This is an optimization exercise on Yosys and OpenROAD, whose aim is small area, not a production implementation.
At most, simulation tests tie the RTL to the original design; equivalence was not proved.
The series may have gaps, and a smaller design here may also do less where the tests do not look.
Function not checked in runs 2, 3, 5, 6 and 10: the RTL went through the layout flow alone. The flow treats the clock pin as an ideal source, which a real chip does not have.

==> design/flow/design.v <==
module regfile(
		input [4:0] wr_num, input [31:0] wr_data, input wr_en,
		input [4:0] rd0_num, output [31:0] rd0_data,
		input [4:0] rd1_num, output [31:0] rd1_data,
		input clk, reset);
	parameter [31:0] sp_init = 0;
	parameter [31:0] ra_init = 0;
    wire [32*32-1:0] data;
    assign data[31:0] = 32'h00000000;
    genvar i;
    generate
        for (i = 1; i < 32; i = i + 1) begin : g_reg
            reg [31:0] q;
            if (i == 29 || i == 31) begin : g_rst
                always @(posedge clk or posedge reset)
                if(reset)
                    q <= (i == 29) ? sp_init : ra_init;
                else if(wr_en && wr_num == i)
                    q <= wr_data;
            end
            else begin : g_norst
                always @(posedge clk)
                if(wr_en && wr_num == i)
                    q <= wr_data;
            end
            assign data[i*32 +: 32] = q;
        end
    endgenerate
   	assign rd0_data = data[rd0_num*32 +: 32];
   	assign rd1_data = data[rd1_num*32 +: 32];
endmodule
module mips(
	input clk, reset,
    output [31:0] instr_addr,
    input [31:0] instr_in,
    output [31:0] data_addr,
    input [31:0] data_in,
    output logic [31:0] data_out,
    output logic [1:0] data_access_size,
    output data_rd_wr);
	parameter [31:0] pc_init = 0;
	parameter [31:0] sp_init = 0;
	parameter [31:0] ra_init = 0;
	localparam [1:0] sz_byte = 2'd0, sz_word = 2'd1, sz_4word = 2'd2, sz_8word = 2'd3;
	logic [31:0] pc, pc_4, pc_8;
	assign instr_addr = pc;
	logic [31:0] ir;
	logic [5:0] opcode, func;
	logic [4:0] rs, rt, rd, shift_amt;
	logic [15:0] imm;
	logic [25:0] target;
	assign opcode = ir[31:26];
	assign rs = ir[25:21];
	assign rt = ir[20:16];
	assign rd = ir[15:11];
	assign shift_amt = ir[10:6];
	assign func = ir[5:0];
	assign imm = ir[15:0];
	assign target = ir[25:0];
    logic [4:0] reg_rd_num0, reg_rd_num1;
    wire [31:0] reg_rd_data0, reg_rd_data1, rs_data, rt_data;
	assign reg_rd_num0 = ir[25:21];
	assign reg_rd_num1 = ir[20:16];
	assign rs_data = reg_rd_data0;
	assign rt_data = reg_rd_data1;
	logic set;
	logic [31:0] a, b, sign_ext_imm, alu_out, add, sub, shift, upper_imm, ext_data_in, zero;
	logic [63:0] mult;
	logic alu_src_a, alu_src_b;
	logic [1:0] alu_op;
	assign sign_ext_imm = {{16{ir[15]}},ir[15:0]};
	assign upper_imm = imm << 16;
	assign ext_data_in = {24'b0, data_in[7:0]};
	logic st_en;
	assign data_out = rt_data;
	assign data_rd_wr = ~st_en;
	logic mem_wr;
	logic [2:0] mem_to_reg;
 	assign data_addr = alu_out;
	assign st_en = (mem_wr && (state == me)) ? 1 : 0;
    logic [4:0] reg_wr_num;
    logic [31:0] reg_wr_data;
    logic reg_wr_en, reg_wr;
    logic [1:0] reg_dst;
    assign reg_wr = (reg_wr_en && (state==me || state==wb)) ? 1 : 0;
    logic [1:0] pc_src;
    logic [31:0] jump_target, branch_target, next_pc;	
    assign jump_target = {pc_4[31:28], target, 2'b00};
    assign branch_target = pc_4 + {{14{ir[15]}}, imm, 2'b0};
	localparam [2:0] init = 3'd0, fetch = 3'd1, id = 3'd2, ex = 3'd3, me = 3'd4, wb = 3'd5;
	logic [2:0] state;
    regfile #(.sp_init(sp_init), .ra_init(ra_init)) regs(
		.wr_num(reg_wr_num), .wr_data(reg_wr_data), .wr_en(reg_wr),
        .rd0_num(reg_rd_num0), .rd0_data(reg_rd_data0),
		.rd1_num(reg_rd_num1), .rd1_data(reg_rd_data1),
        .clk(clk), .reset(reset));
	assign reg_wr_data = (mem_to_reg==0) ? alu_out : (mem_to_reg==1) ? data_in : (mem_to_reg==2) ? set : (mem_to_reg==3) ? pc_8 : (mem_to_reg==4) ? upper_imm : ext_data_in;
	assign a = (alu_src_a) ? shift_amt : rs_data;
	assign b = (alu_src_b) ? rt_data : sign_ext_imm;
	assign reg_wr_num = (reg_dst==0) ? rt : (reg_dst==1) ? rd : 31;
	assign next_pc = (pc_src==0) ? pc_4 : (pc_src==1) ? jump_target : (pc_src==2) ? rs_data : branch_target;
	assign add = a + b;
	assign sub = a - b;
	assign mult = a * b;
	assign shift = b << a;
	always @(posedge clk or posedge reset) begin
		if(reset) begin
			reg_wr_en <= 0;
			pc <= pc_init;
			state <= init;
			alu_out <= 0;
			data_access_size <= sz_word;
		end
		else
			case(state)
				init: state <= fetch;
				fetch: begin
					reg_wr_en <= 0;
					data_access_size <= sz_word;
					state <= id;
				end
				id: begin
					case(opcode)
						6'b000000: begin  
							case(func)
								6'b000000: reg_wr_en <= 1;  
								6'b100001: reg_wr_en <= 1;  
								6'b100011: reg_wr_en <= 1;  
							endcase
						end
						6'b011100: begin  
							case(func)
								6'b000010: reg_wr_en <= 1;  
							endcase
						end
						6'b001001: reg_wr_en <= 1;  
						6'b001111: reg_wr_en <= 1;  
						6'b101000: data_access_size <= sz_byte;  
						6'b100011: reg_wr_en <= 1;  
						6'b100100: begin  
							reg_wr_en <= 1;
							data_access_size <= sz_byte;
						end
						6'b000011: reg_wr_en <= 1;  
						6'b001010: reg_wr_en <= 1;  
					endcase
					state <= ex;
				end
				ex: begin
					alu_out <= (alu_op==0) ? sub : (alu_op==1) ? add : (alu_op==2) ? mult : shift;
					state <= me;
				end
				me: begin
					pc <= next_pc;
					state <= wb;
				end
				wb: state <= fetch;
				default: begin
					reg_wr_en <= 0;
					state <= fetch;
				end
			endcase
	end
	always @(posedge clk) begin
		if(!reset)
			case(state)
				init: begin
				end
				fetch: begin
					ir <= instr_in;
					pc_4 <= pc + 4;
					pc_8 <= pc + 8;
					pc_src <= 0;
					mem_wr <= 0;
				end
				id: begin
					case(opcode)
						6'b000000: begin  
							case(func)
								6'b000000: begin  
									reg_dst <= 1;  
									mem_to_reg <= 0;  
									alu_src_a <= 1;  
									alu_src_b <= 1;  
									alu_op <= 3;  
								end
								6'b100001: begin  
									alu_op <= 1;
									mem_to_reg <= 0;  
									alu_src_a <= 0;  
									alu_src_b <= 1;  
									reg_dst <= 1;  
								end
								6'b100011: begin  
									alu_op <= 0;
									mem_to_reg <= 0;  
									alu_src_a <= 0;  
									alu_src_b <= 1;  
									reg_dst <= 1;  
								end
								6'b001000: begin  
									pc_src <= 2;  
								end
							endcase
						end
						6'b011100: begin  
							case(func)
								6'b000010: begin  
									alu_src_a <= 0;  
									alu_src_b <= 1;  
									alu_op <= 2;  
									reg_dst <= 1;  
									mem_to_reg <= 0;  
								end
							endcase
						end
						6'b001001: begin  
							alu_op <= 1;
							mem_to_reg <= 0;  
							alu_src_a <= 0;  
							alu_src_b <= 0;  
							reg_dst <= 0;  
						end
						6'b001111: begin  
							mem_to_reg <= 4;  
							reg_dst <= 0;  
						end
						6'b101011: begin  
							alu_src_a <= 0;  
							alu_src_b <= 0;  
							alu_op <= 1;  
							mem_wr <= 1;  
						end
						6'b101000: begin  
							alu_src_a <= 0;  
							alu_src_b <= 0;  
							alu_op <= 1;  
							mem_wr <= 1;  
						end
						6'b100011: begin  
							alu_op <= 1;  
							mem_to_reg <= 1;  
							alu_src_a <= 0;  
							alu_src_b <= 0;  
							mem_wr <= 0;  
							reg_dst <= 0;  
						end
						6'b100100: begin  
							alu_op <= 1;  
							alu_src_a <= 0;  
							alu_src_b <= 0;  
							mem_wr <= 0;  
							reg_dst <= 0;  
							mem_to_reg <= 5;  
						end
						6'b000010: begin  
							pc_src <= 1;  
						end
						6'b000011: begin  
							pc_src <= 1;  
							reg_dst <= 2;  
							mem_to_reg <= 3;  
						end
						6'b001010: begin  
							mem_to_reg <= 2;  
							set <= (rs_data < sign_ext_imm) ? 1 : 0;
							reg_dst <= 0;  
						end
						6'b000100: begin  
							pc_src <= (rs_data == rt_data) ? 3 : 0;  
						end
						6'b000101: begin  
							pc_src <= (rs_data != rt_data) ? 3 : 0;  
						end
					endcase
				end
				ex: begin
				end
				me: begin
				end
				wb: begin
				end
				default: begin
				end
			endcase
	end
endmodule
==> design/flow/run.sh <==
#!/bin/bash
# synth_recipe.tcl (not shown) runs the flow's synth.tcl, then flattens the netlist and writes it again
# the make line also repeats each setting of config.mk as NAME=value (left out here)
make -C /OpenROAD-flow-scripts/flow DESIGN_CONFIG=/design/flow/config.mk WORK_HOME=/design/flow/orfs CLKGATE_MAP_FILE= SYNTH_SCRIPT=/design/flow/synth_recipe.tcl finish
==> design/flow/config.mk <==
export PLATFORM = sky130hd
export DESIGN_NAME = mips
export DESIGN_NICKNAME = mips
export VERILOG_FILES = /design/flow/design.v
export SDC_FILE = /design/flow/constraint.sdc
export NUM_CORES = 4
export LEC_CHECK = 0
export CAP_MARGIN = 20
export CORE_MARGIN = 2
export CORE_UTILIZATION = 40
export PLACE_DENSITY = 0.6
export SLEW_MARGIN = 20
==> design/flow/constraint.sdc <==
create_clock -name core_clock -period 15.0 [get_ports {clk}]
set_input_delay 3.0000 -clock core_clock [delete_from_list [all_inputs] [get_ports {clk}]]
set_output_delay 3.0000 -clock core_clock [all_outputs]
set_load 0.01 [all_outputs]
**Run 1: metal layers overlaid**

Drawn at 1 px/µm. Only two layers are drawn.
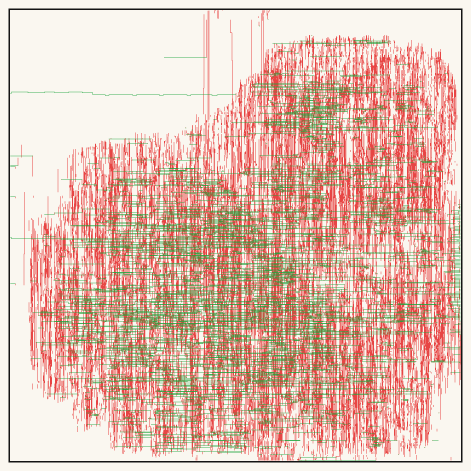
| colour | layer | wire length |
|---|---|---|
| green | M3 | 42.6 mm |
| red | M2 | 143 mm |

**Run 1: clock distribution**

Drawn at 1.5 px/µm.
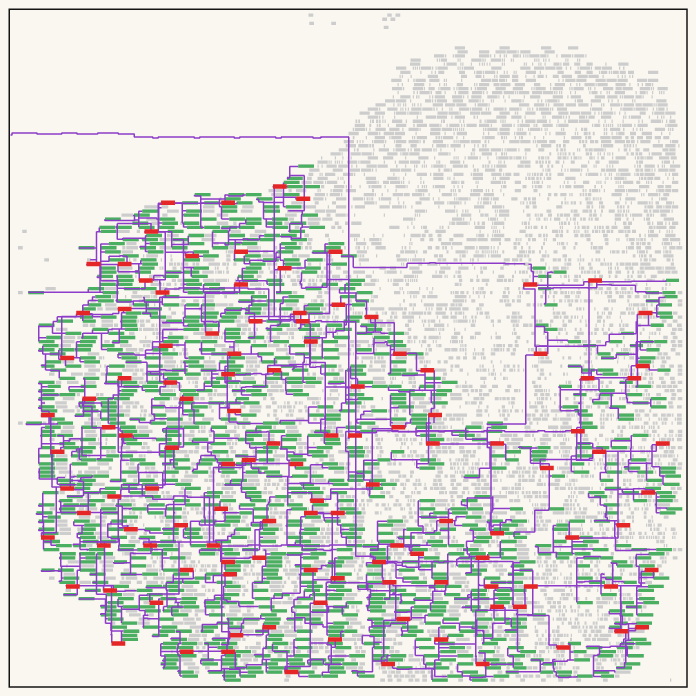
[red] clock-net drivers | count: 119
[green] flip-flops | count: 1168
[purple] clock wires | length: 15600 µm
routed clock nets: 120

**Run 1: final layout**

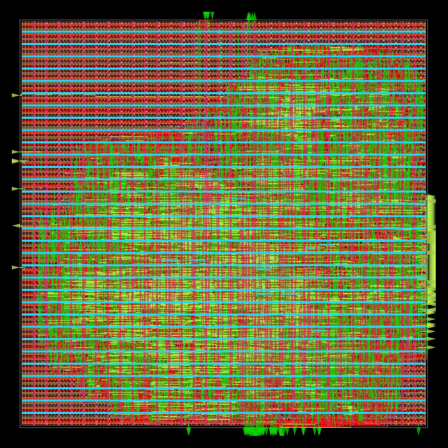
Die Ht: 451 µm
Routed WL: 330 mm
fin area: 0.0889 mm²
die footprint: 0.203 mm²
DIE WIDTH: 451 µm

==> qor.yml, run 1 <==
placed_design:
  dp_hpwl_mm: 225
  pre_cts_slack_ns: 3.51
  portBuffers: 163
  place_inst: 9085
  place_congestion: 0.979
  placed_area_mm2: 0.0847
timing:
  min_period_ns: 11.90
  fin_ws_ns: 3.10
  hold_ws_ns: 0.483
  worstMarginPinSlew_ns: 1.39
  clock.fmax_ghz: 0.0841
  worst_clock_skew_ns: 0.0749
  timing_hold_violations_final: 0
  period_share: 0.793
  tns_ns: 0
  rsz0062_at_grt: "no"
  setup_violations: 0
  maxSlewViolCount: 0
  slew_headroom: 0.0727
worst_setup_path:
  r2r-end: "alu_out[30]$_DFFE_PP0P_"
  cp_top_family: "adder cells"
  reg2reg_from: "ir[21]$_DFFE_PP_"
  required_ns: 15.72
  crit_type: "reg -> reg"
  critical_path.startpoint: "ir[21]$_DFFE_PP_"
  rr_worst_depth: 34
  crit_end: "alu_out[30]$_DFFE_PP0P_"
  critPathMostFrequentCell: "fa_1"
  cp-start-kind: "flip-flop"
  slowest_stage: "nand2_1"
  cp_max_fo: 83
  cp.arrival_ns: 12.62
  slowest_delay_ns: 0.93
  r2r_setup_slack_ns: 3.10
  cp.depth: 34
  worstSetupEndpointType: "flip-flop"
  crit_buf_inv: 9
global_routing:
  grt.busiest_layer: "met2"
  grt_pass1_wl_mm: 460
  grt.total_usage: 0.319
  met3_usage: 0.0927
  grt_max_degree: 130
  grt_pass1_vias: 59200
  gr-total-overflow: 0
  use_met2: 0.472
  met1_usage: 0.424
  antenna_found_initial: 22
routing:
  detail_route.first_pass.iterations: 8
  via_count: 60200
  top_layer: "met5"
  route.met2.wl_mm: 143
  wl_per_cell_um: 35.4
  vias_per_cell: 6.46
  first_iter_violations: 9456
  drc: 0
  route.met3.wl_mm: 42.6
  ant_nets: 0
  wl_met1_mm: 123
synth:
  synth_top_cell_by_area: "edfxtp_1"
  synth_area_leaders: "edfxtp_1 (39%), mux4_2 (10%), fa_1 (10%), dfrtp_1 (4.1%), ha_1 (3.9%)"
  synthMuxAreaShare: 0.165
  ys_types: 121
  synth.top_cell.area_share: 0.389
  synth.avg_cell_area_um2: 12.4
  yosysSeqAreaShare: 0.431
  syn_area_mm2: 0.0799
  synth_common_cells: "edfxtp_1 (1035), nor2_1 (594), inv_1 (586)"
  synthFlopType: "edfxtp_1"
  synthAdderAreaFrac: 0.142
  synth_xor_area_frac: 0.0244
  synth_most_common_cell: "edfxtp_1"
  ys_async_sr_fraction: 0.114
  synth-compound-area-share: 0.0911
  synth_edf_count: 1035
  synth_cells: 6467
  synth_simple_gate_area_frac: 0.0883
  synth_warnings: 2
  synth_seq_cells: 1168
  synth_top_family_by_area: "multiplexers"
outcome:
  status: "no timing/DRC/antenna violations"
final_layout:
  drive_gt1_frac: 0.164
  dominant_cells: "multi-input gates"
  n_antenna_cell: 2
  multiInputGateArea_mm2: 0.0413
  final_util: 0.446
  largest_reg_flops: 992
  clkbuf_count: 150
  clock_tree_area_fraction: 0.0470
  final_cells: 9312
  area_delta_synth_final_pct: 11.2
  bufAreaShareNonClock: 0.0372
  fillers: 18100
  top_register: "regs.g.q"
  inv_count: 609
  design.seq.count: 1168
  buffers: 370
  nMultiInputCombCells: 4283
  multi_input_area_share: 0.465
  nets: 7275
  sh_seq_area: 0.387
  regArea_mm2: 0.0344
run:
  maxCapViolations: 0
cts:
  postCtsSetupRepairBufs: 0
  clk_pin_slew_worst_paths_ns: 0.07
  clockBufferDepth: 3
  htree_levels: 3
  clock_latency_ns: 0.83
  numCtsBuffers: 119
  cts_hold_buf: 0
  cts-resized-gates: 0
  cts_num_sinks: 1168
  cts_root_buf: "clkbuf_16"
  cts_tree: "built"
worst_hold_path:
  hold_depth: 2
  hp-start: "data_access_size[0]$_DFFE_PP1P_"
  min_to: "data_access_size[0]$_DFFE_PP1P_"
  hold_class: "reg -> reg"
die:
  tapCellCount: 2656
  core_mm2: 0.199
  design.portCount: 165
  start_util: 0.401
  row_count: 164
-- run 1: cells in the final DEF (no fill, tap or decap), drive strengths merged, types with 36 or more instances in the layout --
cell / synthesis / layout
mux2i: 220 / 220
clkbuf: 210 / 150
o21ai: 186 / 186
and3: 36 / 36
xnor2: 144 / 144
mux2: 160 / 160
a221oi: 48 / 48
a21o: 51 / 51
nand2: 488 / 488
buf: 194 / 207
o22ai: 44 / 44
edfxtp: 1035 / 1035
clkdlybuf4s50: 0 / 163
a21oi: 246 / 246
ha: 247 / 247
mux4: 401 / 401
nand2b: 40 / 40
a22oi: 103 / 103
nor2: 596 / 596
clkinv: 16 / 58
inv: 593 / 599
dfrtp: 132 / 132
fa: 411 / 411
nand3: 66 / 66
xor2: 61 / 61
nor3: 126 / 126
nor2b: 53 / 53
a31oi: 39 / 39
-- run 1: worst reg2reg max path, delay by kind of cell (launching register included) --
kind	cells	cell delay (ns)
xor+xnor	1	0.23
simple gates	4	1.38
buf+inv	9	2.73
fa+ha+maj	10	4.53
compound gates	9	1.93
mux	1	0.64
flops	1	0.40
--- run 2 (changed files replaced; the others as in run 1) ---
==> design/flow/design.v <==
module regfile(
		input clk, reset,
		input wr_en, input [4:0] wr_num, input [7:0] wr_data,
		input [4:0] rd0_num, output [7:0] rd0_data,
		input [4:0] rd1_num, output [7:0] rd1_data);
	parameter [31:0] sp_init = 0;
	parameter [31:0] ra_init = 0;
	wire [8*32-1:0] head;
	assign head[7:0] = 8'h00;
	genvar i;
	generate
		for (i = 1; i < 32; i = i + 1) begin : g_reg
			reg [31:0] q;
			wire [7:0] nxt = (wr_en && wr_num == i) ? wr_data : q[7:0];
			if (i == 29 || i == 31) begin : g_rst
				always @(posedge clk or posedge reset)
					if (reset)
						q <= (i == 29) ? sp_init : ra_init;
					else
						q <= {nxt, q[31:8]};
			end
			else begin : g_norst
				always @(posedge clk)
					q <= {nxt, q[31:8]};
			end
			assign head[i*8 +: 8] = q[7:0];
		end
	endgenerate
	wire [31:0] sel0 = 32'd1 << rd0_num;
	wire [31:0] sel1 = 32'd1 << rd1_num;
	logic [7:0] r0, r1;
	integer k;
	always_comb begin
		r0 = 8'h00;
		r1 = 8'h00;
		for (k = 1; k < 32; k = k + 1) begin
			r0 = r0 | (head[k*8 +: 8] & {8{sel0[k]}});
			r1 = r1 | (head[k*8 +: 8] & {8{sel1[k]}});
		end
	end
	assign rd0_data = r0;
	assign rd1_data = r1;
endmodule
module mips(
	input clk, reset,
	output [31:0] instr_addr,
	input [31:0] instr_in,
	output [31:0] data_addr,
	input [31:0] data_in,
	output logic [31:0] data_out,
	output logic [1:0] data_access_size,
	output data_rd_wr);
	parameter [31:0] pc_init = 0;
	parameter [31:0] sp_init = 0;
	parameter [31:0] ra_init = 0;
	logic [1:0] ph, rnd;
	logic [31:0] pc;
	assign instr_addr = pc;
	wire [5:0] op = instr_in[31:26];
	wire [5:0] fn = instr_in[5:0];
	wire [4:0] rs = instr_in[25:21];
	wire [4:0] rt = instr_in[20:16];
	wire [4:0] rd = instr_in[15:11];
	wire [4:0] sh = instr_in[10:6];
	wire [15:0] imm = instr_in[15:0];
	wire special = (op == 6'h00);
	wire i_sll   = special && fn == 6'h00;
	wire i_addu  = special && fn == 6'h21;
	wire i_subu  = special && fn == 6'h23;
	wire i_jr    = special && fn == 6'h08;
	wire i_mul   = (op == 6'h1c) && fn == 6'h02;
	wire i_addiu = (op == 6'h09);
	wire i_lui   = (op == 6'h0f);
	wire i_slti  = (op == 6'h0a);
	wire i_lw    = (op == 6'h23);
	wire i_lbu   = (op == 6'h24);
	wire i_sw    = (op == 6'h2b);
	wire i_sb    = (op == 6'h28);
	wire i_j     = (op == 6'h02);
	wire i_jal   = (op == 6'h03);
	wire i_beq   = (op == 6'h04);
	wire i_bne   = (op == 6'h05);
	wire i_load  = i_lw | i_lbu;
	wire i_store = i_sw | i_sb;
	wire i_mulsh = i_mul | i_sll;
	wire i_jump  = i_j | i_jal;
	wire [1:0] last = (i_load | i_mulsh) ? 2'd2 :
	                  (i_slti | i_store | i_beq | i_bne | i_jr | i_jump) ? 2'd1 : 2'd0;
	wire in_last = (rnd == last);
	logic we;
	logic [4:0] wnum;
	logic [7:0] wdata;
	wire [7:0] ra, rb;
	regfile #(.sp_init(sp_init), .ra_init(ra_init)) regs(
		.clk(clk), .reset(reset),
		.wr_en(we), .wr_num(wnum), .wr_data(wdata),
		.rd0_num(rs), .rd0_data(ra),
		.rd1_num(rt), .rd1_data(rb));
	wire [31:0] pc4 = {pc[31:2] + 30'd1, pc[1:0]};
	wire [31:0] jt = {pc4[31:28], instr_in[25:0], 2'b00};
	wire [31:0] simm = {{16{imm[15]}}, imm};
	wire [31:0] boff = {{14{imm[15]}}, imm, 2'b00};
	wire [31:0] onehot = 32'd1 << sh;
	wire [7:0] pc4_b   = pc4[ph*8 +: 8];
	wire [7:0] jt_b    = jt[ph*8 +: 8];
	wire [7:0] simm_b  = simm[ph*8 +: 8];
	wire [7:0] boff_b  = boff[ph*8 +: 8];
	wire [7:0] oh_b    = onehot[ph*8 +: 8];
	wire [7:0] din_b   = data_in[ph*8 +: 8];
	logic c;
	wire use_pc = i_beq | i_bne | i_jal;
	wire [7:0] a = use_pc ? pc4_b : (i_sll ? 8'h00 : ra);
	wire sub = i_subu | i_slti;
	wire [7:0] b0 = i_addu ? rb :
	                i_subu ? ~rb :
	                (i_addiu | i_load | i_store) ? simm_b :
	                i_slti ? ~simm_b :
	                (i_beq | i_bne) ? boff_b :
	                i_jal ? ((ph == 2'd0) ? 8'd4 : 8'd0) :
	                i_sll ? oh_b : 8'h00;
	wire cin = (ph == 2'd0) ? sub : c;
	wire [8:0] sum = {1'b0, a} + {1'b0, b0} + {8'd0, cin};
	logic [31:0] T, M;
	logic [27:0] P;
	wire [31:0] S = {4'd0, P} + (M[0] ? T : 32'd0) + (M[1] ? {T[30:0], 1'b0} : 32'd0)
	              + (M[2] ? {T[29:0], 2'b0} : 32'd0) + (M[3] ? {T[28:0], 3'b0} : 32'd0);
	wire [7:0] mul_b = (ph == 2'd0) ? M[23:16] :
	                   (ph == 2'd1) ? M[27:20] :
	                   (ph == 2'd2) ? M[31:24] : {S[3:0], M[31:28]};
	logic f;
	wire taken = (i_beq & f) | (i_bne & ~f) | i_jr | i_jump;
	always_comb begin
		we = 1'b0;
		wnum = rt;
		wdata = sum[7:0];
		if (i_addu | i_subu) begin
			we = (rnd == 2'd0);
			wnum = rd;
		end
		if (i_addiu) we = (rnd == 2'd0);
		if (i_lui) begin
			we = (rnd == 2'd0);
			wdata = (ph == 2'd2) ? imm[7:0] : (ph == 2'd3) ? imm[15:8] : 8'h00;
		end
		if (i_jal) begin
			we = (rnd == 2'd0);
			wnum = 5'd31;
		end
		if (i_slti) begin
			we = (rnd == 2'd1);
			wdata = {7'd0, f & (ph == 2'd0)};
		end
		if (i_load) begin
			we = (rnd == 2'd1 && ph != 2'd0) || (rnd == 2'd2 && ph == 2'd0);
			wdata = (i_lbu && ph != 2'd0) ? 8'h00 : din_b;
		end
		if (i_mulsh) begin
			we = (rnd == 2'd2);
			wnum = rd;
			wdata = mul_b;
		end
	end
	assign data_addr = T;
	assign data_out = M;
	assign data_access_size = {1'b0, instr_in[26]};
	assign data_rd_wr = ~(i_store && rnd == 2'd1 && ph == 2'd0);
	always @(posedge clk or posedge reset) begin
		if (reset) begin
			ph <= 2'd0;
			rnd <= 2'd0;
			pc <= pc_init;
		end
		else begin
			ph <= ph + 2'd1;
			if (ph == 2'd3)
				rnd <= in_last ? 2'd0 : rnd + 2'd1;
			if (in_last && ph == 2'd2)
				pc <= taken ? T : pc4;
		end
	end
	always @(posedge clk) begin
		c <= sum[8];
		if (rnd == 2'd0) begin
			T <= {(i_jump ? jt_b : sum[7:0]), T[31:8]};
			M <= {rb, M[31:8]};
			P <= 28'd0;
			f <= i_slti ? ~sum[8] : (((ph == 2'd0) | f) & (ra == rb));
		end
		else if (i_mulsh) begin
			M <= {S[3:0], M[31:4]};
			P <= S[31:4];
		end
	end
endmodule
==> design/flow/config.mk <==
export PLATFORM = sky130hd
export DESIGN_NAME = mips
export DESIGN_NICKNAME = mips
export VERILOG_FILES = /design/flow/design.v
export SDC_FILE = /design/flow/constraint.sdc
export NUM_CORES = 4
export LEC_CHECK = 0
export CAP_MARGIN = 20
export CORE_MARGIN = 2
export CORE_UTILIZATION = 55
export CTS_BUF_LIST = sky130_fd_sc_hd__clkbuf_4
export PLACE_DENSITY = 0.7
export SLEW_MARGIN = 20
**Run 2: clock distribution**

Drawn at 2 px/µm.
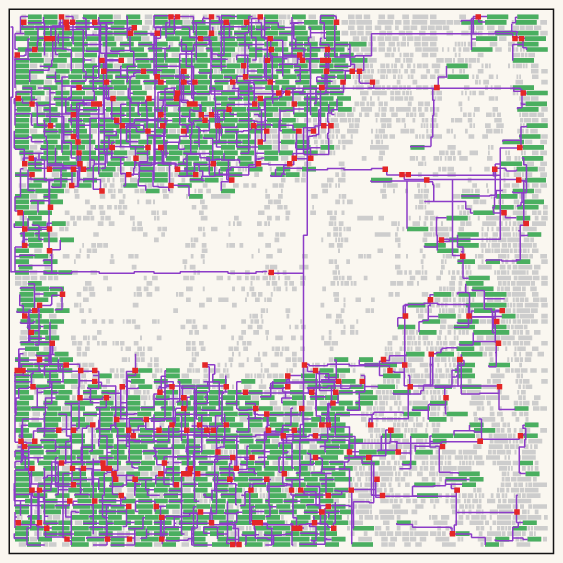
Layout Skew: 0.124 ns
clock latency on the worst-skew pair: 1.10 ns

**Run 2: metal layers overlaid**

Drawn at 1.5 px/µm. Only two layers are drawn.
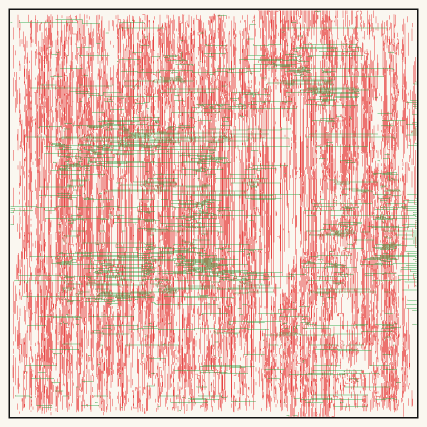
| colour | layer | wire length |
|---|---|---|
| red | M2 | 71.3 mm |
| green | M3 | 11800 µm |
Vias: 29400
GRT Resource Usage Total: 0.404

==> run 2 against run 1 <==
Effect of this change:
- global-route usage grew 8.4 points
- sequential share of layout area grew 13 points
- clock skew grew 0.049 ns
- critical path depth shrank 15
- core utilization grew 19 points
- critical endpoint is now regs.g_reg[29].q[31]$_DFF_PP0_
- largest cell class is now flip-flops and latches
==> qor.yml, run 2 <==
worst_setup_path:
  worstSetupEndpointType: "flip-flop"
  path_cells: "clkdlybuf4s50_1 > nand3b_1 > nor2_1 > a22oi_1 > nand4_1 > or4_1 > xor2_1 > a2111o_1 > ha_1 > nor2b_1 > o21ai_0 > a21boi_0 > o21ai_0 > nand2b_1 > a31oi_1 > xnor2_1 > o2111ai_4 > buf_16 > a31oi_1"
  slowest_delay_ns: 1.08
  required_ns: 15.95
  cp_top_family: "simple AND/OR/NAND/NOR gates"
  cp.arrival_ns: 9.51
  crit_type: "in -> reg"
  cp_max_fo: 19
  slowest_stage: "clkdlybuf4s50_1"
  cp-start-kind: "input pin"
  crit_buf_inv: 2
timing:
  fin_ws_ns: 6.44
  tns_ns: 0
  setup_violations: 0
  timing_hold_violations_final: 0
  period_share: 0.571
  maxSlewViolCount: 0
  hold_ws_ns: 0.247
  slew_headroom: 0.146
  min_period_ns: 8.56
  clock.fmax_ghz: 0.117
  worstMarginPinSlew_ns: 1.28
  rsz0062_at_grt: "no"
synth:
  synth_simple_gate_area_frac: 0.110
  synth_seq_cells: 1122
  synth.top_cell.area_share: 0.487
  synthAdderAreaFrac: 0.0599
  synth_warnings: 2
  synth_cells: 3263
  ys_async_sr_fraction: 0.0891
  syn_area_mm2: 0.0393
  synth_common_cells: "dfxtp_1 (957), nor2_1 (235), mux2_2 (214)"
  synth.avg_cell_area_um2: 12.0
  synthFlopType: "dfxtp_1"
  yosysSeqAreaShare: 0.601
  synth_xor_area_frac: 0.0169
  synth_edf_count: 65
  ys_types: 90
  synth_area_leaders: "dfxtp_1 (49%), dfrtp_1 (6.4%), mux2_2 (6.1%), edfxtp_1 (5.0%), fa_1 (4.4%)"
  synth_top_cell_by_area: "dfxtp_1"
  synth_most_common_cell: "dfxtp_1"
  synthMuxAreaShare: 0.0808
  synth_top_family_by_area: "compound AO/OA/AOI/OAI gates"
  synth-compound-area-share: 0.113
final_layout:
  layout_commonest_cell: "dfxtp_1"
  top_register: "regs.g.q"
  multi_input_area_share: 0.330
  final_cells: 4783
  clkbuf_count: 412
  final_util: 0.641
  nets: 3844
  clock_tree_area_fraction: 0.0742
  design.seq.count: 1122
  drive_gt1_frac: 0.210
  inv_count: 46
  final_cell_area_mm2: 0.0456
  bufAreaShareNonClock: 0.0477
  sh_seq_area: 0.518
  fillers: 5163
  multiInputGateArea_mm2: 0.0151
  largest_reg_flops: 992
  nMultiInputCombCells: 1959
  n_antenna_cell: 6
  regArea_mm2: 0.0236
  mostFrequentLayoutCells: "dfxtp_1 (957), clkbuf_4 (412), nor2_1 (233)"
  area_delta_synth_final_pct: 16.0
  buffers: 233
  dominant_cells: "flip-flops and latches"
routing:
  detail_route.first_pass.iterations: 10
  first_iter_violations: 3471
  drt_wl_total_mm: 149
  wl_per_cell_um: 31.2
  top_layer: "met5"
  drc: 0
  wl_met1_mm: 54.4
  route.met3.wl_mm: 11.8
  route.met2.wl_mm: 71.3
  ant_nets: 0
  vias_per_cell: 6.14
global_routing:
  grt_pass1_wl_mm: 212
  met3_usage: 0.0948
  antenna_found_initial: 6
  grt.busiest_layer: "met2"
  use_met2: 0.668
  met1_usage: 0.467
  gr-total-overflow: 0
  grt_max_degree: 72
  grt_pass1_vias: 30500
cts:
  cts_tree: "built"
  cts_root_buf: "clkbuf_4"
  postCtsSetupRepairBufs: 0
  clockBufferDepth: 4
  cts_num_sinks: 1122
  cts-resized-gates: 0
  clk_pin_slew_worst_paths_ns: 0.07
  numCtsBuffers: 280
  htree_levels: 5
  cts_hold_buf: 0
placed_design:
  portBuffers: 163
  placed_area_mm2: 0.0422
  place_inst: 4309
  place_congestion: 1.06
  pre_cts_slack_ns: 5.56
  dp_hpwl_mm: 104
run:
  maxCapViolations: 0
die:
  dieArea_mm2: 0.0736
  core_mm2: 0.0711
  design.portCount: 165
  dieWidth_um: 271
  tapCellCount: 950
  fp.dieH_um: 271
  row_count: 98
  start_util: 0.553
worst_hold_path:
  hold_class: "reg -> reg"
outcome:
  status: "no timing/DRC/antenna violations"
[run 2: logic make-up (layout without fill, tap and decap cells)]
kind of cell,after synthesis,count (layout)
AOI/OAI and AO/OA,653,653
xor gates and xnor gates,76,76
adders and majority gates,136,136
buffers and inverters,182,746
DFF,1122,1122
muxes,269,269
other,1,7
and+or+nand+nor,824,824
[run 2: final timing paths]
check | slack [ns] | end | from | cells after the start
hold reg to reg | 0.25 | regs.g_reg[12].q[22]$_DFF_P_ | regs.g_reg[12].q[30]$_DFF_P_ | 0
min in group asynchronous | 2.33 | pc[3]$_DFFE_PP0P_ | reset | 2
setup / recovery | 6.44 | regs.g_reg[29].q[31]$_DFF_PP0_ | instr_in[20] | 19
setup reg to reg | 9.25 | P[27]$_SDFFE_PP0P_ | M[1]$_DFFE_PP_ | 17
max in group asynchronous | 11.27 | regs.g_reg[29].q[12]$_DFF_PP0_ | reset | 3
hold / removal | 0.25 | regs.g_reg[12].q[22]$_DFF_P_ | regs.g_reg[12].q[30]$_DFF_P_ | 0
--- run 3 (diff from run 2) ---
--- a/design/flow/config.mk
+++ b/design/flow/config.mk
@@ -8,6 +8,7 @@
 export CAP_MARGIN = 20
 export CORE_MARGIN = 2
 export CORE_UTILIZATION = 55
-export CTS_BUF_LIST = sky130_fd_sc_hd__clkbuf_4
+export CTS_BUF_LIST = sky130_fd_sc_hd__clkbuf_8
+export CTS_CLUSTER_SIZE = 24
 export PLACE_DENSITY = 0.7
 export SLEW_MARGIN = 20
**Run 3: final layout**

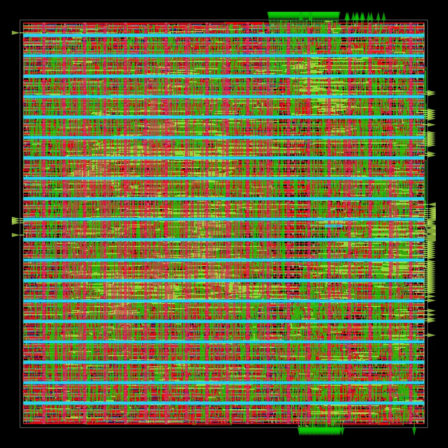
DIE WIDTH: 271 µm
post-route insts no fill: 4601
fin area: 0.0457 mm²

**Run 3: clock distribution**

Drawn at 2 px/µm.
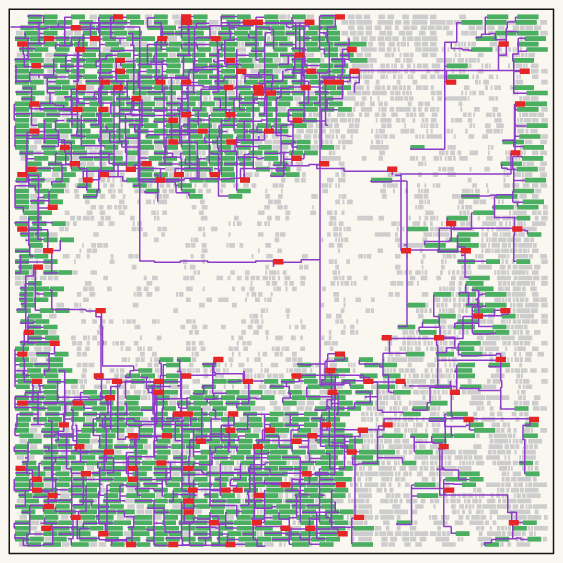
[green] flip-flops | count: 1122
[red] clock-net drivers | count: 158
[purple] clock wires | length: 13100 µm
flops lie: all over the die
routed clock nets: 159

==> run 3 against run 2 <==
Effect of this change:
- register-to-register slack improved by 0.02 ns
- maximum frequency down 2.3%
- worst hold slack better by 0.043 ns
- critical endpoint is now regs.g_reg[8].q[31]$_DFF_P_
- non-clock buffer count is the same
- sequential share of layout area decreased by 0.14 points
- highest routed layer unchanged
- setup slack worse by 0.20 ns
- critical path depth is the same
- synthesized cell count unchanged
- wire length decreased by 0.79%
==> qor.yml, run 3 <==
outcome:
  status: "no timing/DRC/antenna violations"
worst_setup_path:
  worstSetupEndpointType: "flip-flop"
  cp_top_family: "simple AND/OR/NAND/NOR gates"
  cp.depth: 19
  crit_type: "in -> reg"
  crit_end: "regs.g_reg[8].q[31]$_DFF_P_"
  reg2reg_from: "M[1]$_DFFE_PP_"
  crit_buf_inv: 2
  slowest_stage: "clkdlybuf4s50_1"
  r2r_setup_slack_ns: 9.27
  slowest_delay_ns: 1.09
  critical_path.startpoint: "instr_in[20]"
  r2r-end: "P[27]$_SDFFE_PP0P_"
  cp_max_fo: 19
  cp-start-kind: "input pin"
synth:
  synth_common_cells: "dfxtp_1 (957), nor2_1 (235), mux2_2 (214)"
  synth_edf_count: 65
  synth_top_family_by_area: "compound AO/OA/AOI/OAI gates"
  synth_xor_area_frac: 0.0169
  synthFlopType: "dfxtp_1"
  synth.top_cell.area_share: 0.487
  synth_most_common_cell: "dfxtp_1"
  ys_async_sr_fraction: 0.0891
  synth_top_cell_by_area: "dfxtp_1"
  synth_simple_gate_area_frac: 0.110
routing:
  detail_route.first_pass.iterations: 9
  drc: 0
  route.met2.wl_mm: 70.2
  drt_wl_total_mm: 148
  wl_met1_mm: 54.1
  route.met3.wl_mm: 11.7
  first_iter_violations: 3369
  ant_nets: 0
  top_layer: "met5"
  vias_per_cell: 6.22
timing:
  timing_hold_violations_final: 0
  worstMarginPinSlew_ns: 1.20
  worst_clock_skew_ns: 0.0690
  slew_headroom: 0.194
  period_share: 0.584
  maxSlewViolCount: 0
cts:
  cts-resized-gates: 0
  htree_levels: 4
  cts_num_sinks: 1122
  cts_hold_buf: 0
global_routing:
  grt_pass1_wl_mm: 209
  grt_max_degree: 72
  gr-total-overflow: 0
  grt.total_usage: 0.399
  antenna_found_initial: 4
final_layout:
  largest_reg_flops: 992
  drive_gt1_frac: 0.171
  area_delta_synth_final_pct: 16.3
placed_design:
  placed_area_mm2: 0.0422
  place_inst: 4309
  place_congestion: 1.06
die:
  row_count: 98
  core_mm2: 0.0711
  dieArea_mm2: 0.0736
worst_hold_path:
  hold_class: "reg -> reg"
[run 3: logic make-up after synthesis]
logic type,after synthesis
flops,1122
fa+ha+maj,136
buf+inv,182
xor+xnor,76
mux,269
other cells,1
compound gates,653
simple gates,824
[run 3: worst reg2reg max path, cell delays in order, from the launching register on]
cell and delay, ns:
edfxtp_1 0.32, buf_4 0.35, and2_1 0.24, fa_1 0.45
fa_1 0.46, fa_1 0.50, ha_1 0.20, inv_1 0.08
fa_1 0.43, nor2b_1 0.23, o31ai_1 0.17, a211oi_1 0.53
nor2_1 0.13, a211oi_1 0.57, o211ai_1 0.31, a31oi_1 0.29
mux2i_1 0.11, a211o_1 0.26
[run 3: layout make-up]
cell class / instances / area (µm²)
tap: 950 / 1190
multi-input combinational: 1959 / 15100
clock inverter: 81 / 668
inverter: 46 / 175
fill: 5114 / 25400
sequential: 1122 / 23600
antenna: 3 / 7.51
timing repair buffer: 233 / 2180
clock buffer: 207 / 2850
[run 3: layer usage]
layer / GRT usage / vias to the layer above
met2: 0.659 / 1742
met4: 0.270 / 2
met3: 0.0885 / 532
met1: 0.467 / 14200
li1: - / 12200
met5: 0 / -
--- run 4 (diff from run 3) ---
--- a/design/flow/design.v
+++ b/design/flow/design.v
@@ -26,20 +26,8 @@
 			assign head[i*8 +: 8] = q[7:0];
 		end
 	endgenerate
-	wire [31:0] sel0 = 32'd1 << rd0_num;
-	wire [31:0] sel1 = 32'd1 << rd1_num;
-	logic [7:0] r0, r1;
-	integer k;
-	always_comb begin
-		r0 = 8'h00;
-		r1 = 8'h00;
-		for (k = 1; k < 32; k = k + 1) begin
-			r0 = r0 | (head[k*8 +: 8] & {8{sel0[k]}});
-			r1 = r1 | (head[k*8 +: 8] & {8{sel1[k]}});
-		end
-	end
-	assign rd0_data = r0;
-	assign rd1_data = r1;
+	assign rd0_data = head[rd0_num*8 +: 8];
+	assign rd1_data = head[rd1_num*8 +: 8];
 endmodule
 module mips(
 	input clk, reset,
==> design/flow/config.mk (replaced) <==
export PLATFORM = sky130hd
export DESIGN_NAME = mips
export DESIGN_NICKNAME = mips
export VERILOG_FILES = /design/flow/design.v
export SDC_FILE = /design/flow/constraint.sdc
export NUM_CORES = 4
export LEC_CHECK = 0
export CAP_MARGIN = 20
export CORE_MARGIN = 2
export CORE_UTILIZATION = 40
export PLACE_DENSITY = 0.6
export SLEW_MARGIN = 20
**Run 4: metal layers overlaid**

Drawn at 1 px/µm. Only two layers are drawn.
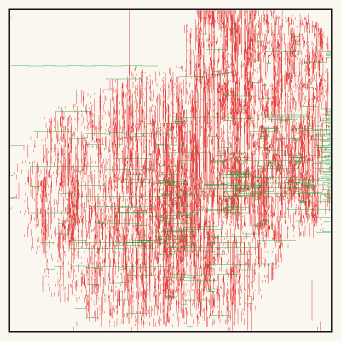
| colour | layer | wire length |
|---|---|---|
| red | M2 | 50.4 mm |
| green | M3 | 6160 µm |

**Run 4: clock distribution**

Drawn at 2 px/µm.
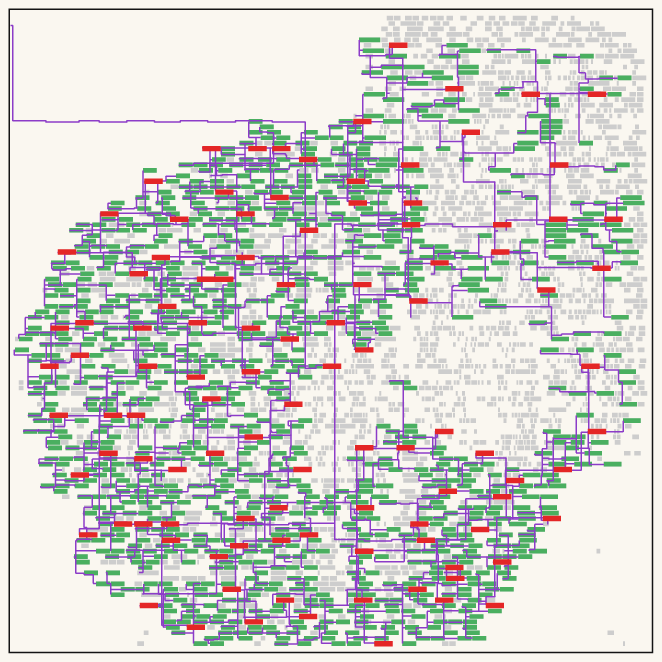
[green] flip-flops | count: 1122
[red] clock-net drivers | count: 107
[purple] clock wires | length: 12300 µm
routed clock nets: 108
flops lie: all over the die
Layout Skew: 0.0476 ns

==> run 4 against run 3 <==
Effect of this change:
- still clean
- global-route usage is 19 points lower
- design area is 2.6% higher
- clock skew is 0.021 ns lower
- via count is 14% lower
- register-to-register slack better by 0.23 ns
- area after synthesis is 2.2% higher
- die area is 40% higher
- critical endpoint is now regs.g_reg[25].q[28]$_DFF_P_
- largest cell class unchanged
==> qor.yml, run 4 <==
synth:
  synth_warnings: 2
  synth_cells: 3106
  synth_edf_count: 65
  yosysSeqAreaShare: 0.588
  synthAdderAreaFrac: 0.0586
  syn_area_mm2: 0.0402
  synth.top_cell.area_share: 0.477
  ys_async_sr_fraction: 0.0891
  synthFlopType: "dfxtp_1"
  ys_types: 89
  synth.avg_cell_area_um2: 12.9
  synth_area_leaders: "dfxtp_1 (48%), mux2_2 (8.5%), dfrtp_1 (6.2%), mux4_2 (5.6%), edfxtp_1 (4.9%)"
  synth_xor_area_frac: 0.0166
  synth_most_common_cell: "dfxtp_1"
  synth_top_family_by_area: "multiplexers"
  synth_simple_gate_area_frac: 0.0802
  synth_top_cell_by_area: "dfxtp_1"
  synthMuxAreaShare: 0.162
  synth_seq_cells: 1122
  synth_common_cells: "dfxtp_1 (957), mux2_2 (303), nand2_1 (171)"
worst_setup_path:
  rr_worst_depth: 15
  cp_max_fo: 39
  cp.depth: 20
  crit_end: "regs.g_reg[25].q[28]$_DFF_P_"
  crit_type: "in -> reg"
  path_cells: "buf_4 > buf_4 > nor2b_1 > a22oi_1 > nor2_1 > o31ai_1 > o21ai_0 > xnor2_1 > nor2_1 > a2111oi_0 > fa_1 > fa_1 > nor2b_1 > o21ai_0 > a21oi_1 > nand2b_1 > a21oi_1 > a221oi_1 > a21oi_4 > mux2_2"
  slowest_delay_ns: 0.91
  cp.arrival_ns: 9.20
  slowest_stage: "a21oi_4"
  crit_buf_inv: 2
  cp-start-kind: "input pin"
  reg2reg_from: "ph[0]$_DFF_PP0_"
  cp_top_family: "compound AO/OA/AOI/OAI gates"
  r2r-end: "regs.g_reg[25].q[28]$_DFF_P_"
  required_ns: 15.62
  worstSetupEndpointType: "flip-flop"
timing:
  rsz0062_at_grt: "no"
  clock.fmax_ghz: 0.117
  maxSlewViolCount: 0
  timing_hold_violations_final: 0
  period_share: 0.572
  worstMarginPinSlew_ns: 1.16
  setup_violations: 0
  tns_ns: 0
  hold_ws_ns: 0.293
  fin_ws_ns: 6.42
final_layout:
  multi_input_area_share: 0.337
  clkbuf_count: 143
  final_util: 0.470
  clock_tree_area_fraction: 0.0819
  layout_commonest_cell: "dfxtp_1"
  final_cell_area_mm2: 0.0469
  bufAreaShareNonClock: 0.0403
  final_cells: 4639
  buffers: 200
  regArea_mm2: 0.0236
  multiInputGateArea_mm2: 0.0158
  nets: 3452
  sh_seq_area: 0.503
  area_delta_synth_final_pct: 16.8
  nMultiInputCombCells: 1778
  top_register: "regs.g.q"
  largest_reg_flops: 992
  drive_gt1_frac: 0.204
  design.seq.count: 1122
  dominant_cells: "flip-flops and latches"
  mostFrequentLayoutCells: "dfxtp_1 (957), mux2_2 (303), nand2_1 (171)"
  n_antenna_cell: 0
global_routing:
  grt.total_usage: 0.211
  antenna_found_initial: 2
  grt_pass1_wl_mm: 162
  gr-total-overflow: 0
  grt_pass1_vias: 24100
  grt_max_degree: 69
routing:
  first_iter_violations: 1917
  wl_per_cell_um: 23.6
  via_count: 24600
  vias_per_cell: 5.30
  drc: 0
  ant_nets: 0
  detail_route.first_pass.iterations: 5
placed_design:
  placed_area_mm2: 0.0431
  dp_hpwl_mm: 74.9
  place_inst: 4439
  portBuffers: 163
  pre_cts_slack_ns: 5.87
cts:
  htree_levels: 3
  cts_hold_buf: 0
  clock_latency_ns: 0.69
  cts_num_sinks: 1122
  cts_root_buf: "clkbuf_16"
  numCtsBuffers: 107
  postCtsSetupRepairBufs: 0
  clockBufferDepth: 3
  clk_pin_slew_worst_paths_ns: 0.06
  cts-resized-gates: 0
run:
  maxCapViolations: 0
worst_hold_path:
  min_to: "regs.g_reg[19].q[18]$_DFF_P_"
  hold_depth: 0
  hp-start: "regs.g_reg[19].q[26]$_DFF_P_"
  hold_class: "reg -> reg"
die:
  fp.dieH_um: 321
  dieArea_mm2: 0.103
  core_mm2: 0.0999
  row_count: 116
  start_util: 0.402
  dieWidth_um: 321
  design.portCount: 165
  tapCellCount: 1298
outcome:
  status: "no timing/DRC/antenna violations"
[run 4: cell count changes after synthesis, sizes merged, moves of 15 or more]
cell / previous run / this run
a221oi: 30 / 11
a22o: 23 / 2
a22oi: 160 / 17
a31oi: 47 / 22
a32oi: 18 / 2
buf: 37 / 52
mux2: 226 / 312
mux2i: 27 / 78
mux4: 16 / 99
nand4: 30 / 7
nor2: 266 / 136
nor3: 54 / 26
o21ai: 92 / 110
[run 4: layer usage]
layer	vias to the layer above	GRT usage	share of wire
met3	181	0.0361	0.056
met1	12300	0.293	0.45
li1	11300	-	-
met5	-	0	0.000082
met2	785	0.337	0.46
met4	2	0.0671	0.030
[run 4: kinds of logic (layout without fill, tap and decap cells)]
family,count (synthesis),after routing
DFF,1122,1122
and+or+nand+nor,610,610
muxes,489,489
AOI/OAI and AO/OA,466,466
buffers and inverters,206,441
adders and majority gates,136,136
xor gates and xnor gates,76,76
other,1,1
## Run 5: files that changed since run 4, shown whole
==> design/flow/design.v <==
module regfile(
		input clk, reset,
		input wr_en, input [4:0] wr_num, input [7:0] wr_data,
		input [4:0] rd_num, output [7:0] rd_data);
	parameter [31:0] sp_init = 0;
	parameter [31:0] ra_init = 0;
	wire [8*32-1:0] head;
	assign head[7:0] = 8'h00;
	genvar i;
	generate
		for (i = 1; i < 32; i = i + 1) begin : g_reg
			reg [31:0] q;
			wire [7:0] nxt = (wr_en && wr_num == i) ? wr_data : q[7:0];
			if (i == 29 || i == 31) begin : g_rst
				always @(posedge clk or posedge reset)
					if (reset)
						q <= (i == 29) ? sp_init : ra_init;
					else
						q <= {nxt, q[31:8]};
			end
			else begin : g_norst
				always @(posedge clk)
					q <= {nxt, q[31:8]};
			end
			assign head[i*8 +: 8] = q[7:0];
		end
	endgenerate
	assign rd_data = head[rd_num*8 +: 8];
endmodule
module mips(
	input clk, reset,
	output [31:0] instr_addr,
	input [31:0] instr_in,
	output [31:0] data_addr,
	input [31:0] data_in,
	output logic [31:0] data_out,
	output logic [1:0] data_access_size,
	output data_rd_wr);
	parameter [31:0] pc_init = 0;
	parameter [31:0] sp_init = 0;
	parameter [31:0] ra_init = 0;
	logic [1:0] ph, rnd;
	logic [11:0] pc;
	assign instr_addr = {20'd0, pc};
	wire [5:0] op = instr_in[31:26];
	wire [5:0] fn = instr_in[5:0];
	wire [4:0] rs = instr_in[25:21];
	wire [4:0] rt = instr_in[20:16];
	wire [4:0] rd = instr_in[15:11];
	wire [4:0] sh = instr_in[10:6];
	wire [15:0] imm = instr_in[15:0];
	wire special = (op == 6'h00);
	wire i_sll   = special && fn == 6'h00;
	wire i_addu  = special && fn == 6'h21;
	wire i_subu  = special && fn == 6'h23;
	wire i_jr    = special && fn == 6'h08;
	wire i_mul   = (op == 6'h1c) && fn == 6'h02;
	wire i_addiu = (op == 6'h09);
	wire i_lui   = (op == 6'h0f);
	wire i_slti  = (op == 6'h0a);
	wire i_lw    = (op == 6'h23);
	wire i_lbu   = (op == 6'h24);
	wire i_sw    = (op == 6'h2b);
	wire i_sb    = (op == 6'h28);
	wire i_j     = (op == 6'h02);
	wire i_jal   = (op == 6'h03);
	wire i_beq   = (op == 6'h04);
	wire i_bne   = (op == 6'h05);
	wire i_load  = i_lw | i_lbu;
	wire i_store = i_sw | i_sb;
	wire i_mulsh = i_mul | i_sll;
	wire i_br    = i_beq | i_bne;
	wire i_jump  = i_j | i_jal;
	wire i_arith = i_addu | i_subu;
	wire [1:0] last = (i_load | i_store | i_mulsh | i_br) ? 2'd2 :
	                  (i_arith | i_slti | i_jr) ? 2'd1 : 2'd0;
	wire in_last = (rnd == last);
	wire r0 = (rnd == 2'd0);
	wire r1 = (rnd == 2'd1);
	wire r2 = (rnd == 2'd2);
	logic we;
	logic [4:0] wnum;
	logic [7:0] wdata;
	wire [7:0] rb;
	regfile #(.sp_init(sp_init), .ra_init(ra_init)) regs(
		.clk(clk), .reset(reset),
		.wr_en(we), .wr_num(wnum), .wr_data(wdata),
		.rd_num(r0 ? rs : rt), .rd_data(rb));
	wire [10:0] pc4h;
	inc #(10) u_pcinc(.a(pc[11:2]), .s(pc4h));
	wire [12:0] pc4 = {pc4h, pc[1:0]};
	wire [31:0] pc4w = {19'd0, pc4};
	wire [31:0] simm = {{16{imm[15]}}, imm};
	wire [31:0] luiw = {imm, 16'd0};
	wire [31:0] onehot = 32'd1 << sh;
	wire [7:0] pc4_b   = pc4w[ph*8 +: 8];
	wire [7:0] simm_b  = simm[ph*8 +: 8];
	wire [7:0] lui_b   = luiw[ph*8 +: 8];
	wire [7:0] oh_b    = onehot[ph*8 +: 8];
	wire [7:0] din_b   = data_in[ph*8 +: 8];
	logic [31:0] T, M;
	logic c;
	wire [7:0] a = r1 ? T[7:0] : (i_jal ? pc4_b : rb);
	wire sub = r1 ? (i_subu | i_br) : i_slti;
	logic [7:0] b0;
	always_comb begin
		b0 = 8'h00;
		if (r1) begin
			if (i_addu) b0 = rb;
			else b0 = ~rb;
		end
		else begin
			if (i_addiu | i_load | i_store) b0 = simm_b;
			if (i_slti) b0 = ~simm_b;
			if (i_lui) b0 = lui_b;
			if (i_sll) b0 = oh_b;
			if (i_jal) b0 = (ph == 2'd0) ? 8'd4 : 8'd0;
		end
	end
	wire cin = (ph == 2'd0) ? sub : c;
	wire [8:0] sum;
	rca #(8) u_alu(.a(a), .b(b0), .cin(cin), .s(sum[7:0]), .cout(sum[8]));
	logic [27:0] P;
	wire [3:0] d = (r1 && ph == 2'd0) ? rb[3:0] : M[3:0];
	logic pb;
	wire pbx = (r1 && ph == 2'd0) ? 1'b0 : pb;
	wire neg0 = d[1] & ~(d[0] & pbx);
	wire one0 = d[0] ^ pbx;
	wire two0 = (d[1] & ~d[0] & ~pbx) | (~d[1] & d[0] & pbx);
	wire neg1 = d[3] & ~(d[2] & d[1]);
	wire one1 = d[2] ^ d[1];
	wire two1 = (d[3] & ~d[2] & ~d[1]) | (~d[3] & d[2] & d[1]);
	wire [31:0] pp0 = (({32{one0}} & T) | ({32{two0}} & {T[30:0], 1'b0})) ^ {32{neg0}};
	wire [29:0] pp1 = (({30{one1}} & T[29:0]) | ({30{two1}} & {T[28:0], 1'b0})) ^ {30{neg1}};
	wire [31:0] csx = {4'd0, P};
	wire [31:0] csz = {pp1, neg1, neg0};
	wire [31:0] css = csx ^ pp0 ^ csz;
	wire [31:0] csc = (csx & pp0) | (csx & csz) | (pp0 & csz);
	wire [31:0] S;
	assign S[0] = css[0];
	rca #(31) u_mcpa(.a(css[31:1]), .b(csc[30:0]), .cin(neg1), .s(S[31:1]), .cout());
	wire [7:0] mul_b = (ph == 2'd0) ? M[23:16] :
	                   (ph == 2'd1) ? M[27:20] :
	                   (ph == 2'd2) ? M[31:24] : {S[3:0], M[31:28]};
	logic [31:0] Mn;
	always_comb begin
		Mn = {(i_store ? d : S[3:0]), M[31:4]};
		if (r1)
			case (ph)
				2'd0: Mn[3:0] = rb[7:4];
				2'd1: Mn[7:0] = rb;
				2'd2: Mn[11:4] = rb;
				2'd3: Mn[15:8] = rb;
			endcase
	end
	logic f;
	wire [9:0] bt_hi;
	rca #(10) u_bt(.a(pc4[11:2]), .b(imm[9:0]), .cin(1'b0), .s(bt_hi), .cout());
	wire [11:0] btarget = {bt_hi, pc4[1:0]};
	always_comb begin
		we = 1'b0;
		wnum = rt;
		wdata = sum[7:0];
		if (i_arith) begin
			we = r1;
			wnum = rd;
		end
		if (i_addiu | i_lui) we = r0;
		if (i_jal) begin
			we = r0;
			wnum = 5'd31;
		end
		if (i_slti) begin
			we = r1;
			wdata = {7'd0, f & (ph == 2'd0)};
		end
		if (i_load) begin
			we = (r1 && ph != 2'd0) || (r2 && ph == 2'd0);
			wdata = (i_lbu && ph != 2'd0) ? 8'h00 : din_b;
		end
		if (i_mulsh) begin
			we = r2;
			wnum = rd;
			wdata = mul_b;
		end
	end
	assign data_addr = T;
	assign data_out = {M[15:0], M[31:16]};
	assign data_access_size = {1'b0, instr_in[26]};
	assign data_rd_wr = ~(i_store && r2 && ph == 2'd0);
	always @(posedge clk or posedge reset) begin
		if (reset) begin
			ph <= 2'd0;
			rnd <= 2'd0;
			pc <= pc_init[11:0];
		end
		else begin
			ph <= ph + 2'd1;
			if (ph == 2'd3)
				rnd <= in_last ? 2'd0 : rnd + 2'd1;
			if (in_last && ph == 2'd2)
				pc <= i_jump ? {instr_in[9:0], 2'b00} :
				      i_jr ? T[11:0] :
				      (i_beq & f) | (i_bne & ~f) ? btarget : pc4[11:0];
		end
	end
	always @(posedge clk) begin
		c <= sum[8];
		if (r0) begin
			T <= {sum[7:0], T[31:8]};
			P <= 28'd0;
			f <= ~sum[8];
		end
		else begin
			if (r1 & (i_arith | i_br))
				T <= {T[7:0], T[31:8]};
			if (r1 & i_br)
				f <= ((ph == 2'd0) | f) & (sum[7:0] == 8'h00);
			if (i_mulsh | i_store) begin
				M <= Mn;
				P <= S[31:4];
				pb <= d[3];
			end
		end
	end
endmodule
module rca #(parameter N = 8) (
	input [N-1:0] a, b, input cin,
	output [N-1:0] s, output cout);
	wire [N:0] c;
	assign c[0] = cin;
	genvar i;
	generate
		for (i = 0; i < N; i = i + 1) begin : g_bit
			assign s[i] = a[i] ^ b[i] ^ c[i];
			assign c[i+1] = (a[i] & b[i]) | (a[i] & c[i]) | (b[i] & c[i]);
		end
	endgenerate
	assign cout = c[N];
endmodule
module inc #(parameter N = 8) (
	input [N-1:0] a, output [N:0] s);
	wire [N:0] c;
	assign c[0] = 1'b1;
	genvar i;
	generate
		for (i = 0; i < N; i = i + 1) begin : g_bit
			assign s[i] = a[i] ^ c[i];
			assign c[i+1] = a[i] & c[i];
		end
	endgenerate
	assign s[N] = c[N];
endmodule
==> design/flow/config.mk <==
export PLATFORM = sky130hd
export DESIGN_NAME = mips
export DESIGN_NICKNAME = mips
export VERILOG_FILES = /design/flow/design.v
export SDC_FILE = /design/flow/constraint.sdc
export NUM_CORES = 4
export LEC_CHECK = 0
export CAP_MARGIN = 20
export CORE_MARGIN = 2
export CORE_UTILIZATION = 55
export CTS_BUF_LIST = sky130_fd_sc_hd__clkbuf_16
export CTS_CLUSTER_DIAMETER = 100
export CTS_CLUSTER_SIZE = 25
export PLACE_DENSITY = 0.7
export SLEW_MARGIN = 20
**Run 5: final layout**

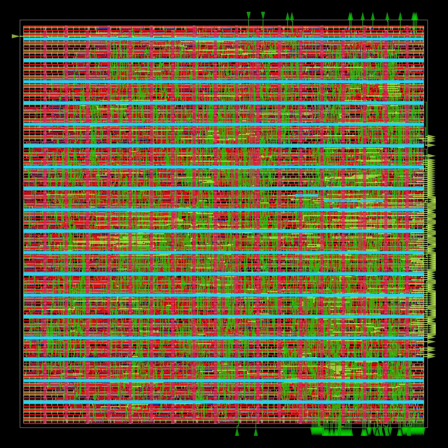
Final Util: 0.635
Routed WL: 91.8 mm

**Run 5: metal layers overlaid**

Drawn at 1.5 px/µm. Only two layers are drawn.
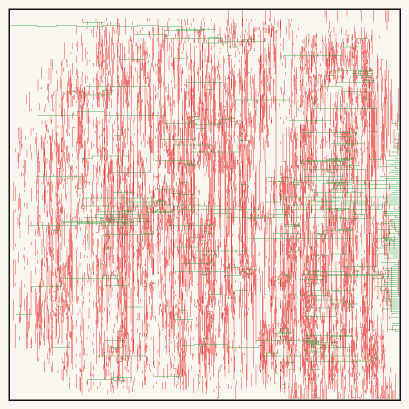
| colour | layer | wire length |
|---|---|---|
| red | M2 | 43.9 mm |
| green | M3 | 4910 µm |

==> run 5 against run 4 <==
Effect of this change:
- now fails the layout checks on negative setup slack
- flip-flop and latch count down 19
- largest cell class unchanged
- worst hold slack better by 0.022 ns
- area after synthesis down 11%
- clock-buffer cell count down 90
==> qor.yml, run 5 <==
outcome:
  status: "failed layout checks"
  failed_checks: "negative setup slack"
cts:
  cts_tree: "built"
  cts_num_sinks: 1103
  numCtsBuffers: 52
  cts_hold_buf: 0
  clock_latency_ns: 0.66
  htree_levels: 2
  cts_root_buf: "clkbuf_16"
worst_setup_path:
  cp.depth: 55
  cp-start-kind: "input pin"
  cp_max_fo: 7
  critical_path.startpoint: "instr_in[16]"
  reg2reg_from: "rnd[0]$_DFFE_PP0P_"
  slowest_stage: "fa_1"
  required_ns: 15.53
placed_design:
  dp_hpwl_mm: 63.8
  place_congestion: 0.950
  pre_cts_slack_ns: -3.00
  place_inst: 3849
final_layout:
  multi_input_area_share: 0.297
  buffers: 309
  nMultiInputCombCells: 1544
  mostFrequentLayoutCells: "dfxtp_1 (957), nand2_1 (286), mux2_2 (227)"
  area_delta_synth_final_pct: 14.0
  final_cells: 3938
  bufAreaShareNonClock: 0.0695
  top_register: "regs.g.q"
  nets: 3225
  clock_tree_area_fraction: 0.0367
  layout_commonest_cell: "dfxtp_1"
synth:
  synth_warnings: 2
  synth.top_cell.area_share: 0.533
  synth_xor_area_frac: 0.0190
  synth.avg_cell_area_um2: 12.5
  yosysSeqAreaShare: 0.644
  ys_async_sr_fraction: 0.0725
  synth-compound-area-share: 0.0820
  synth_simple_gate_area_frac: 0.0782
  synth_seq_cells: 1103
  synthMuxAreaShare: 0.0955
  synth_top_cell_by_area: "dfxtp_1"
  synthAdderAreaFrac: 0.0478
worst_hold_path:
  hold_class: "reg -> reg"
  hold_depth: 0
timing:
  timing_hold_violations_final: 0
  worst_clock_skew_ns: 0.0292
  rsz0062_at_grt: "yes"
  fin_ws_ns: -1.87
  maxSlewViolCount: 0
  min_period_ns: 16.87
  setup_violations: 5
  worstMarginPinSlew_ns: 1.18
die:
  dieArea_mm2: 0.0674
  core_mm2: 0.0645
  row_count: 93
  start_util: 0.557
run:
  maxCapViolations: 0
routing:
  wl_per_cell_um: 23.3
  ant_nets: 0
  vias_per_cell: 5.57
  via_count: 21900
  top_layer: "met5"
  route.met3.wl_mm: 4.91
  drc: 0
global_routing:
  grt_pass1_vias: 22200
  grt_pass1_wl_mm: 138
  met1_usage: 0.365
  grt.busiest_layer: "met2"
## run 5: cell count changes after synthesis, moves of 18 or more
cell | previous run | this run
a21oi_1 | 149 | 112
a22oi_1 | 17 | 43
and2_1 | 122 | 6
buf_4 | 5 | 41
dfrtp_1 | 100 | 80
ha_1 | 49 | 22
mux2_2 | 303 | 229
mux2i_1 | 78 | 53
mux4_2 | 99 | 12
nand2_1 | 171 | 291
nand3_1 | 39 | 75
nor2_1 | 121 | 103
## run 5: worst max-delay path by stage
stage / end / slack (ns)
6_report: P[27]$_SDFFE_PN0N_ / -1.87
5_1_grt: P[27]$_SDFFE_PN0N_ / -2.19
4_1_cts: P[27]$_SDFFE_PN0N_ / -2.10
3_5_place_dp: P[27]$_SDFFE_PN0N_ / -3.00
3_3_place_gp: P[27]$_SDFFE_PN0N_ / -2.84
2_1_floorplan: P[27]$_SDFFE_PN0N_ / -2.10
## run 5: per-stage QoR
step	hold slack [ns]	utilization	area [µm²]
2_1_floorplan	0.310	-	36200
4_1_cts	0.318	0.629	40600
3_5_place_dp	0.312	0.603	38900
6_report	0.316	0.635	40900
3_3_place_gp	0.310	0.603	38900
5_1_grt	0.323	0.635	40900
--- run 6 (diff from run 5) ---
--- a/design/flow/design.v
+++ b/design/flow/design.v
@@ -1,6 +1,6 @@
 module regfile(
 		input clk, reset,
-		input wr_en, input [4:0] wr_num, input [7:0] wr_data,
+		input wr_en, input [4:0] wr_num, input [7:0] wr_data, input wr_last,
 		input [4:0] rd_num, output [7:0] rd_data);
 	parameter [31:0] sp_init = 0;
 	parameter [31:0] ra_init = 0;
@@ -10,19 +10,22 @@
 	generate
 		for (i = 1; i < 32; i = i + 1) begin : g_reg
 			reg [31:0] q;
-			wire [7:0] nxt = (wr_en && wr_num == i) ? wr_data : q[7:0];
+			wire wsel = wr_en && wr_num == i;
+			wire [7:0] nxt = wsel ? wr_data : q[7:0];
+			always @(posedge clk)
+				q <= {nxt, q[31:8]};
 			if (i == 29 || i == 31) begin : g_rst
+				reg valid;
 				always @(posedge clk or posedge reset)
 					if (reset)
-						q <= (i == 29) ? sp_init : ra_init;
-					else
-						q <= {nxt, q[31:8]};
+						valid <= 1'b0;
+					else if (wsel && wr_last)
+						valid <= 1'b1;
+				assign head[i*8 +: 8] = q[7:0] & {8{valid}};
 			end
 			else begin : g_norst
-				always @(posedge clk)
-					q <= {nxt, q[31:8]};
+				assign head[i*8 +: 8] = q[7:0];
 			end
-			assign head[i*8 +: 8] = q[7:0];
 		end
 	endgenerate
 	assign rd_data = head[rd_num*8 +: 8];
@@ -84,7 +87,7 @@
 	wire [7:0] rb;
 	regfile #(.sp_init(sp_init), .ra_init(ra_init)) regs(
 		.clk(clk), .reset(reset),
-		.wr_en(we), .wr_num(wnum), .wr_data(wdata),
+		.wr_en(we), .wr_num(wnum), .wr_data(wdata), .wr_last(ph == 2'd3),
 		.rd_num(r0 ? rs : rt), .rd_data(rb));
 	wire [10:0] pc4h;
 	inc #(10) u_pcinc(.a(pc[11:2]), .s(pc4h));
@@ -138,7 +141,12 @@
 	wire [31:0] csc = (csx & pp0) | (csx & csz) | (pp0 & csz);
 	wire [31:0] S;
 	assign S[0] = css[0];
-	rca #(31) u_mcpa(.a(css[31:1]), .b(csc[30:0]), .cin(neg1), .s(S[31:1]), .cout());
+	wire k22;
+	wire [9:0] sh0, sh1;
+	rca #(21) u_mlo(.a(css[21:1]), .b(csc[20:0]), .cin(neg1), .s(S[21:1]), .cout(k22));
+	rca #(10) u_mh0(.a(css[31:22]), .b(csc[30:21]), .cin(1'b0), .s(sh0), .cout());
+	rca #(10) u_mh1(.a(css[31:22]), .b(csc[30:21]), .cin(1'b1), .s(sh1), .cout());
+	assign S[31:22] = k22 ? sh1 : sh0;
 	wire [7:0] mul_b = (ph == 2'd0) ? M[23:16] :
 	                   (ph == 2'd1) ? M[27:20] :
 	                   (ph == 2'd2) ? M[31:24] : {S[3:0], M[31:28]};
@@ -206,9 +214,11 @@
 	end
 	always @(posedge clk) begin
 		c <= sum[8];
+		M <= Mn;
+		P <= r0 ? 28'd0 : S[31:4];
+		pb <= d[3];
 		if (r0) begin
 			T <= {sum[7:0], T[31:8]};
-			P <= 28'd0;
 			f <= ~sum[8];
 		end
 		else begin
@@ -216,11 +226,6 @@
 				T <= {T[7:0], T[31:8]};
 			if (r1 & i_br)
 				f <= ((ph == 2'd0) | f) & (sum[7:0] == 8'h00);
-			if (i_mulsh | i_store) begin
-				M <= Mn;
-				P <= S[31:4];
-				pb <= d[3];
-			end
 		end
 	end
 endmodule
**Run 6: pin map**

Drawn at 2 px/µm. Pins as bars across the die edge, other pins in grey.
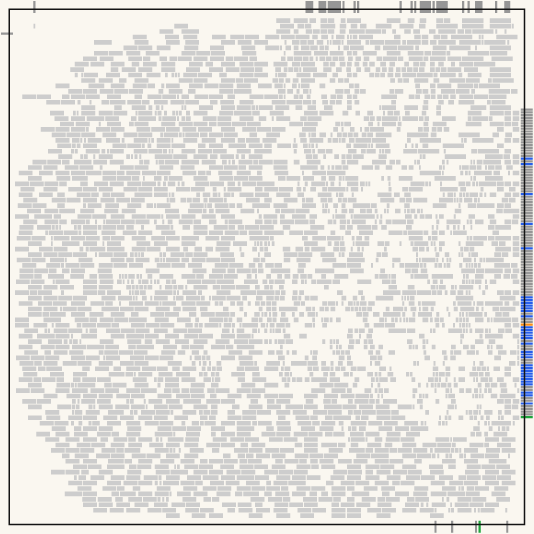
| colour | port | pins | direction | edge |
|---|---|---|---|---|
| orange | `data_rd_wr` | 1 | output | east |
| green | `data_access_size` | 2 | output | 1 east, 1 south |
| blue | `instr_in` | 32 | input | east |
all pins by edge: 114 east, 45 north, 5 south, 1 west
I/O Buffers: 143
DIE WIDTH: 257 µm
Die Ht: 257 µm

**Run 6: gate-type map**

Drawn at 2 px/µm.
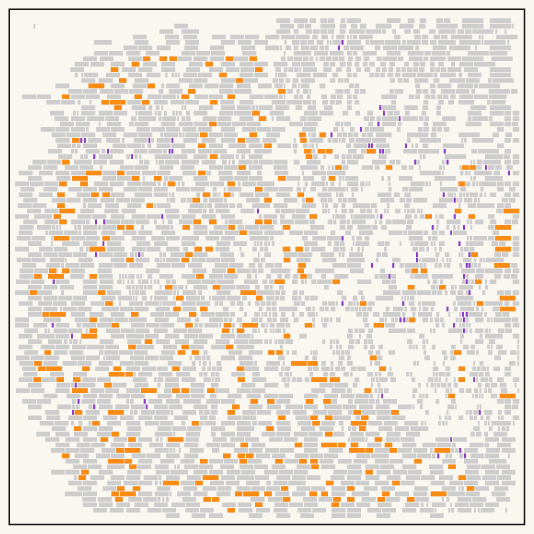
| colour | family | cells |
|---|---|---|
| purple | inv cells | 80 |
| orange | mux cells | 284 |

==> run 6 against run 5 <==
Effect of this change:
- maximum frequency increased by 14%
- the run now finishes clean
- global-route usage grew 0.31 points
- register-to-register slack improved by 1.7 ns
- synthesized cell count down 3.6%
- clock-buffer cell count grew 1
- first-iteration DRC count is 2.0% lower
- die area fell by 2.0%
- core utilization is 0.48 points lower
- cell count decreased by 3.3%
- worst hold slack improved by 0.0058 ns
==> qor.yml, run 6 <==
outcome:
  status: "no timing/DRC/antenna violations"
timing:
  setup_violations: 0
  timing_hold_violations_final: 0
  worst_clock_skew_ns: 0.0336
  worstMarginPinSlew_ns: 1.09
  slew_headroom: 0.267
  clock.fmax_ghz: 0.0674
  hold_ws_ns: 0.322
  min_period_ns: 14.83
  period_share: 0.988
  tns_ns: 0
  rsz0062_at_grt: "yes"
  fin_ws_ns: 0.173
  maxSlewViolCount: 0
routing:
  drc: 0
  route.met3.wl_mm: 5.70
  detail_route.first_pass.iterations: 5
  first_iter_violations: 1586
  drt_wl_total_mm: 91.7
  vias_per_cell: 5.59
  ant_nets: 0
  route.met2.wl_mm: 42.5
  via_count: 21300
  wl_per_cell_um: 24.1
  top_layer: "met5"
  wl_met1_mm: 40.1
cts:
  cts_hold_buf: 0
  htree_levels: 2
  cts_num_sinks: 1105
  numCtsBuffers: 51
  clk_pin_slew_worst_paths_ns: 0.09
  cts_root_buf: "clkbuf_16"
  cts_tree: "built"
  clock_latency_ns: 0.66
  clockBufferDepth: 3
synth:
  synth_top_cell_by_area: "dfxtp_1"
  synthAdderAreaFrac: 0.0472
  synth_warnings: 2
  synth_cells: 2771
  synth.avg_cell_area_um2: 12.7
  synth_seq_cells: 1105
  synthMuxAreaShare: 0.101
  synth_top_family_by_area: "multiplexers"
  synth_simple_gate_area_frac: 0.0656
  synth-compound-area-share: 0.0897
  synth_area_leaders: "dfxtp_1 (60%), mux2_2 (6.3%), fa_1 (3.6%), edfxtp_1 (2.8%), mux4_2 (2.4%)"
  synth_most_common_cell: "dfxtp_1"
  synthFlopType: "dfxtp_1"
  synth_xor_area_frac: 0.0220
  synth.top_cell.area_share: 0.600
  synth_common_cells: "dfxtp_1 (1054), mux2_2 (196), nand2_1 (141)"
  syn_area_mm2: 0.0352
  ys_async_sr_fraction: 0.0163
  synth_edf_count: 33
  ys_types: 89
  yosysSeqAreaShare: 0.641
global_routing:
  antenna_found_initial: 4
  grt.busiest_layer: "met2"
  grt_max_degree: 49
  grt.total_usage: 0.274
  met1_usage: 0.377
  gr-total-overflow: 0
  use_met2: 0.445
  grt_pass1_vias: 21200
  grt_pass1_wl_mm: 136
  met3_usage: 0.0373
worst_setup_path:
  cp.arrival_ns: 15.36
  slowest_delay_ns: 0.43
  critical_path.startpoint: "instr_in[23]"
  crit_end: "P[27]$_SDFF_PN0_"
  r2r-end: "P[27]$_SDFF_PN0_"
  cp_max_fo: 7
  r2r_setup_slack_ns: 1.42
  required_ns: 15.54
  crit_type: "in -> reg"
  cp-start-kind: "input pin"
  rr_worst_depth: 48
  slowest_stage: "clkdlybuf4s50_1"
  critPathMostFrequentCell: "fa_2"
  crit_buf_inv: 5
  cp_top_family: "adder cells"
  cp.depth: 45
  reg2reg_from: "rnd[0]$_DFFE_PP0P_"
  worstSetupEndpointType: "flip-flop"
final_layout:
  nets: 3111
  layout_commonest_cell: "dfxtp_1"
  top_register: "regs.g.q"
  final_cells: 3809
  reg_top3: "regs.g.q x992, M x32, T x32"
  drive_gt1_frac: 0.189
  final_cell_area_mm2: 0.0398
  mostFrequentLayoutCells: "dfxtp_1 (1054), mux2_2 (195), buf_4 (142)"
  area_delta_synth_final_pct: 13.2
  final_util: 0.630
  largest_reg_flops: 992
die:
  core_mm2: 0.0632
  row_count: 92
  design.portCount: 165
  start_util: 0.557
  dieArea_mm2: 0.0660
placed_design:
  placed_area_mm2: 0.0381
  pre_cts_slack_ns: -0.770
  place_congestion: 0.971
  dp_hpwl_mm: 66.1
  place_inst: 3725
worst_hold_path:
  hold_class: "reg -> reg"
  hold_depth: 0
  min_to: "regs.g_reg[10].q[15]$_DFF_P_"
  hp-start: "regs.g_reg[10].q[23]$_DFF_P_"
run:
  maxCapViolations: 0
## run 6: changes by cell type in the layout (fill, tap and decap cells not counted), moves of 16 or more
cell | before | now
a22oi_1 | 42 | 58
dfrtp_1 | 80 | 18
dfxtp_1 | 957 | 1054
edfxtp_1 | 66 | 33
inv_1 | 57 | 80
mux2_2 | 227 | 195
mux4_2 | 12 | 37
nand2_1 | 286 | 138
nand3_1 | 74 | 28
nor2_1 | 99 | 123
nor2b_1 | 6 | 23
xnor2_1 | 67 | 13
xor2_1 | 8 | 69
## run 6: what timing repair did
| item | in CTS | in global routing |
|---|---|---|
| gates resized for setup | 4 | 23 |
| endpoints found under the setup margin | 1 | 2 |
| pin swaps | 1 | 11 |
| cloned | 0 | 0 |
| buffers inserted | 5 | 10 |
## run 6: layout make-up
class | instances | area, µm²
diodes | 3 | 7.51
clock buffers | 54 | 1350
clock inverters | 9 | 103
fillers | 4807 | 23400
inverters | 80 | 300
multi-input cells | 1423 | 11900
flip-flops and latches | 1105 | 22500
well taps | 846 | 1060
repair buffers | 289 | 2550
--- run 7 (diff from run 6) ---
--- a/design/flow/design.v
+++ b/design/flow/design.v
@@ -141,11 +141,15 @@
 	wire [31:0] csc = (csx & pp0) | (csx & csz) | (pp0 & csz);
 	wire [31:0] S;
 	assign S[0] = css[0];
-	wire k22;
-	wire [9:0] sh0, sh1;
-	rca #(21) u_mlo(.a(css[21:1]), .b(csc[20:0]), .cin(neg1), .s(S[21:1]), .cout(k22));
+	wire k12, k22_0, k22_1;
+	wire [9:0] sm0, sm1, sh0, sh1;
+	rca #(11) u_mlo(.a(css[11:1]), .b(csc[10:0]), .cin(neg1), .s(S[11:1]), .cout(k12));
+	rca #(10) u_mm0(.a(css[21:12]), .b(csc[20:11]), .cin(1'b0), .s(sm0), .cout(k22_0));
+	rca #(10) u_mm1(.a(css[21:12]), .b(csc[20:11]), .cin(1'b1), .s(sm1), .cout(k22_1));
 	rca #(10) u_mh0(.a(css[31:22]), .b(csc[30:21]), .cin(1'b0), .s(sh0), .cout());
 	rca #(10) u_mh1(.a(css[31:22]), .b(csc[30:21]), .cin(1'b1), .s(sh1), .cout());
+	wire k22 = k12 ? k22_1 : k22_0;
+	assign S[21:12] = k12 ? sm1 : sm0;
 	assign S[31:22] = k22 ? sh1 : sh0;
 	wire [7:0] mul_b = (ph == 2'd0) ? M[23:16] :
 	                   (ph == 2'd1) ? M[27:20] :
==> design/flow/flow/run.sh (new file) <==
#!/bin/bash
# The standard layout (standard.sh), with two ORFS settings passed in the
# environment:
#  - ports are buffered with buf_1 cells instead of clkdlybuf4s50_1
#  - clock tree: sink clusters of up to 25 flip-flops, each driven by a
#    clkbuf_16, and no dummy loads
# standard.sh's full output goes to standard.log in this folder; ORFS's own
# per-step logs stay under orfs/logs.
set -o pipefail
export BUFFER_PORTS_ARGS="-buffer_cell sky130_fd_sc_hd__buf_1"
export CTS_ARGS="-sink_clustering_enable -repair_clock_nets -dont_use_dummy_load -sink_clustering_size 25 -sink_clustering_max_diameter 100 -buf_list sky130_fd_sc_hd__clkbuf_16"
bash standard.sh > standard.log 2>&1
==> design/flow/standard.sh (new file) <==
#!/bin/bash
# synth_recipe.tcl (not shown) runs the flow's synth.tcl, then flattens the netlist and writes it again
# the make line also repeats each setting of config.mk as NAME=value (left out here)
make -C /OpenROAD-flow-scripts/flow DESIGN_CONFIG=/design/flow/config.mk WORK_HOME=/design/flow/orfs CLKGATE_MAP_FILE= SYNTH_SCRIPT=/design/flow/synth_recipe.tcl "${@:-finish}"
removed: design/flow/run.sh
**Run 7: metal layers overlaid**

Drawn at 1.5 px/µm. Only two layers are drawn.
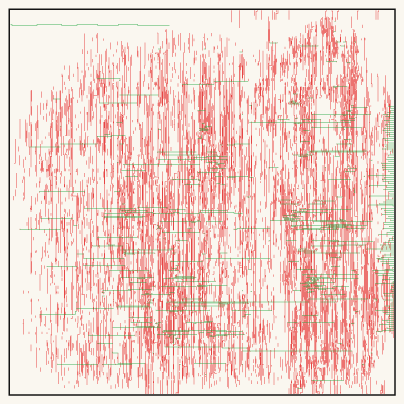
Vias: 20900
WL/cell: 22.6 µm
GRT Resource Usage Total: 0.254

**Run 7: pin map**

Drawn at 2 px/µm. Pins as bars across the die edge, other pins in grey.
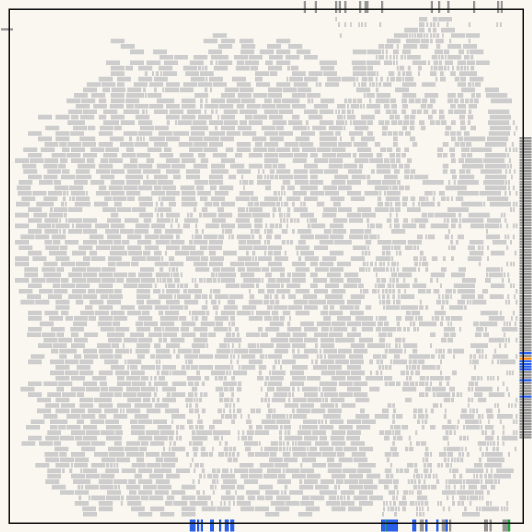
| colour | port | pins | direction | edge |
|---|---|---|---|---|
| green | `data_access_size` | 2 | output | south |
| blue | `instr_in` | 32 | input | 25 south, 7 east |
| orange | `data_rd_wr` | 1 | output | east |
all pins by edge: 111 east, 38 south, 15 north, 1 west
DIE WIDTH: 256 µm
Die Ht: 256 µm

==> run 7 against run 6 <==
Effect of this change:
- die area shrank 0.55%
- flip-flop and latch count is the same
- non-clock buffer count shrank 108
- first-iteration DRC count grew 22%
- critical path depth shrank 9
- global-route usage shrank 2.0 points
- setup slack gained 0.91 ns
- wire length shrank 7.8%
- area after synthesis shrank 0.56%
- critical path type unchanged
- highest routed layer is now met4
==> qor.yml, run 7 <==
final_layout:
  layout_commonest_cell: "dfxtp_1"
  area_delta_synth_final_pct: 7.26
  clock_tree_area_fraction: 0.0340
  sh_seq_area: 0.601
  regArea_mm2: 0.0225
  multi_input_area_share: 0.308
  final_cell_area_mm2: 0.0375
  clkbuf_count: 51
  dominant_cells: "flip-flops and latches"
  multiInputGateArea_mm2: 0.0116
  mostFrequentLayoutCells: "dfxtp_1 (1054), nand2_1 (235), mux2_2 (199)"
  n_antenna_cell: 0
  largest_reg_flops: 992
  design.seq.count: 1105
  nMultiInputCombCells: 1501
  buffers: 181
  inv_count: 65
  nets: 3067
  fillers: 5044
  reg_top3: "regs.g.q x992, M x32, T x32"
  final_util: 0.596
  top_register: "regs.g.q"
  final_cells: 3749
  bufAreaShareNonClock: 0.0227
  drive_gt1_frac: 0.126
cts:
  numCtsBuffers: 51
  clock_latency_ns: 0.65
  cts_num_sinks: 1105
  postCtsSetupRepairBufs: 0
  cts_tree: "built"
  htree_levels: 2
  cts-resized-gates: 0
  cts_hold_buf: 0
  clockBufferDepth: 3
  cts_root_buf: "clkbuf_16"
  clk_pin_slew_worst_paths_ns: 0.10
global_routing:
  grt_pass1_wl_mm: 127
  grt_pass1_vias: 20600
  antenna_found_initial: 0
  grt_max_degree: 54
  gr-total-overflow: 0
synth:
  synth.avg_cell_area_um2: 12.4
  synth_area_leaders: "dfxtp_1 (60%), mux2_2 (6.4%), fa_1 (3.0%), edfxtp_1 (2.8%), nand2_1 (2.5%)"
  synth_cells: 2817
  synth_top_cell_by_area: "dfxtp_1"
  synth_most_common_cell: "dfxtp_1"
  ys_async_sr_fraction: 0.0163
  yosysSeqAreaShare: 0.644
  synth_edf_count: 33
  syn_area_mm2: 0.0350
  synth.top_cell.area_share: 0.603
  synth_seq_cells: 1105
  ys_types: 89
  synth_common_cells: "dfxtp_1 (1054), nand2_1 (235), mux2_2 (199)"
  synthFlopType: "dfxtp_1"
  synth_warnings: 2
routing:
  detail_route.first_pass.iterations: 5
  first_iter_violations: 1928
  drt_wl_total_mm: 84.5
  drc: 0
  vias_per_cell: 5.57
  ant_nets: 0
die:
  row_count: 92
  design.portCount: 165
  tapCellCount: 846
  core_mm2: 0.0630
  dieArea_mm2: 0.0656
  start_util: 0.556
worst_setup_path:
  worstSetupEndpointType: "flip-flop"
  reg2reg_from: "rnd[1]$_DFFE_PP0P_"
  critical_path.startpoint: "instr_in[16]"
  crit_type: "in -> reg"
  cp_top_family: "adder cells"
  cp_max_fo: 32
  slowest_stage: "or4_4"
  required_ns: 15.47
  r2r-end: "P[27]$_SDFF_PN0_"
  r2r_setup_slack_ns: 2.40
  rr_worst_depth: 38
  slowest_delay_ns: 0.58
  crit_buf_inv: 5
  cp.depth: 36
  critPathMostFrequentCell: "fa_1"
  cp.arrival_ns: 14.39
  cp-start-kind: "input pin"
timing:
  tns_ns: 0
  maxSlewViolCount: 0
  worstMarginPinSlew_ns: 1.16
  period_share: 0.928
  slew_headroom: 0.222
  fin_ws_ns: 1.08
  setup_violations: 0
  timing_hold_violations_final: 0
  rsz0062_at_grt: "no"
  hold_ws_ns: 0.295
  min_period_ns: 13.92
  worst_clock_skew_ns: 0.0761
  clock.fmax_ghz: 0.0718
placed_design:
  place_congestion: 0.920
  dp_hpwl_mm: 59.2
  placed_area_mm2: 0.0362
  place_inst: 3698
  portBuffers: 143
  pre_cts_slack_ns: 0.503
worst_hold_path:
  hp-start: "regs.g_reg[26].q[25]$_DFF_P_"
  hold_class: "reg -> reg"
  min_to: "regs.g_reg[26].q[17]$_DFF_P_"
  hold_depth: 0
outcome:
  status: "no timing/DRC/antenna violations"
run:
  maxCapViolations: 0
[run 7: worst max-delay path by stage]
stage          slack, ns               end
2_1_floorplan       1.44  P[27]$_SDFF_PN0_
3_3_place_gp        0.72  P[27]$_SDFF_PN0_
3_5_place_dp        0.50  P[27]$_SDFF_PN0_
4_1_cts             1.14  P[27]$_SDFF_PN0_
5_1_grt             0.45  P[27]$_SDFF_PN0_
6_report            1.08  P[27]$_SDFF_PN0_
[run 7: metal layers]
layer / part of all wire / vias up / global-route usage
met5: 0 / - / 0
met4: 0.039 / 0 / 0.101
met3: 0.053 / 177 / 0.0280
met2: 0.46 / 681 / 0.409
met1: 0.45 / 10300 / 0.354
li1: - / 9762 / -
[run 7: kinds of logic after synthesis]
group,synth area share
flops,0.644
simple gates,0.0687
compound gates,0.0879
mux,0.0980
buf+inv,0.0307
xor+xnor,0.0245
fa+ha+maj,0.0457
other cells,0.000107
--- run 8 (diff from run 7) ---
==> design/flow/flow/run.sh (replaced) <==
#!/bin/bash
# The standard layout (standard.sh), with two ORFS settings passed in the
# environment:
#  - ports are buffered with buf_1 cells instead of clkdlybuf4s50_1
#  - clock tree: sink clusters of up to 32 flip-flops, each driven by a
#    clkbuf_16, and no dummy loads
# standard.sh's full output goes to standard.log in this folder; ORFS's own
# per-step logs stay under orfs/logs.
set -o pipefail
export BUFFER_PORTS_ARGS="-buffer_cell sky130_fd_sc_hd__buf_1"
export CTS_ARGS="-sink_clustering_enable -repair_clock_nets -dont_use_dummy_load -sink_clustering_size 32 -sink_clustering_max_diameter 90 -buf_list sky130_fd_sc_hd__clkbuf_16"
bash standard.sh > standard.log 2>&1
**Run 8: pin map**

Drawn at 2 px/µm. Pins as bars across the die edge, other pins in grey.
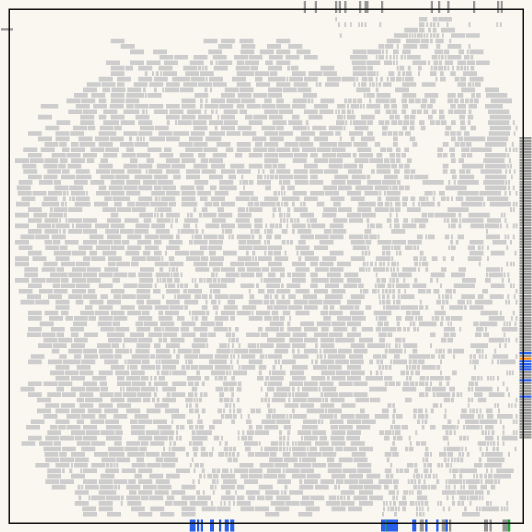

**Run 8: metal layers overlaid**

Drawn at 1.5 px/µm. Only two layers are drawn.
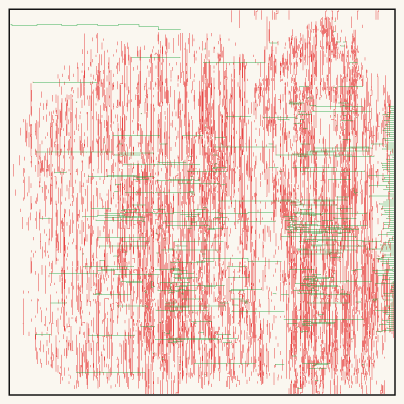
GRT Resource Usage Total: 0.253
Routed WL: 83.9 mm
Vias: 20800
WL/cell: 22.4 µm

==> run 8 against run 7 <==
Effect of this change:
- die area is the same
- cell count shrank 0.19%
- maximum frequency shrank 0.51%
- first-iteration DRC count shrank 0.47%
- still clean
- synthesized cell count is the same
- core utilization shrank 0.28 points
- clock skew grew 0.013 ns
- design area shrank 0.47%
- critical path depth is the same
- setup slack lost 0.071 ns
==> qor.yml, run 8 <==
routing:
  top_layer: "met4"
  ant_nets: 0
  route.met2.wl_mm: 38.5
  wl_met1_mm: 37.5
  route.met3.wl_mm: 4.81
  vias_per_cell: 5.56
  drc: 0
  detail_route.first_pass.iterations: 6
  first_iter_violations: 1919
cts:
  clk_pin_slew_worst_paths_ns: 0.11
  cts-resized-gates: 0
  cts_root_buf: "clkbuf_16"
  clock_latency_ns: 0.64
  clockBufferDepth: 3
  numCtsBuffers: 44
  postCtsSetupRepairBufs: 0
  htree_levels: 2
die:
  start_util: 0.556
  core_mm2: 0.0630
  design.portCount: 165
  dieWidth_um: 256
  row_count: 92
  dieArea_mm2: 0.0656
synth:
  synth_most_common_cell: "dfxtp_1"
  synth.avg_cell_area_um2: 12.4
  ys_async_sr_fraction: 0.0163
  synth_common_cells: "dfxtp_1 (1054), nand2_1 (235), mux2_2 (199)"
  synth_area_leaders: "dfxtp_1 (60%), mux2_2 (6.4%), fa_1 (3.0%), edfxtp_1 (2.8%), nand2_1 (2.5%)"
  synth_top_cell_by_area: "dfxtp_1"
  synth_edf_count: 33
  synth_cells: 2817
  ys_types: 89
  synth_warnings: 2
  synthFlopType: "dfxtp_1"
  yosysSeqAreaShare: 0.644
  synth.top_cell.area_share: 0.603
worst_setup_path:
  rr_worst_depth: 38
  r2r-end: "P[27]$_SDFF_PN0_"
  cp-start-kind: "input pin"
  cp.depth: 36
  required_ns: 15.44
  cp_top_family: "adder cells"
  crit_end: "P[27]$_SDFF_PN0_"
  cp_max_fo: 32
  r2r_setup_slack_ns: 2.32
  critPathMostFrequentCell: "fa_1"
  reg2reg_from: "rnd[1]$_DFFE_PP0P_"
  slowest_stage: "or4_4"
  crit_type: "in -> reg"
  worstSetupEndpointType: "flip-flop"
  slowest_delay_ns: 0.58
  crit_buf_inv: 5
  cp.arrival_ns: 14.43
timing:
  timing_hold_violations_final: 0
  fin_ws_ns: 1.01
  setup_violations: 0
  min_period_ns: 13.99
  hold_ws_ns: 0.266
  rsz0062_at_grt: "no"
  clock.fmax_ghz: 0.0715
  tns_ns: 0
  slew_headroom: 0.203
  maxSlewViolCount: 0
global_routing:
  antenna_found_initial: 1
  grt.busiest_layer: "met2"
  met3_usage: 0.0288
  grt_pass1_vias: 20600
  grt_max_degree: 54
  grt_pass1_wl_mm: 127
  met1_usage: 0.352
  gr-total-overflow: 0
worst_hold_path:
  min_to: "regs.g_reg[8].q[14]$_DFF_P_"
  hold_class: "reg -> reg"
placed_design:
  place_inst: 3698
  pre_cts_slack_ns: 0.503
  portBuffers: 143
  placed_area_mm2: 0.0362
final_layout:
  fillers: 5058
  layout_commonest_cell: "dfxtp_1"
  area_delta_synth_final_pct: 6.76
  final_cell_area_mm2: 0.0373
  drive_gt1_frac: 0.124
  mostFrequentLayoutCells: "dfxtp_1 (1054), nand2_1 (235), mux2_2 (199)"
  regArea_mm2: 0.0225
  reg_top3: "regs.g.q x992, M x32, T x32"
run:
  maxCapViolations: 0
outcome:
  status: "no timing/DRC/antenna violations"
[run 8: cell types whose count changed in the layout (fill, tap and decap cells not counted)]
cell	before	now
clkbuf_16	51	44
[run 8: cells by family after synthesis]
| kind of cell | after synthesis | share of synthesized area |
|---|---|---|
| flops | 1105 | 0.644 |
| simple gates | 540 | 0.0687 |
| compound gates | 470 | 0.0879 |
| mux | 276 | 0.0980 |
| buf+inv | 231 | 0.0307 |
| xor+xnor | 98 | 0.0245 |
| fa+ha+maj | 96 | 0.0457 |
| other cells | 1 | 0.000107 |
[run 8: cell type report]
cell class	instances	share of cell area
flip-flops and latches	1105	0.604
multi-input cells	1501	0.309
clock buffers	44	0.0295
well taps	846	0.0283
repair buffers	181	0.0228
inverters	65	0.00653
--- run 9 (diff from run 8) ---
==> design/flow/flow/run.sh (replaced) <==
#!/bin/bash
# The standard layout (standard.sh), with these ORFS settings changed
# through the environment:
#  - synthesis maps logic with an area-oriented ABC script (flow/abc_area.script,
#    used in place of ORFS's abc_speed.script in a copy of ORFS's scripts
#    folder); everything else in synthesis is unchanged, so the registers are
#    the standard synthesis's
#  - ports are buffered with buf_1 cells instead of clkdlybuf4s50_1
#  - clock tree: sink clusters of up to 32 flip-flops, each driven by a
#    clkbuf_16, and no dummy loads
# standard.sh's full output goes to standard.log in this folder; ORFS's own
# per-step logs stay under orfs/logs.
set -o pipefail
rm -rf scripts_abc
cp -r "$FLOW_HOME/scripts" scripts_abc
cp flow/abc_area.script scripts_abc/abc_speed.script
export SCRIPTS_DIR="$PWD/scripts_abc"
export BUFFER_PORTS_ARGS="-buffer_cell sky130_fd_sc_hd__buf_1"
export CTS_ARGS="-sink_clustering_enable -repair_clock_nets -dont_use_dummy_load -sink_clustering_size 32 -sink_clustering_max_diameter 90 -buf_list sky130_fd_sc_hd__clkbuf_16"
bash standard.sh > standard.log 2>&1
==> design/flow/flow/abc_area.script (new file) <==
&get -n
&st
&dch
&nf -R 1000 -p -F 16 -C 32
&put
topo
dnsize -c
**Run 9: pin map**

Drawn at 2 px/µm. Pins as bars across the die edge, other pins in grey.
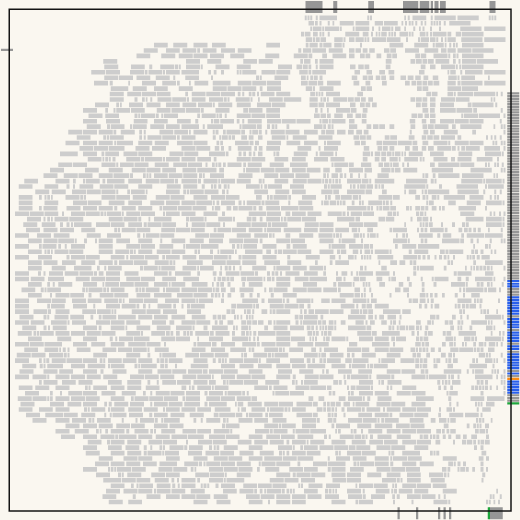
| colour | port | pins | direction | edge |
|---|---|---|---|---|
| blue | `instr_in` | 32 | input | east |
| orange | `data_rd_wr` | 1 | output | east |
| green | `data_access_size` | 2 | output | 1 east, 1 south |
all pins by edge: 115 east, 36 north, 13 south, 1 west

**Run 9: clock distribution**

Drawn at 3 px/µm.
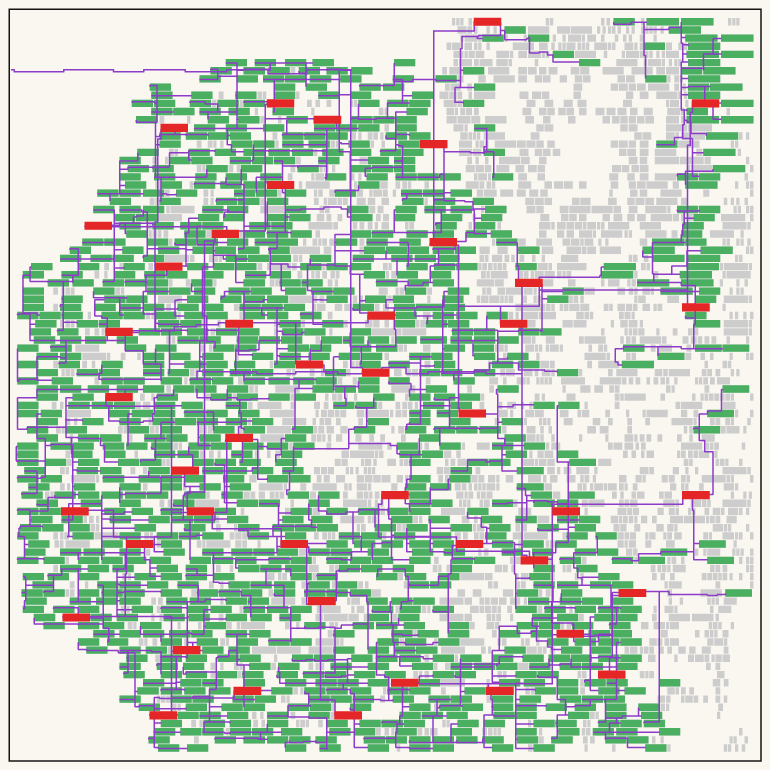
[green] flip-flops | count: 1105
[purple] clock wires | length: 9370 µm
[red] clock-net drivers | count: 43
flops lie: all over the die

==> run 9 against run 8 <==
Effect of this change:
- still clean on timing, DRC and antenna
- worst hold slack improved by 0.021 ns
- via count rose by 0.28%
- design area decreased by 2.6%
- setup slack got worse by 0.24 ns
- die area decreased by 4.7%
- cell count about the same
- non-clock buffer count is 14 higher
- critical path type unchanged
- largest cell class unchanged
==> qor.yml, run 9 <==
worst_setup_path:
  critPathMostFrequentCell: "nor2_1"
  cp_top_family: "adder cells"
  crit_type: "in -> reg"
  critical_path.startpoint: "instr_in[16]"
  crit_buf_inv: 4
  cp_max_fo: 15
  reg2reg_from: "rnd[0]$_DFFE_PP0P_"
  slowest_delay_ns: 0.80
  r2r_setup_slack_ns: 2.31
  rr_worst_depth: 50
  worstSetupEndpointType: "flip-flop"
  cp-start-kind: "input pin"
  required_ns: 15.52
  cp.arrival_ns: 14.75
  crit_end: "P[27]$_SDFF_PN0_"
  cp.depth: 49
final_layout:
  area_delta_synth_final_pct: 9.23
  drive_gt1_frac: 0.0622
  n_antenna_cell: 0
  layout_commonest_cell: "dfxtp_1"
  largest_reg_flops: 992
  nets: 3121
  top_register: "regs.g.q"
  multiInputGateArea_mm2: 0.0106
  regArea_mm2: 0.0225
  reg_top3: "regs.g.q x992, M x32, T x32"
  fillers: 4785
  final_cells: 3739
  mostFrequentLayoutCells: "dfxtp_1 (1054), nor2_1 (271), o21ai_0 (235)"
worst_hold_path:
  hold_class: "reg -> reg"
  min_to: "regs.g_reg[30].q[4]$_DFF_P_"
  hold_depth: 0
  hp-start: "regs.g_reg[30].q[12]$_DFF_P_"
synth:
  synthFlopType: "dfxtp_1"
  synth-compound-area-share: 0.110
  syn_area_mm2: 0.0333
  synth_top_family_by_area: "compound AO/OA/AOI/OAI gates"
  ys_types: 48
  synth_common_cells: "dfxtp_1 (1054), nor2_1 (276), o21ai_0 (238)"
  synth_edf_count: 33
  ys_async_sr_fraction: 0.0163
  synth_area_leaders: "dfxtp_1 (63%), mux4_2 (3.8%), o21ai_0 (3.6%), a21oi_1 (3.5%), fa_1 (3.2%)"
  synth_most_common_cell: "dfxtp_1"
  synth.avg_cell_area_um2: 12.2
  synthAdderAreaFrac: 0.0480
  yosysSeqAreaShare: 0.677
  synth_top_cell_by_area: "dfxtp_1"
  synth_warnings: 2
  synth.top_cell.area_share: 0.633
  synthMuxAreaShare: 0.0501
  synth_xor_area_frac: 0.0258
  synth_simple_gate_area_frac: 0.0754
  synth_seq_cells: 1105
timing:
  setup_violations: 0
  slew_headroom: 0.227
  period_share: 0.949
  worst_clock_skew_ns: 0.0919
  tns_ns: 0
  clock.fmax_ghz: 0.0703
  rsz0062_at_grt: "no"
  maxSlewViolCount: 0
  min_period_ns: 14.23
  worstMarginPinSlew_ns: 1.15
placed_design:
  portBuffers: 143
  place_congestion: 0.965
  dp_hpwl_mm: 57.7
  place_inst: 3694
cts:
  cts-resized-gates: 0
  clk_pin_slew_worst_paths_ns: 0.11
  clockBufferDepth: 3
  numCtsBuffers: 43
  cts_root_buf: "clkbuf_16"
  cts_tree: "built"
  cts_hold_buf: 0
  cts_num_sinks: 1105
  clock_latency_ns: 0.64
  postCtsSetupRepairBufs: 0
die:
  fp.dieH_um: 250
  design.portCount: 165
  row_count: 90
  start_util: 0.554
  dieArea_mm2: 0.0625
  core_mm2: 0.0601
routing:
  drt_wl_total_mm: 81.2
  first_iter_violations: 1707
  via_count: 20900
  detail_route.first_pass.iterations: 6
  ant_nets: 0
  drc: 0
  wl_per_cell_um: 21.7
global_routing:
  antenna_found_initial: 0
  gr-total-overflow: 0
  grt_pass1_vias: 20600
  grt_max_degree: 46
  grt.total_usage: 0.259
outcome:
  status: "no timing/DRC/antenna violations"
run:
  maxCapViolations: 0
run 9: cell types whose count changed in the layout (fill, tap and decap cells not counted), sizes merged, moves of 14 or more:
cell,before,now
nor3,35,14
nand3,41,27
nor2,134,276
o21ai,132,238
mux2,200,6
nand2,235,215
buf,181,195
inv,62,0
clkinv,3,56
a21oi,102,236
mux4,31,56
run 9: metrics by stage:
stage / hold slack [ns] / instance area [µm²] / util / setup slack, ns
after floorplan: 0.310 / 33500 / - / 0.0476
final: 0.287 / 36400 / 0.605 / 0.769
after global routing: 0.283 / 36400 / 0.605 / 0.0775
after global placement: 0.310 / 35200 / 0.586 / 0.357
after detailed placement: 0.312 / 35200 / 0.586 / 0.202
after CTS: 0.286 / 36300 / 0.604 / 0.817
run 9: area by class of cell:
class,count,share of cell area
multi-input combinational,1558,0.292
timing repair buffer,195,0.0266
clock buffer,43,0.0296
tap,782,0.0269
sequential,1105,0.620
inverter,56,0.00578
run 9: per-layer routing:
layer	wire length, µm	vias to the layer above	track usage
met1	36500	9983	0.370
met4	3840	0	0.109
met5	0	-	0
met3	5720	193	0.0338
met2	35200	842	0.399
li1	-	9844	-
--- run 10 (diff from run 9) ---
--- a/design/flow/design.v
+++ b/design/flow/design.v
@@ -28,7 +28,15 @@
 			end
 		end
 	endgenerate
-	assign rd_data = head[rd_num*8 +: 8];
+	wire [31:0] sel = 32'd1 << rd_num;
+	logic [7:0] r;
+	integer k;
+	always_comb begin
+		r = 8'h00;
+		for (k = 1; k < 32; k = k + 1)
+			r = r | (head[k*8 +: 8] & {8{sel[k]}});
+	end
+	assign rd_data = r;
 endmodule
 module mips(
 	input clk, reset,
**Run 10: final layout**

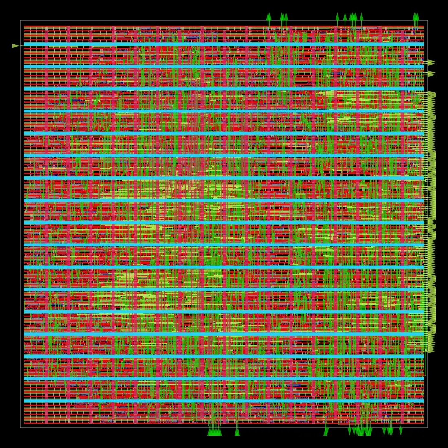
post-route insts no fill: 3747
Final Util: 0.606
Routed WL: 89.9 mm
Die Ht: 248 µm
FP Rows: 89

**Run 10: clock distribution**

Drawn at 3 px/µm.
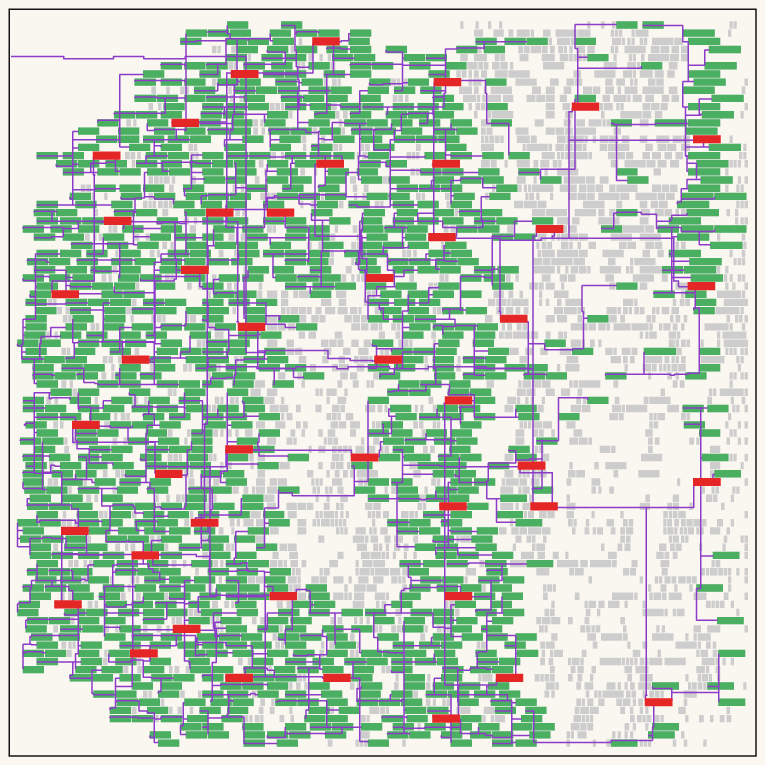
clock latency on the worst-skew pair: 0.65 ns
Layout Skew: 0.112 ns

==> run 10 against run 9 <==
Effect of this change:
- still clean on timing, DRC and antenna
- clock skew increased by 0.021 ns
- synthesized cell count increased by 0.80%
- cell count increased by 0.21%
- register-to-register slack about the same
- first-iteration DRC count increased by 31%
- critical endpoint unchanged
- largest cell class unchanged
==> qor.yml, run 10 <==
timing:
  maxSlewViolCount: 0
  clock.fmax_ghz: 0.0709
  tns_ns: 0
  setup_violations: 0
  period_share: 0.941
  min_period_ns: 14.11
  rsz0062_at_grt: "no"
  timing_hold_violations_final: 0
  slew_headroom: 0.217
  worstMarginPinSlew_ns: 1.17
global_routing:
  grt_max_degree: 45
  grt_pass1_wl_mm: 135
  antenna_found_initial: 1
  grt_pass1_vias: 20900
  grt.total_usage: 0.288
  gr-total-overflow: 0
final_layout:
  buffers: 187
  regArea_mm2: 0.0225
  n_antenna_cell: 2
  nets: 3136
  layout_commonest_cell: "dfxtp_1"
  multiInputGateArea_mm2: 0.0100
  clock_tree_area_fraction: 0.0308
  inv_count: 64
  nMultiInputCombCells: 1572
  sh_seq_area: 0.631
  drive_gt1_frac: 0.0380
  dominant_cells: "flip-flops and latches"
  design.seq.count: 1105
  area_delta_synth_final_pct: 8.77
  fillers: 4816
  multi_input_area_share: 0.280
  clkbuf_count: 44
  mostFrequentLayoutCells: "dfxtp_1 (1054), nand2_1 (267), nor2_1 (251)"
  bufAreaShareNonClock: 0.0245
  top_register: "regs.g.q"
  reg_top3: "regs.g.q x992, M x32, T x32"
  largest_reg_flops: 992
synth:
  synth_cells: 2755
  synth_seq_cells: 1105
  synth_area_leaders: "dfxtp_1 (64%), o21ai_0 (3.6%), fa_1 (3.2%), nand2_1 (3.0%), edfxtp_1 (3.0%)"
  synth.avg_cell_area_um2: 11.9
  synth_top_cell_by_area: "dfxtp_1"
  synth_top_family_by_area: "compound AO/OA/AOI/OAI gates"
  synthAdderAreaFrac: 0.0487
  syn_area_mm2: 0.0329
  synth_xor_area_frac: 0.0261
  synth_warnings: 2
  synth-compound-area-share: 0.120
  synth_common_cells: "dfxtp_1 (1054), nand2_1 (267), nor2_1 (253)"
  ys_types: 52
  yosysSeqAreaShare: 0.686
  synth_most_common_cell: "dfxtp_1"
  synthFlopType: "dfxtp_1"
  synth_simple_gate_area_frac: 0.0867
  synthMuxAreaShare: 0.0171
  ys_async_sr_fraction: 0.0163
  synth_edf_count: 33
  synth.top_cell.area_share: 0.642
worst_setup_path:
  cp-start-kind: "input pin"
  slowest_stage: "a222oi_1"
  crit_type: "in -> reg"
  rr_worst_depth: 52
  crit_buf_inv: 7
  worstSetupEndpointType: "flip-flop"
  critical_path.startpoint: "instr_in[19]"
  reg2reg_from: "rnd[0]$_DFFE_PP0P_"
  required_ns: 15.51
  cp_top_family: "adder cells"
  critPathMostFrequentCell: "nor2_1"
  crit_end: "P[27]$_SDFF_PN0_"
  r2r_setup_slack_ns: 2.32
  cp.depth: 51
  cp_max_fo: 29
  slowest_delay_ns: 0.56
  r2r-end: "P[27]$_SDFF_PN0_"
  cp.arrival_ns: 14.62
run:
  maxCapViolations: 0
die:
  start_util: 0.557
  dieArea_mm2: 0.0617
  dieWidth_um: 248
  core_mm2: 0.0590
  tapCellCount: 773
  design.portCount: 165
cts:
  htree_levels: 2
  cts_num_sinks: 1105
  cts_root_buf: "clkbuf_16"
  numCtsBuffers: 44
  cts_tree: "built"
  clockBufferDepth: 3
  clk_pin_slew_worst_paths_ns: 0.11
routing:
  vias_per_cell: 5.70
  detail_route.first_pass.iterations: 9
  drc: 0
  via_count: 21300
  wl_per_cell_um: 24.0
  ant_nets: 0
  first_iter_violations: 2232
placed_design:
  dp_hpwl_mm: 64.9
  place_inst: 3701
  portBuffers: 143
  place_congestion: 1.02
worst_hold_path:
  min_to: "regs.g_reg[26].q[6]$_DFF_P_"
  hold_depth: 0
  hold_class: "reg -> reg"
  hp-start: "regs.g_reg[26].q[14]$_DFF_P_"
outcome:
  status: "no timing/DRC/antenna violations"
==> run 10: cell types whose count changed after synthesis, sizes merged, moves of 15 or more <==
cell | previous run | this run
xnor2 | 70 | 50
a222oi | 0 | 34
nand2 | 215 | 267
nor2 | 276 | 253
nor3 | 14 | 29
xor2 | 28 | 48
nand4 | 12 | 33
a22oi | 69 | 109
a21oi | 236 | 168
mux4 | 56 | 8
==> run 10: per-stage QoR <==
step / hold WS [ns] / util / cell area (µm²) / setup slack, ns
5_1_grt: 0.282 / 0.606 / 35700 / 0.0343
3_5_place_dp: 0.312 / 0.587 / 34600 / 0.196
3_3_place_gp: 0.310 / 0.587 / 34600 / 0.464
4_1_cts: 0.270 / 0.605 / 35700 / 0.794
6_report: 0.277 / 0.606 / 35700 / 0.892
2_1_floorplan: 0.310 / - / 32900 / 0.131
==> run 10: timing repair <==
action | in CTS | in global routing
hold buffers | 0 | 0
resized for setup | 0 | 5
setup buffers | 0 | 0
endpoints found under the setup margin | 0 | 1
==> run 10: per-layer routing <==
layer,global-route usage,vias to the layer above,routed length [µm]
li1,-,9928,-
met1,0.395,10200,38400
met2,0.453,1001,39800
met3,0.0447,224,7030
met4,0.130,0,4640
met5,0,-,0
--- run 11 (diff from run 10) ---
--- a/design/flow/design.v
+++ b/design/flow/design.v
@@ -60,23 +60,24 @@
 	wire [4:0] rd = instr_in[15:11];
 	wire [4:0] sh = instr_in[10:6];
 	wire [15:0] imm = instr_in[15:0];
-	wire special = (op == 6'h00);
-	wire i_sll   = special && fn == 6'h00;
-	wire i_addu  = special && fn == 6'h21;
-	wire i_subu  = special && fn == 6'h23;
-	wire i_jr    = special && fn == 6'h08;
-	wire i_mul   = (op == 6'h1c) && fn == 6'h02;
-	wire i_addiu = (op == 6'h09);
-	wire i_lui   = (op == 6'h0f);
-	wire i_slti  = (op == 6'h0a);
-	wire i_lw    = (op == 6'h23);
-	wire i_lbu   = (op == 6'h24);
-	wire i_sw    = (op == 6'h2b);
-	wire i_sb    = (op == 6'h28);
-	wire i_j     = (op == 6'h02);
-	wire i_jal   = (op == 6'h03);
-	wire i_beq   = (op == 6'h04);
-	wire i_bne   = (op == 6'h05);
+	wire lo = ~op[5] & ~op[4];                     
+	wire special = lo & ~op[3] & ~op[2] & ~op[1];
+	wire i_sll   = special & ~fn[5] & ~fn[3];
+	wire i_addu  = special & fn[5] & ~fn[1];
+	wire i_subu  = special & fn[5] & fn[1];
+	wire i_jr    = special & ~fn[5] & fn[3];
+	wire i_mul   = ~op[5] & op[4];
+	wire i_addiu = lo & op[3] & ~op[1];
+	wire i_lui   = lo & op[3] & op[1] & op[0];
+	wire i_slti  = lo & op[3] & op[1] & ~op[0];
+	wire i_lw    = op[5] & ~op[3] & ~op[2];
+	wire i_lbu   = op[5] & ~op[3] & op[2];
+	wire i_sw    = op[5] & op[3] & op[0];
+	wire i_sb    = op[5] & op[3] & ~op[0];
+	wire i_j     = lo & ~op[3] & ~op[2] & op[1] & ~op[0];
+	wire i_jal   = lo & ~op[3] & ~op[2] & op[1] & op[0];
+	wire i_beq   = lo & ~op[3] & op[2] & ~op[0];
+	wire i_bne   = lo & ~op[3] & op[2] & op[0];
 	wire i_load  = i_lw | i_lbu;
 	wire i_store = i_sw | i_sb;
 	wire i_mulsh = i_mul | i_sll;
@@ -106,19 +107,21 @@
 	wire [31:0] onehot = 32'd1 << sh;
 	wire [7:0] pc4_b   = pc4w[ph*8 +: 8];
 	wire [7:0] simm_b  = simm[ph*8 +: 8];
+	wire [31:0] boff = {{14{imm[15]}}, imm, 2'b00};
+	wire [7:0] boff_b  = boff[ph*8 +: 8];
 	wire [7:0] lui_b   = luiw[ph*8 +: 8];
 	wire [7:0] oh_b    = onehot[ph*8 +: 8];
-	wire [7:0] din_b   = data_in[ph*8 +: 8];
 	logic [31:0] T, M;
 	logic c;
-	wire [7:0] a = r1 ? T[7:0] : (i_jal ? pc4_b : rb);
-	wire sub = r1 ? (i_subu | i_br) : i_slti;
+	wire [7:0] a = (i_jal | (i_br & r1)) ? pc4_b : (r1 ? T[7:0] : rb);
+	wire sub = r1 ? i_subu : i_slti;
 	logic [7:0] b0;
 	always_comb begin
 		b0 = 8'h00;
 		if (r1) begin
 			if (i_addu) b0 = rb;
-			else b0 = ~rb;
+			if (i_subu) b0 = ~rb;
+			if (i_br) b0 = boff_b;
 		end
 		else begin
 			if (i_addiu | i_load | i_store) b0 = simm_b;
@@ -174,9 +177,6 @@
 			endcase
 	end
 	logic f;
-	wire [9:0] bt_hi;
-	rca #(10) u_bt(.a(pc4[11:2]), .b(imm[9:0]), .cin(1'b0), .s(bt_hi), .cout());
-	wire [11:0] btarget = {bt_hi, pc4[1:0]};
 	always_comb begin
 		we = 1'b0;
 		wnum = rt;
@@ -196,7 +196,7 @@
 		end
 		if (i_load) begin
 			we = (r1 && ph != 2'd0) || (r2 && ph == 2'd0);
-			wdata = (i_lbu && ph != 2'd0) ? 8'h00 : din_b;
+			wdata = (i_lbu && ph != 2'd0) ? 8'h00 : data_in[7:0];
 		end
 		if (i_mulsh) begin
 			we = r2;
@@ -204,9 +204,9 @@
 			wdata = mul_b;
 		end
 	end
-	assign data_addr = T;
+	assign data_addr = {T[31:2], i_lw ? {~ph[1] ^ ph[0], ph[0]} : T[1:0]};
 	assign data_out = {M[15:0], M[31:16]};
-	assign data_access_size = {1'b0, instr_in[26]};
+	assign data_access_size = {1'b0, i_sw};
 	assign data_rd_wr = ~(i_store && r2 && ph == 2'd0);
 	always @(posedge clk or posedge reset) begin
 		if (reset) begin
@@ -220,8 +220,7 @@
 				rnd <= in_last ? 2'd0 : rnd + 2'd1;
 			if (in_last && ph == 2'd2)
 				pc <= i_jump ? {instr_in[9:0], 2'b00} :
-				      i_jr ? T[11:0] :
-				      (i_beq & f) | (i_bne & ~f) ? btarget : pc4[11:0];
+				      (i_jr | (i_beq & f) | (i_bne & ~f)) ? T[11:0] : pc4[11:0];
 		end
 	end
 	always @(posedge clk) begin
@@ -235,9 +234,9 @@
 		end
 		else begin
 			if (r1 & (i_arith | i_br))
-				T <= {T[7:0], T[31:8]};
+				T <= {sum[7:0], T[31:8]};
 			if (r1 & i_br)
-				f <= ((ph == 2'd0) | f) & (sum[7:0] == 8'h00);
+				f <= ((ph == 2'd0) | f) & (T[7:0] == rb);
 		end
 	end
 endmodule
--- a/design/flow/config.mk
+++ b/design/flow/config.mk
@@ -11,5 +11,6 @@
 export CTS_BUF_LIST = sky130_fd_sc_hd__clkbuf_16
 export CTS_CLUSTER_DIAMETER = 100
 export CTS_CLUSTER_SIZE = 25
+export GPL_TIMING_DRIVEN = 0
 export PLACE_DENSITY = 0.7
 export SLEW_MARGIN = 20
**Run 11: pin map**

Drawn at 2 px/µm. Pins as bars across the die edge, other pins in grey.
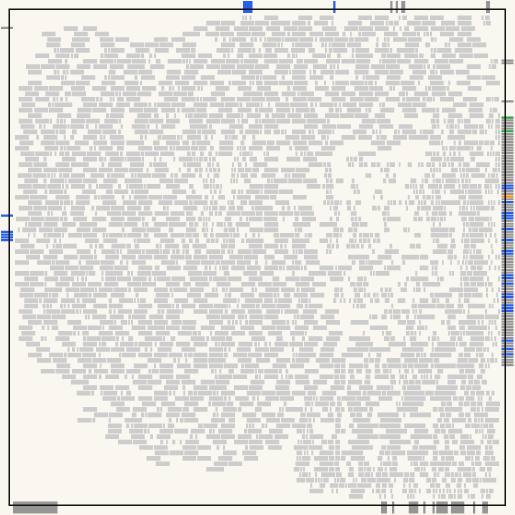
| colour | port | pins | direction | edge |
|---|---|---|---|---|
| orange | `data_rd_wr` | 1 | output | east |
| blue | `instr_in` | 32 | input | 21 east, 6 north, 5 west |
| green | `data_access_size` | 2 | output | east |
all pins by edge: 95 east, 52 south, 12 north, 6 west
Die Ht: 247 µm
DIE WIDTH: 247 µm
I/O Buffers: 119

**Run 11: final layout**

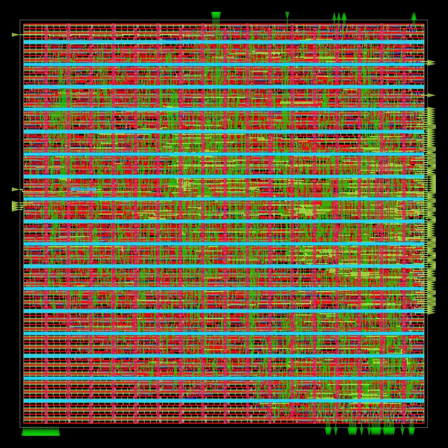
die footprint: 0.0612 mm²
Final Util: 0.614
fin area: 0.0361 mm²

==> run 11 against run 10 <==
Effect of this change:
- flip-flop and latch count unchanged
- still clean
- first-iteration DRC count down 18%
- critical endpoint unchanged
- clock skew decreased by 0.038 ns
- global-route usage is 3.6 points lower
==> qor.yml, run 11 <==
worst_hold_path:
  hold_class: "reg -> reg"
placed_design:
  place_inst: 3643
  dp_hpwl_mm: 53.5
  pre_cts_slack_ns: -2.37
  placed_area_mm2: 0.0346
  place_congestion: 0.955
timing:
  fin_ws_ns: 0.713
  clock.fmax_ghz: 0.0700
  setup_violations: 0
  min_period_ns: 14.29
  slew_headroom: 0.196
  hold_ws_ns: 0.292
  tns_ns: 0
  maxSlewViolCount: 0
  worstMarginPinSlew_ns: 1.20
  timing_hold_violations_final: 0
  worst_clock_skew_ns: 0.0745
  period_share: 0.952
final_layout:
  n_antenna_cell: 1
  inv_count: 48
  drive_gt1_frac: 0.0810
  multi_input_area_share: 0.274
  buffers: 219
  design.seq.count: 1105
  dominant_cells: "flip-flops and latches"
  reg_top3: "regs.g.q x992, M x32, T x32"
  largest_reg_flops: 992
  multiInputGateArea_mm2: 0.00990
  final_cells: 3712
  area_delta_synth_final_pct: 10.9
  bufAreaShareNonClock: 0.0388
  clkbuf_count: 44
  fillers: 4699
  layout_commonest_cell: "dfxtp_1"
  mostFrequentLayoutCells: "dfxtp_1 (1054), nor2_1 (322), a21oi_1 (236)"
  clock_tree_area_fraction: 0.0305
  nets: 3093
  top_register: "regs.g.q"
  sh_seq_area: 0.625
  nMultiInputCombCells: 1522
  regArea_mm2: 0.0225
routing:
  route.met3.wl_mm: 4.90
  drc: 0
  drt_wl_total_mm: 77.7
  first_iter_violations: 1829
  ant_nets: 0
  wl_met1_mm: 36.0
  wl_per_cell_um: 20.9
  detail_route.first_pass.iterations: 6
  via_count: 20600
  route.met2.wl_mm: 34.8
  vias_per_cell: 5.55
  top_layer: "met5"
synth:
  synth_simple_gate_area_frac: 0.0832
  synthFlopType: "dfxtp_1"
  synth_seq_cells: 1105
  synth_top_cell_by_area: "dfxtp_1"
  synth_common_cells: "dfxtp_1 (1054), nor2_1 (355), a21oi_1 (244)"
  synth.top_cell.area_share: 0.648
  synth_top_family_by_area: "compound AO/OA/AOI/OAI gates"
  ys_types: 55
  ys_async_sr_fraction: 0.0163
  synth_cells: 2716
  synth_area_leaders: "dfxtp_1 (65%), nor2_1 (4.1%), a21oi_1 (3.8%), edfxtp_1 (3.0%), fa_1 (2.8%)"
  synth_xor_area_frac: 0.0253
  synthMuxAreaShare: 0.0140
  synth.avg_cell_area_um2: 12.0
  synth_most_common_cell: "dfxtp_1"
  synth_edf_count: 33
  yosysSeqAreaShare: 0.692
  syn_area_mm2: 0.0326
  synth-compound-area-share: 0.121
  synth_warnings: 2
  synthAdderAreaFrac: 0.0438
cts:
  postCtsSetupRepairBufs: 5
  htree_levels: 2
  cts_hold_buf: 0
  cts_tree: "built"
  clock_latency_ns: 0.64
  clockBufferDepth: 3
  clk_pin_slew_worst_paths_ns: 0.11
  numCtsBuffers: 44
  cts_root_buf: "clkbuf_16"
  cts-resized-gates: 15
  cts_num_sinks: 1105
worst_setup_path:
  worstSetupEndpointType: "flip-flop"
  required_ns: 15.51
  r2r_setup_slack_ns: 2.17
  cp.arrival_ns: 14.80
  crit_type: "in -> reg"
  critPathMostFrequentCell: "nor2_1"
  cp-start-kind: "input pin"
  slowest_stage: "mux2i_2"
  slowest_delay_ns: 0.58
  cp_max_fo: 8
die:
  row_count: 89
  start_util: 0.554
  design.portCount: 165
  tapCellCount: 773
  core_mm2: 0.0588
outcome:
  status: "no timing/DRC/antenna violations"
global_routing:
  grt_pass1_vias: 20000
  use_met2: 0.400
  met1_usage: 0.363
  met3_usage: 0.0295
  gr-total-overflow: 0
  antenna_found_initial: 2
  grt.busiest_layer: "met2"
  grt_max_degree: 40
  grt_pass1_wl_mm: 118
  grt.total_usage: 0.252
run:
  maxCapViolations: 0
[run 11: worst paths after layout]
kind / startpoint / to / cells after the start
setup / recovery: instr_in[20] / P[27]$_SDFF_PN0_ / 51
hold / removal: regs.g_reg[24].q[24]$_DFF_P_ / regs.g_reg[24].q[16]$_DFF_P_ / 0
setup reg to reg: rnd[0]$_DFFE_PP0P_ / P[27]$_SDFF_PN0_ / 54
hold reg to reg: regs.g_reg[24].q[24]$_DFF_P_ / regs.g_reg[24].q[16]$_DFF_P_ / 0
max in group asynchronous: reset / pc[8]$_DFFE_PP0P_ / 2
min in group asynchronous: reset / pc[4]$_DFFE_PP0P_ / 2
[run 11: worst max-delay path: cells and delay by family]
| kind | cells | cell delay, ns |
|---|---|---|
| and+or+nand+nor | 23 | 3.60 |
| buffers and inverters | 5 | 0.57 |
| AOI/OAI and AO/OA | 8 | 1.41 |
| xor gates and xnor gates | 1 | 0.18 |
| adders and majority gates | 12 | 5.02 |
| muxes | 2 | 0.97 |
--- run 12 (diff from run 11) ---
--- a/design/flow/config.mk
+++ b/design/flow/config.mk
@@ -11,6 +11,5 @@
 export CTS_BUF_LIST = sky130_fd_sc_hd__clkbuf_16
 export CTS_CLUSTER_DIAMETER = 100
 export CTS_CLUSTER_SIZE = 25
-export GPL_TIMING_DRIVEN = 0
 export PLACE_DENSITY = 0.7
 export SLEW_MARGIN = 20
**Run 12: final layout**

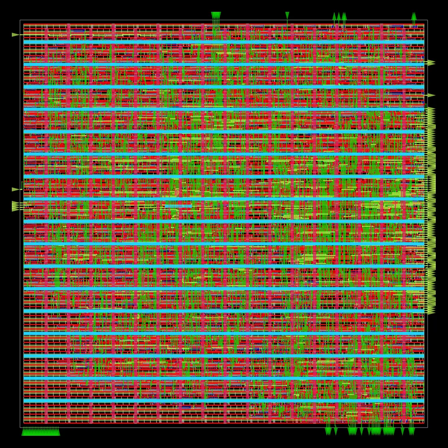
Ports: 165
fin area: 0.0354 mm²
Routed WL: 78.1 mm
post-route insts no fill: 3685
Final Util: 0.602

**Run 12: clock distribution**

Drawn at 3 px/µm.
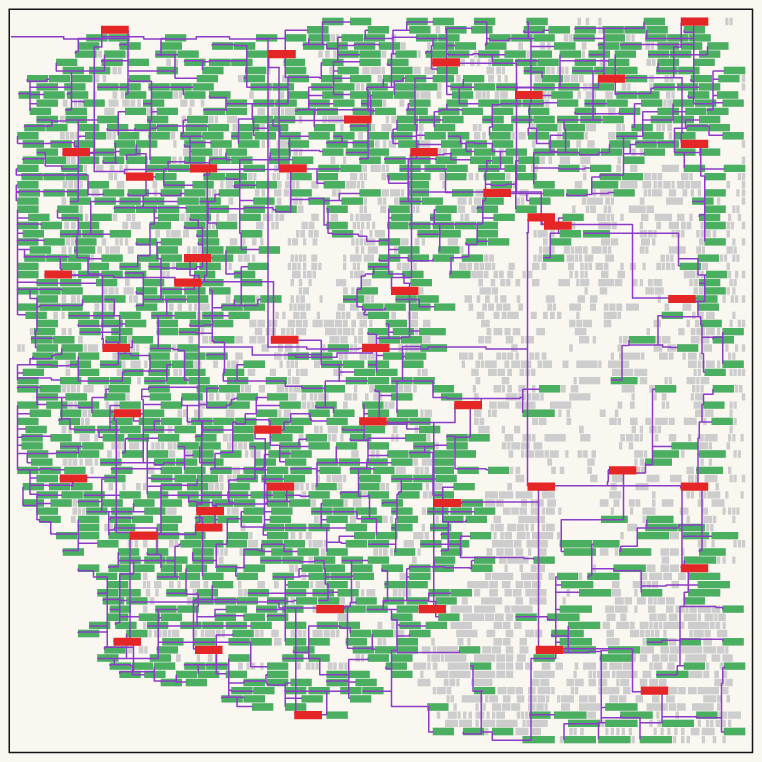
[purple] clock wires | length: 9500 µm
[red] clock-net drivers | count: 45
[green] flip-flops | count: 1105
flops lie: all over the die
clock latency on the worst-skew pair: 0.62 ns
Layout Skew: 0.0839 ns

==> run 12 against run 11 <==
Effect of this change:
- highest routed layer unchanged
- area after synthesis did not move
- critical endpoint unchanged
- critical path depth grew 3
==> qor.yml, run 12 <==
synth:
  synth_area_leaders: "dfxtp_1 (65%), nor2_1 (4.1%), a21oi_1 (3.8%), edfxtp_1 (3.0%), fa_1 (2.8%)"
  synthFlopType: "dfxtp_1"
  synth_edf_count: 33
  synth-compound-area-share: 0.121
  synth_warnings: 2
  syn_area_mm2: 0.0326
  synth_common_cells: "dfxtp_1 (1054), nor2_1 (355), a21oi_1 (244)"
  ys_types: 55
  synth.top_cell.area_share: 0.648
  synth_simple_gate_area_frac: 0.0832
  synth_top_cell_by_area: "dfxtp_1"
  synth_seq_cells: 1105
  synthMuxAreaShare: 0.0140
  ys_async_sr_fraction: 0.0163
  synthAdderAreaFrac: 0.0438
  synth_most_common_cell: "dfxtp_1"
  synth_xor_area_frac: 0.0253
  synth.avg_cell_area_um2: 12.0
  synth_cells: 2716
  yosysSeqAreaShare: 0.692
  synth_top_family_by_area: "compound AO/OA/AOI/OAI gates"
final_layout:
  area_delta_synth_final_pct: 8.69
  largest_reg_flops: 992
  nets: 3066
  top_register: "regs.g.q"
  fillers: 4705
  mostFrequentLayoutCells: "dfxtp_1 (1054), nor2_1 (349), a21oi_1 (240)"
  reg_top3: "regs.g.q x992, M x32, T x32"
  layout_commonest_cell: "dfxtp_1"
  drive_gt1_frac: 0.0481
worst_setup_path:
  slowest_stage: "fa_1"
  required_ns: 15.40
  cp.depth: 54
  r2r-end: "P[27]$_SDFF_PN0_"
  cp_top_family: "adder cells"
  critPathMostFrequentCell: "nor2_1"
  reg2reg_from: "rnd[0]$_DFFE_PP0P_"
  r2r_setup_slack_ns: 1.70
  worstSetupEndpointType: "flip-flop"
  rr_worst_depth: 55
  crit_type: "in -> reg"
  crit_end: "P[27]$_SDFF_PN0_"
  cp.arrival_ns: 14.63
  critical_path.startpoint: "instr_in[18]"
  slowest_delay_ns: 0.52
  crit_buf_inv: 5
  cp_max_fo: 10
  cp-start-kind: "input pin"
routing:
  wl_met1_mm: 36.8
  drc: 0
  top_layer: "met5"
  route.met3.wl_mm: 4.22
  via_count: 20400
  route.met2.wl_mm: 35.3
  detail_route.first_pass.iterations: 6
  first_iter_violations: 1596
  wl_per_cell_um: 21.2
  vias_per_cell: 5.55
  ant_nets: 0
worst_hold_path:
  hold_class: "reg -> reg"
  hold_depth: 0
  hp-start: "regs.g_reg[15].q[11]$_DFF_P_"
  min_to: "regs.g_reg[15].q[3]$_DFF_P_"
cts:
  htree_levels: 2
  cts-resized-gates: 0
  clockBufferDepth: 3
  cts_tree: "built"
  postCtsSetupRepairBufs: 0
  numCtsBuffers: 45
  clk_pin_slew_worst_paths_ns: 0.11
  cts_hold_buf: 0
  cts_num_sinks: 1105
  cts_root_buf: "clkbuf_16"
die:
  core_mm2: 0.0588
  row_count: 89
  dieWidth_um: 247
  fp.dieH_um: 247
  dieArea_mm2: 0.0612
  start_util: 0.554
global_routing:
  grt_pass1_wl_mm: 118
  grt_pass1_vias: 19600
  met3_usage: 0.0302
  grt.busiest_layer: "met2"
  grt.total_usage: 0.254
  antenna_found_initial: 2
  met1_usage: 0.366
  use_met2: 0.406
  gr-total-overflow: 0
  grt_max_degree: 42
timing:
  slew_headroom: 0.248
  min_period_ns: 14.23
  setup_violations: 0
  worstMarginPinSlew_ns: 1.13
  period_share: 0.949
  hold_ws_ns: 0.279
  rsz0062_at_grt: "no"
  maxSlewViolCount: 0
  timing_hold_violations_final: 0
  tns_ns: 0
  clock.fmax_ghz: 0.0703
run:
  maxCapViolations: 0
placed_design:
  dp_hpwl_mm: 54.7
  place_inst: 3638
  portBuffers: 119
  place_congestion: 0.950
outcome:
  status: "no timing/DRC/antenna violations"
[run 12: cell counts after synthesis]
No cell type changed its count.
[run 12: final cells by class]
type	count	area (µm²)	share of cell area
timing repair buffer	194	1020	0.0287
inverter	48	180	0.00509
tap	773	967	0.0273
sequential	1105	22500	0.637
antenna	1	2.50	0.0000707
multi-input combinational	1519	9550	0.270
clock buffer	45	1130	0.0318
[run 12: through the flow]
stage / setup slack (ns) / utilization / instance area, µm²
after global routing: 0.0344 / 0.602 / 35400
after detailed placement: 0.252 / 0.582 / 34200
after global placement: 0.338 / 0.582 / 34200
final: 0.770 / 0.602 / 35400
after floorplan: 0.00745 / - / 32600
after CTS: 0.856 / 0.601 / 35300
[run 12: cell families (layout without fill, tap and decap cells)]
group	after synthesis	after routing
buffers and inverters	112	287
AO/OA/AOI/OAI	622	622
other	1	22
multiplexers	43	43
adder cells (fa/ha/maj)	87	87
flip-flops	1105	1105
AND/OR/NAND/NOR	652	652
XOR/XNOR	94	94

-- separate check: timing with driven ports --
The flow's constraints put no driver on any port. The routed layouts listed below were extracted and timed again, unchanged, in two steps. Step 1: set_driving_cell puts a clkbuf_16 on clk and a buf_2 on each other input, an assumption about the parent block. Step 2 also shifts input and output timing later by t, the mid clock arrival at the registers, as if the neighbouring blocks saw the same clock. a / b / c = no drivers / after step 1 / after step 2; a / b = the first two.
run | t, ns | slack for setup (ns) | hold WS [ns] | pins driven straight from the clock port
run 1 | 0.875 | 3.104 / 3.104 / 3.104 | 0.483 / 0.483 / 0.483 | 1
run 2 | 1.102 | 6.437 / 6.435 / 5.333 | 0.247 / 0.247 / 0.247 | 1
run 3 | 0.881 | 6.239 / 6.242 / 5.361 | 0.290 / 0.290 / 0.290 | 1
run 4 | 0.737 | 6.417 / 6.456 / 5.719 | 0.293 / 0.293 / 0.293 | 1
run 5 | 0.708 | -1.866 / -1.837 / -2.545 | 0.316 / 0.316 / 0.316 | 1
run 6 | 0.705 | 0.173 / 0.169 / -0.536 | 0.322 / 0.322 / 0.322 | 1
run 7 | 0.668 | 1.079 / 1.103 / 0.434 | 0.295 / 0.295 / 0.295 | 1
run 8 | 0.657 | 1.008 / 1.035 / 0.378 | 0.266 / 0.266 / 0.266 | 1
run 9 | 0.648 | 0.769 / 0.806 / 0.158 | 0.287 / 0.287 / 0.287 | 1
run 10 | 0.649 | 0.892 / 0.931 / 0.282 | 0.277 / 0.277 / 0.277 | 1
run 11 | 0.660 | 0.713 / 0.749 / 0.089 | 0.292 / 0.292 / 0.292 | 1
run 12 | 0.643 | 0.770 / 0.773 / 0.131 | 0.279 / 0.279 / 0.279 | 1
Met with ideal ports but missed after step 2: setup timing in run 6. For run 2, which loses most, drivers alone change the setup slack by -0.002 ns; drivers and shift together by -1.104 ns.
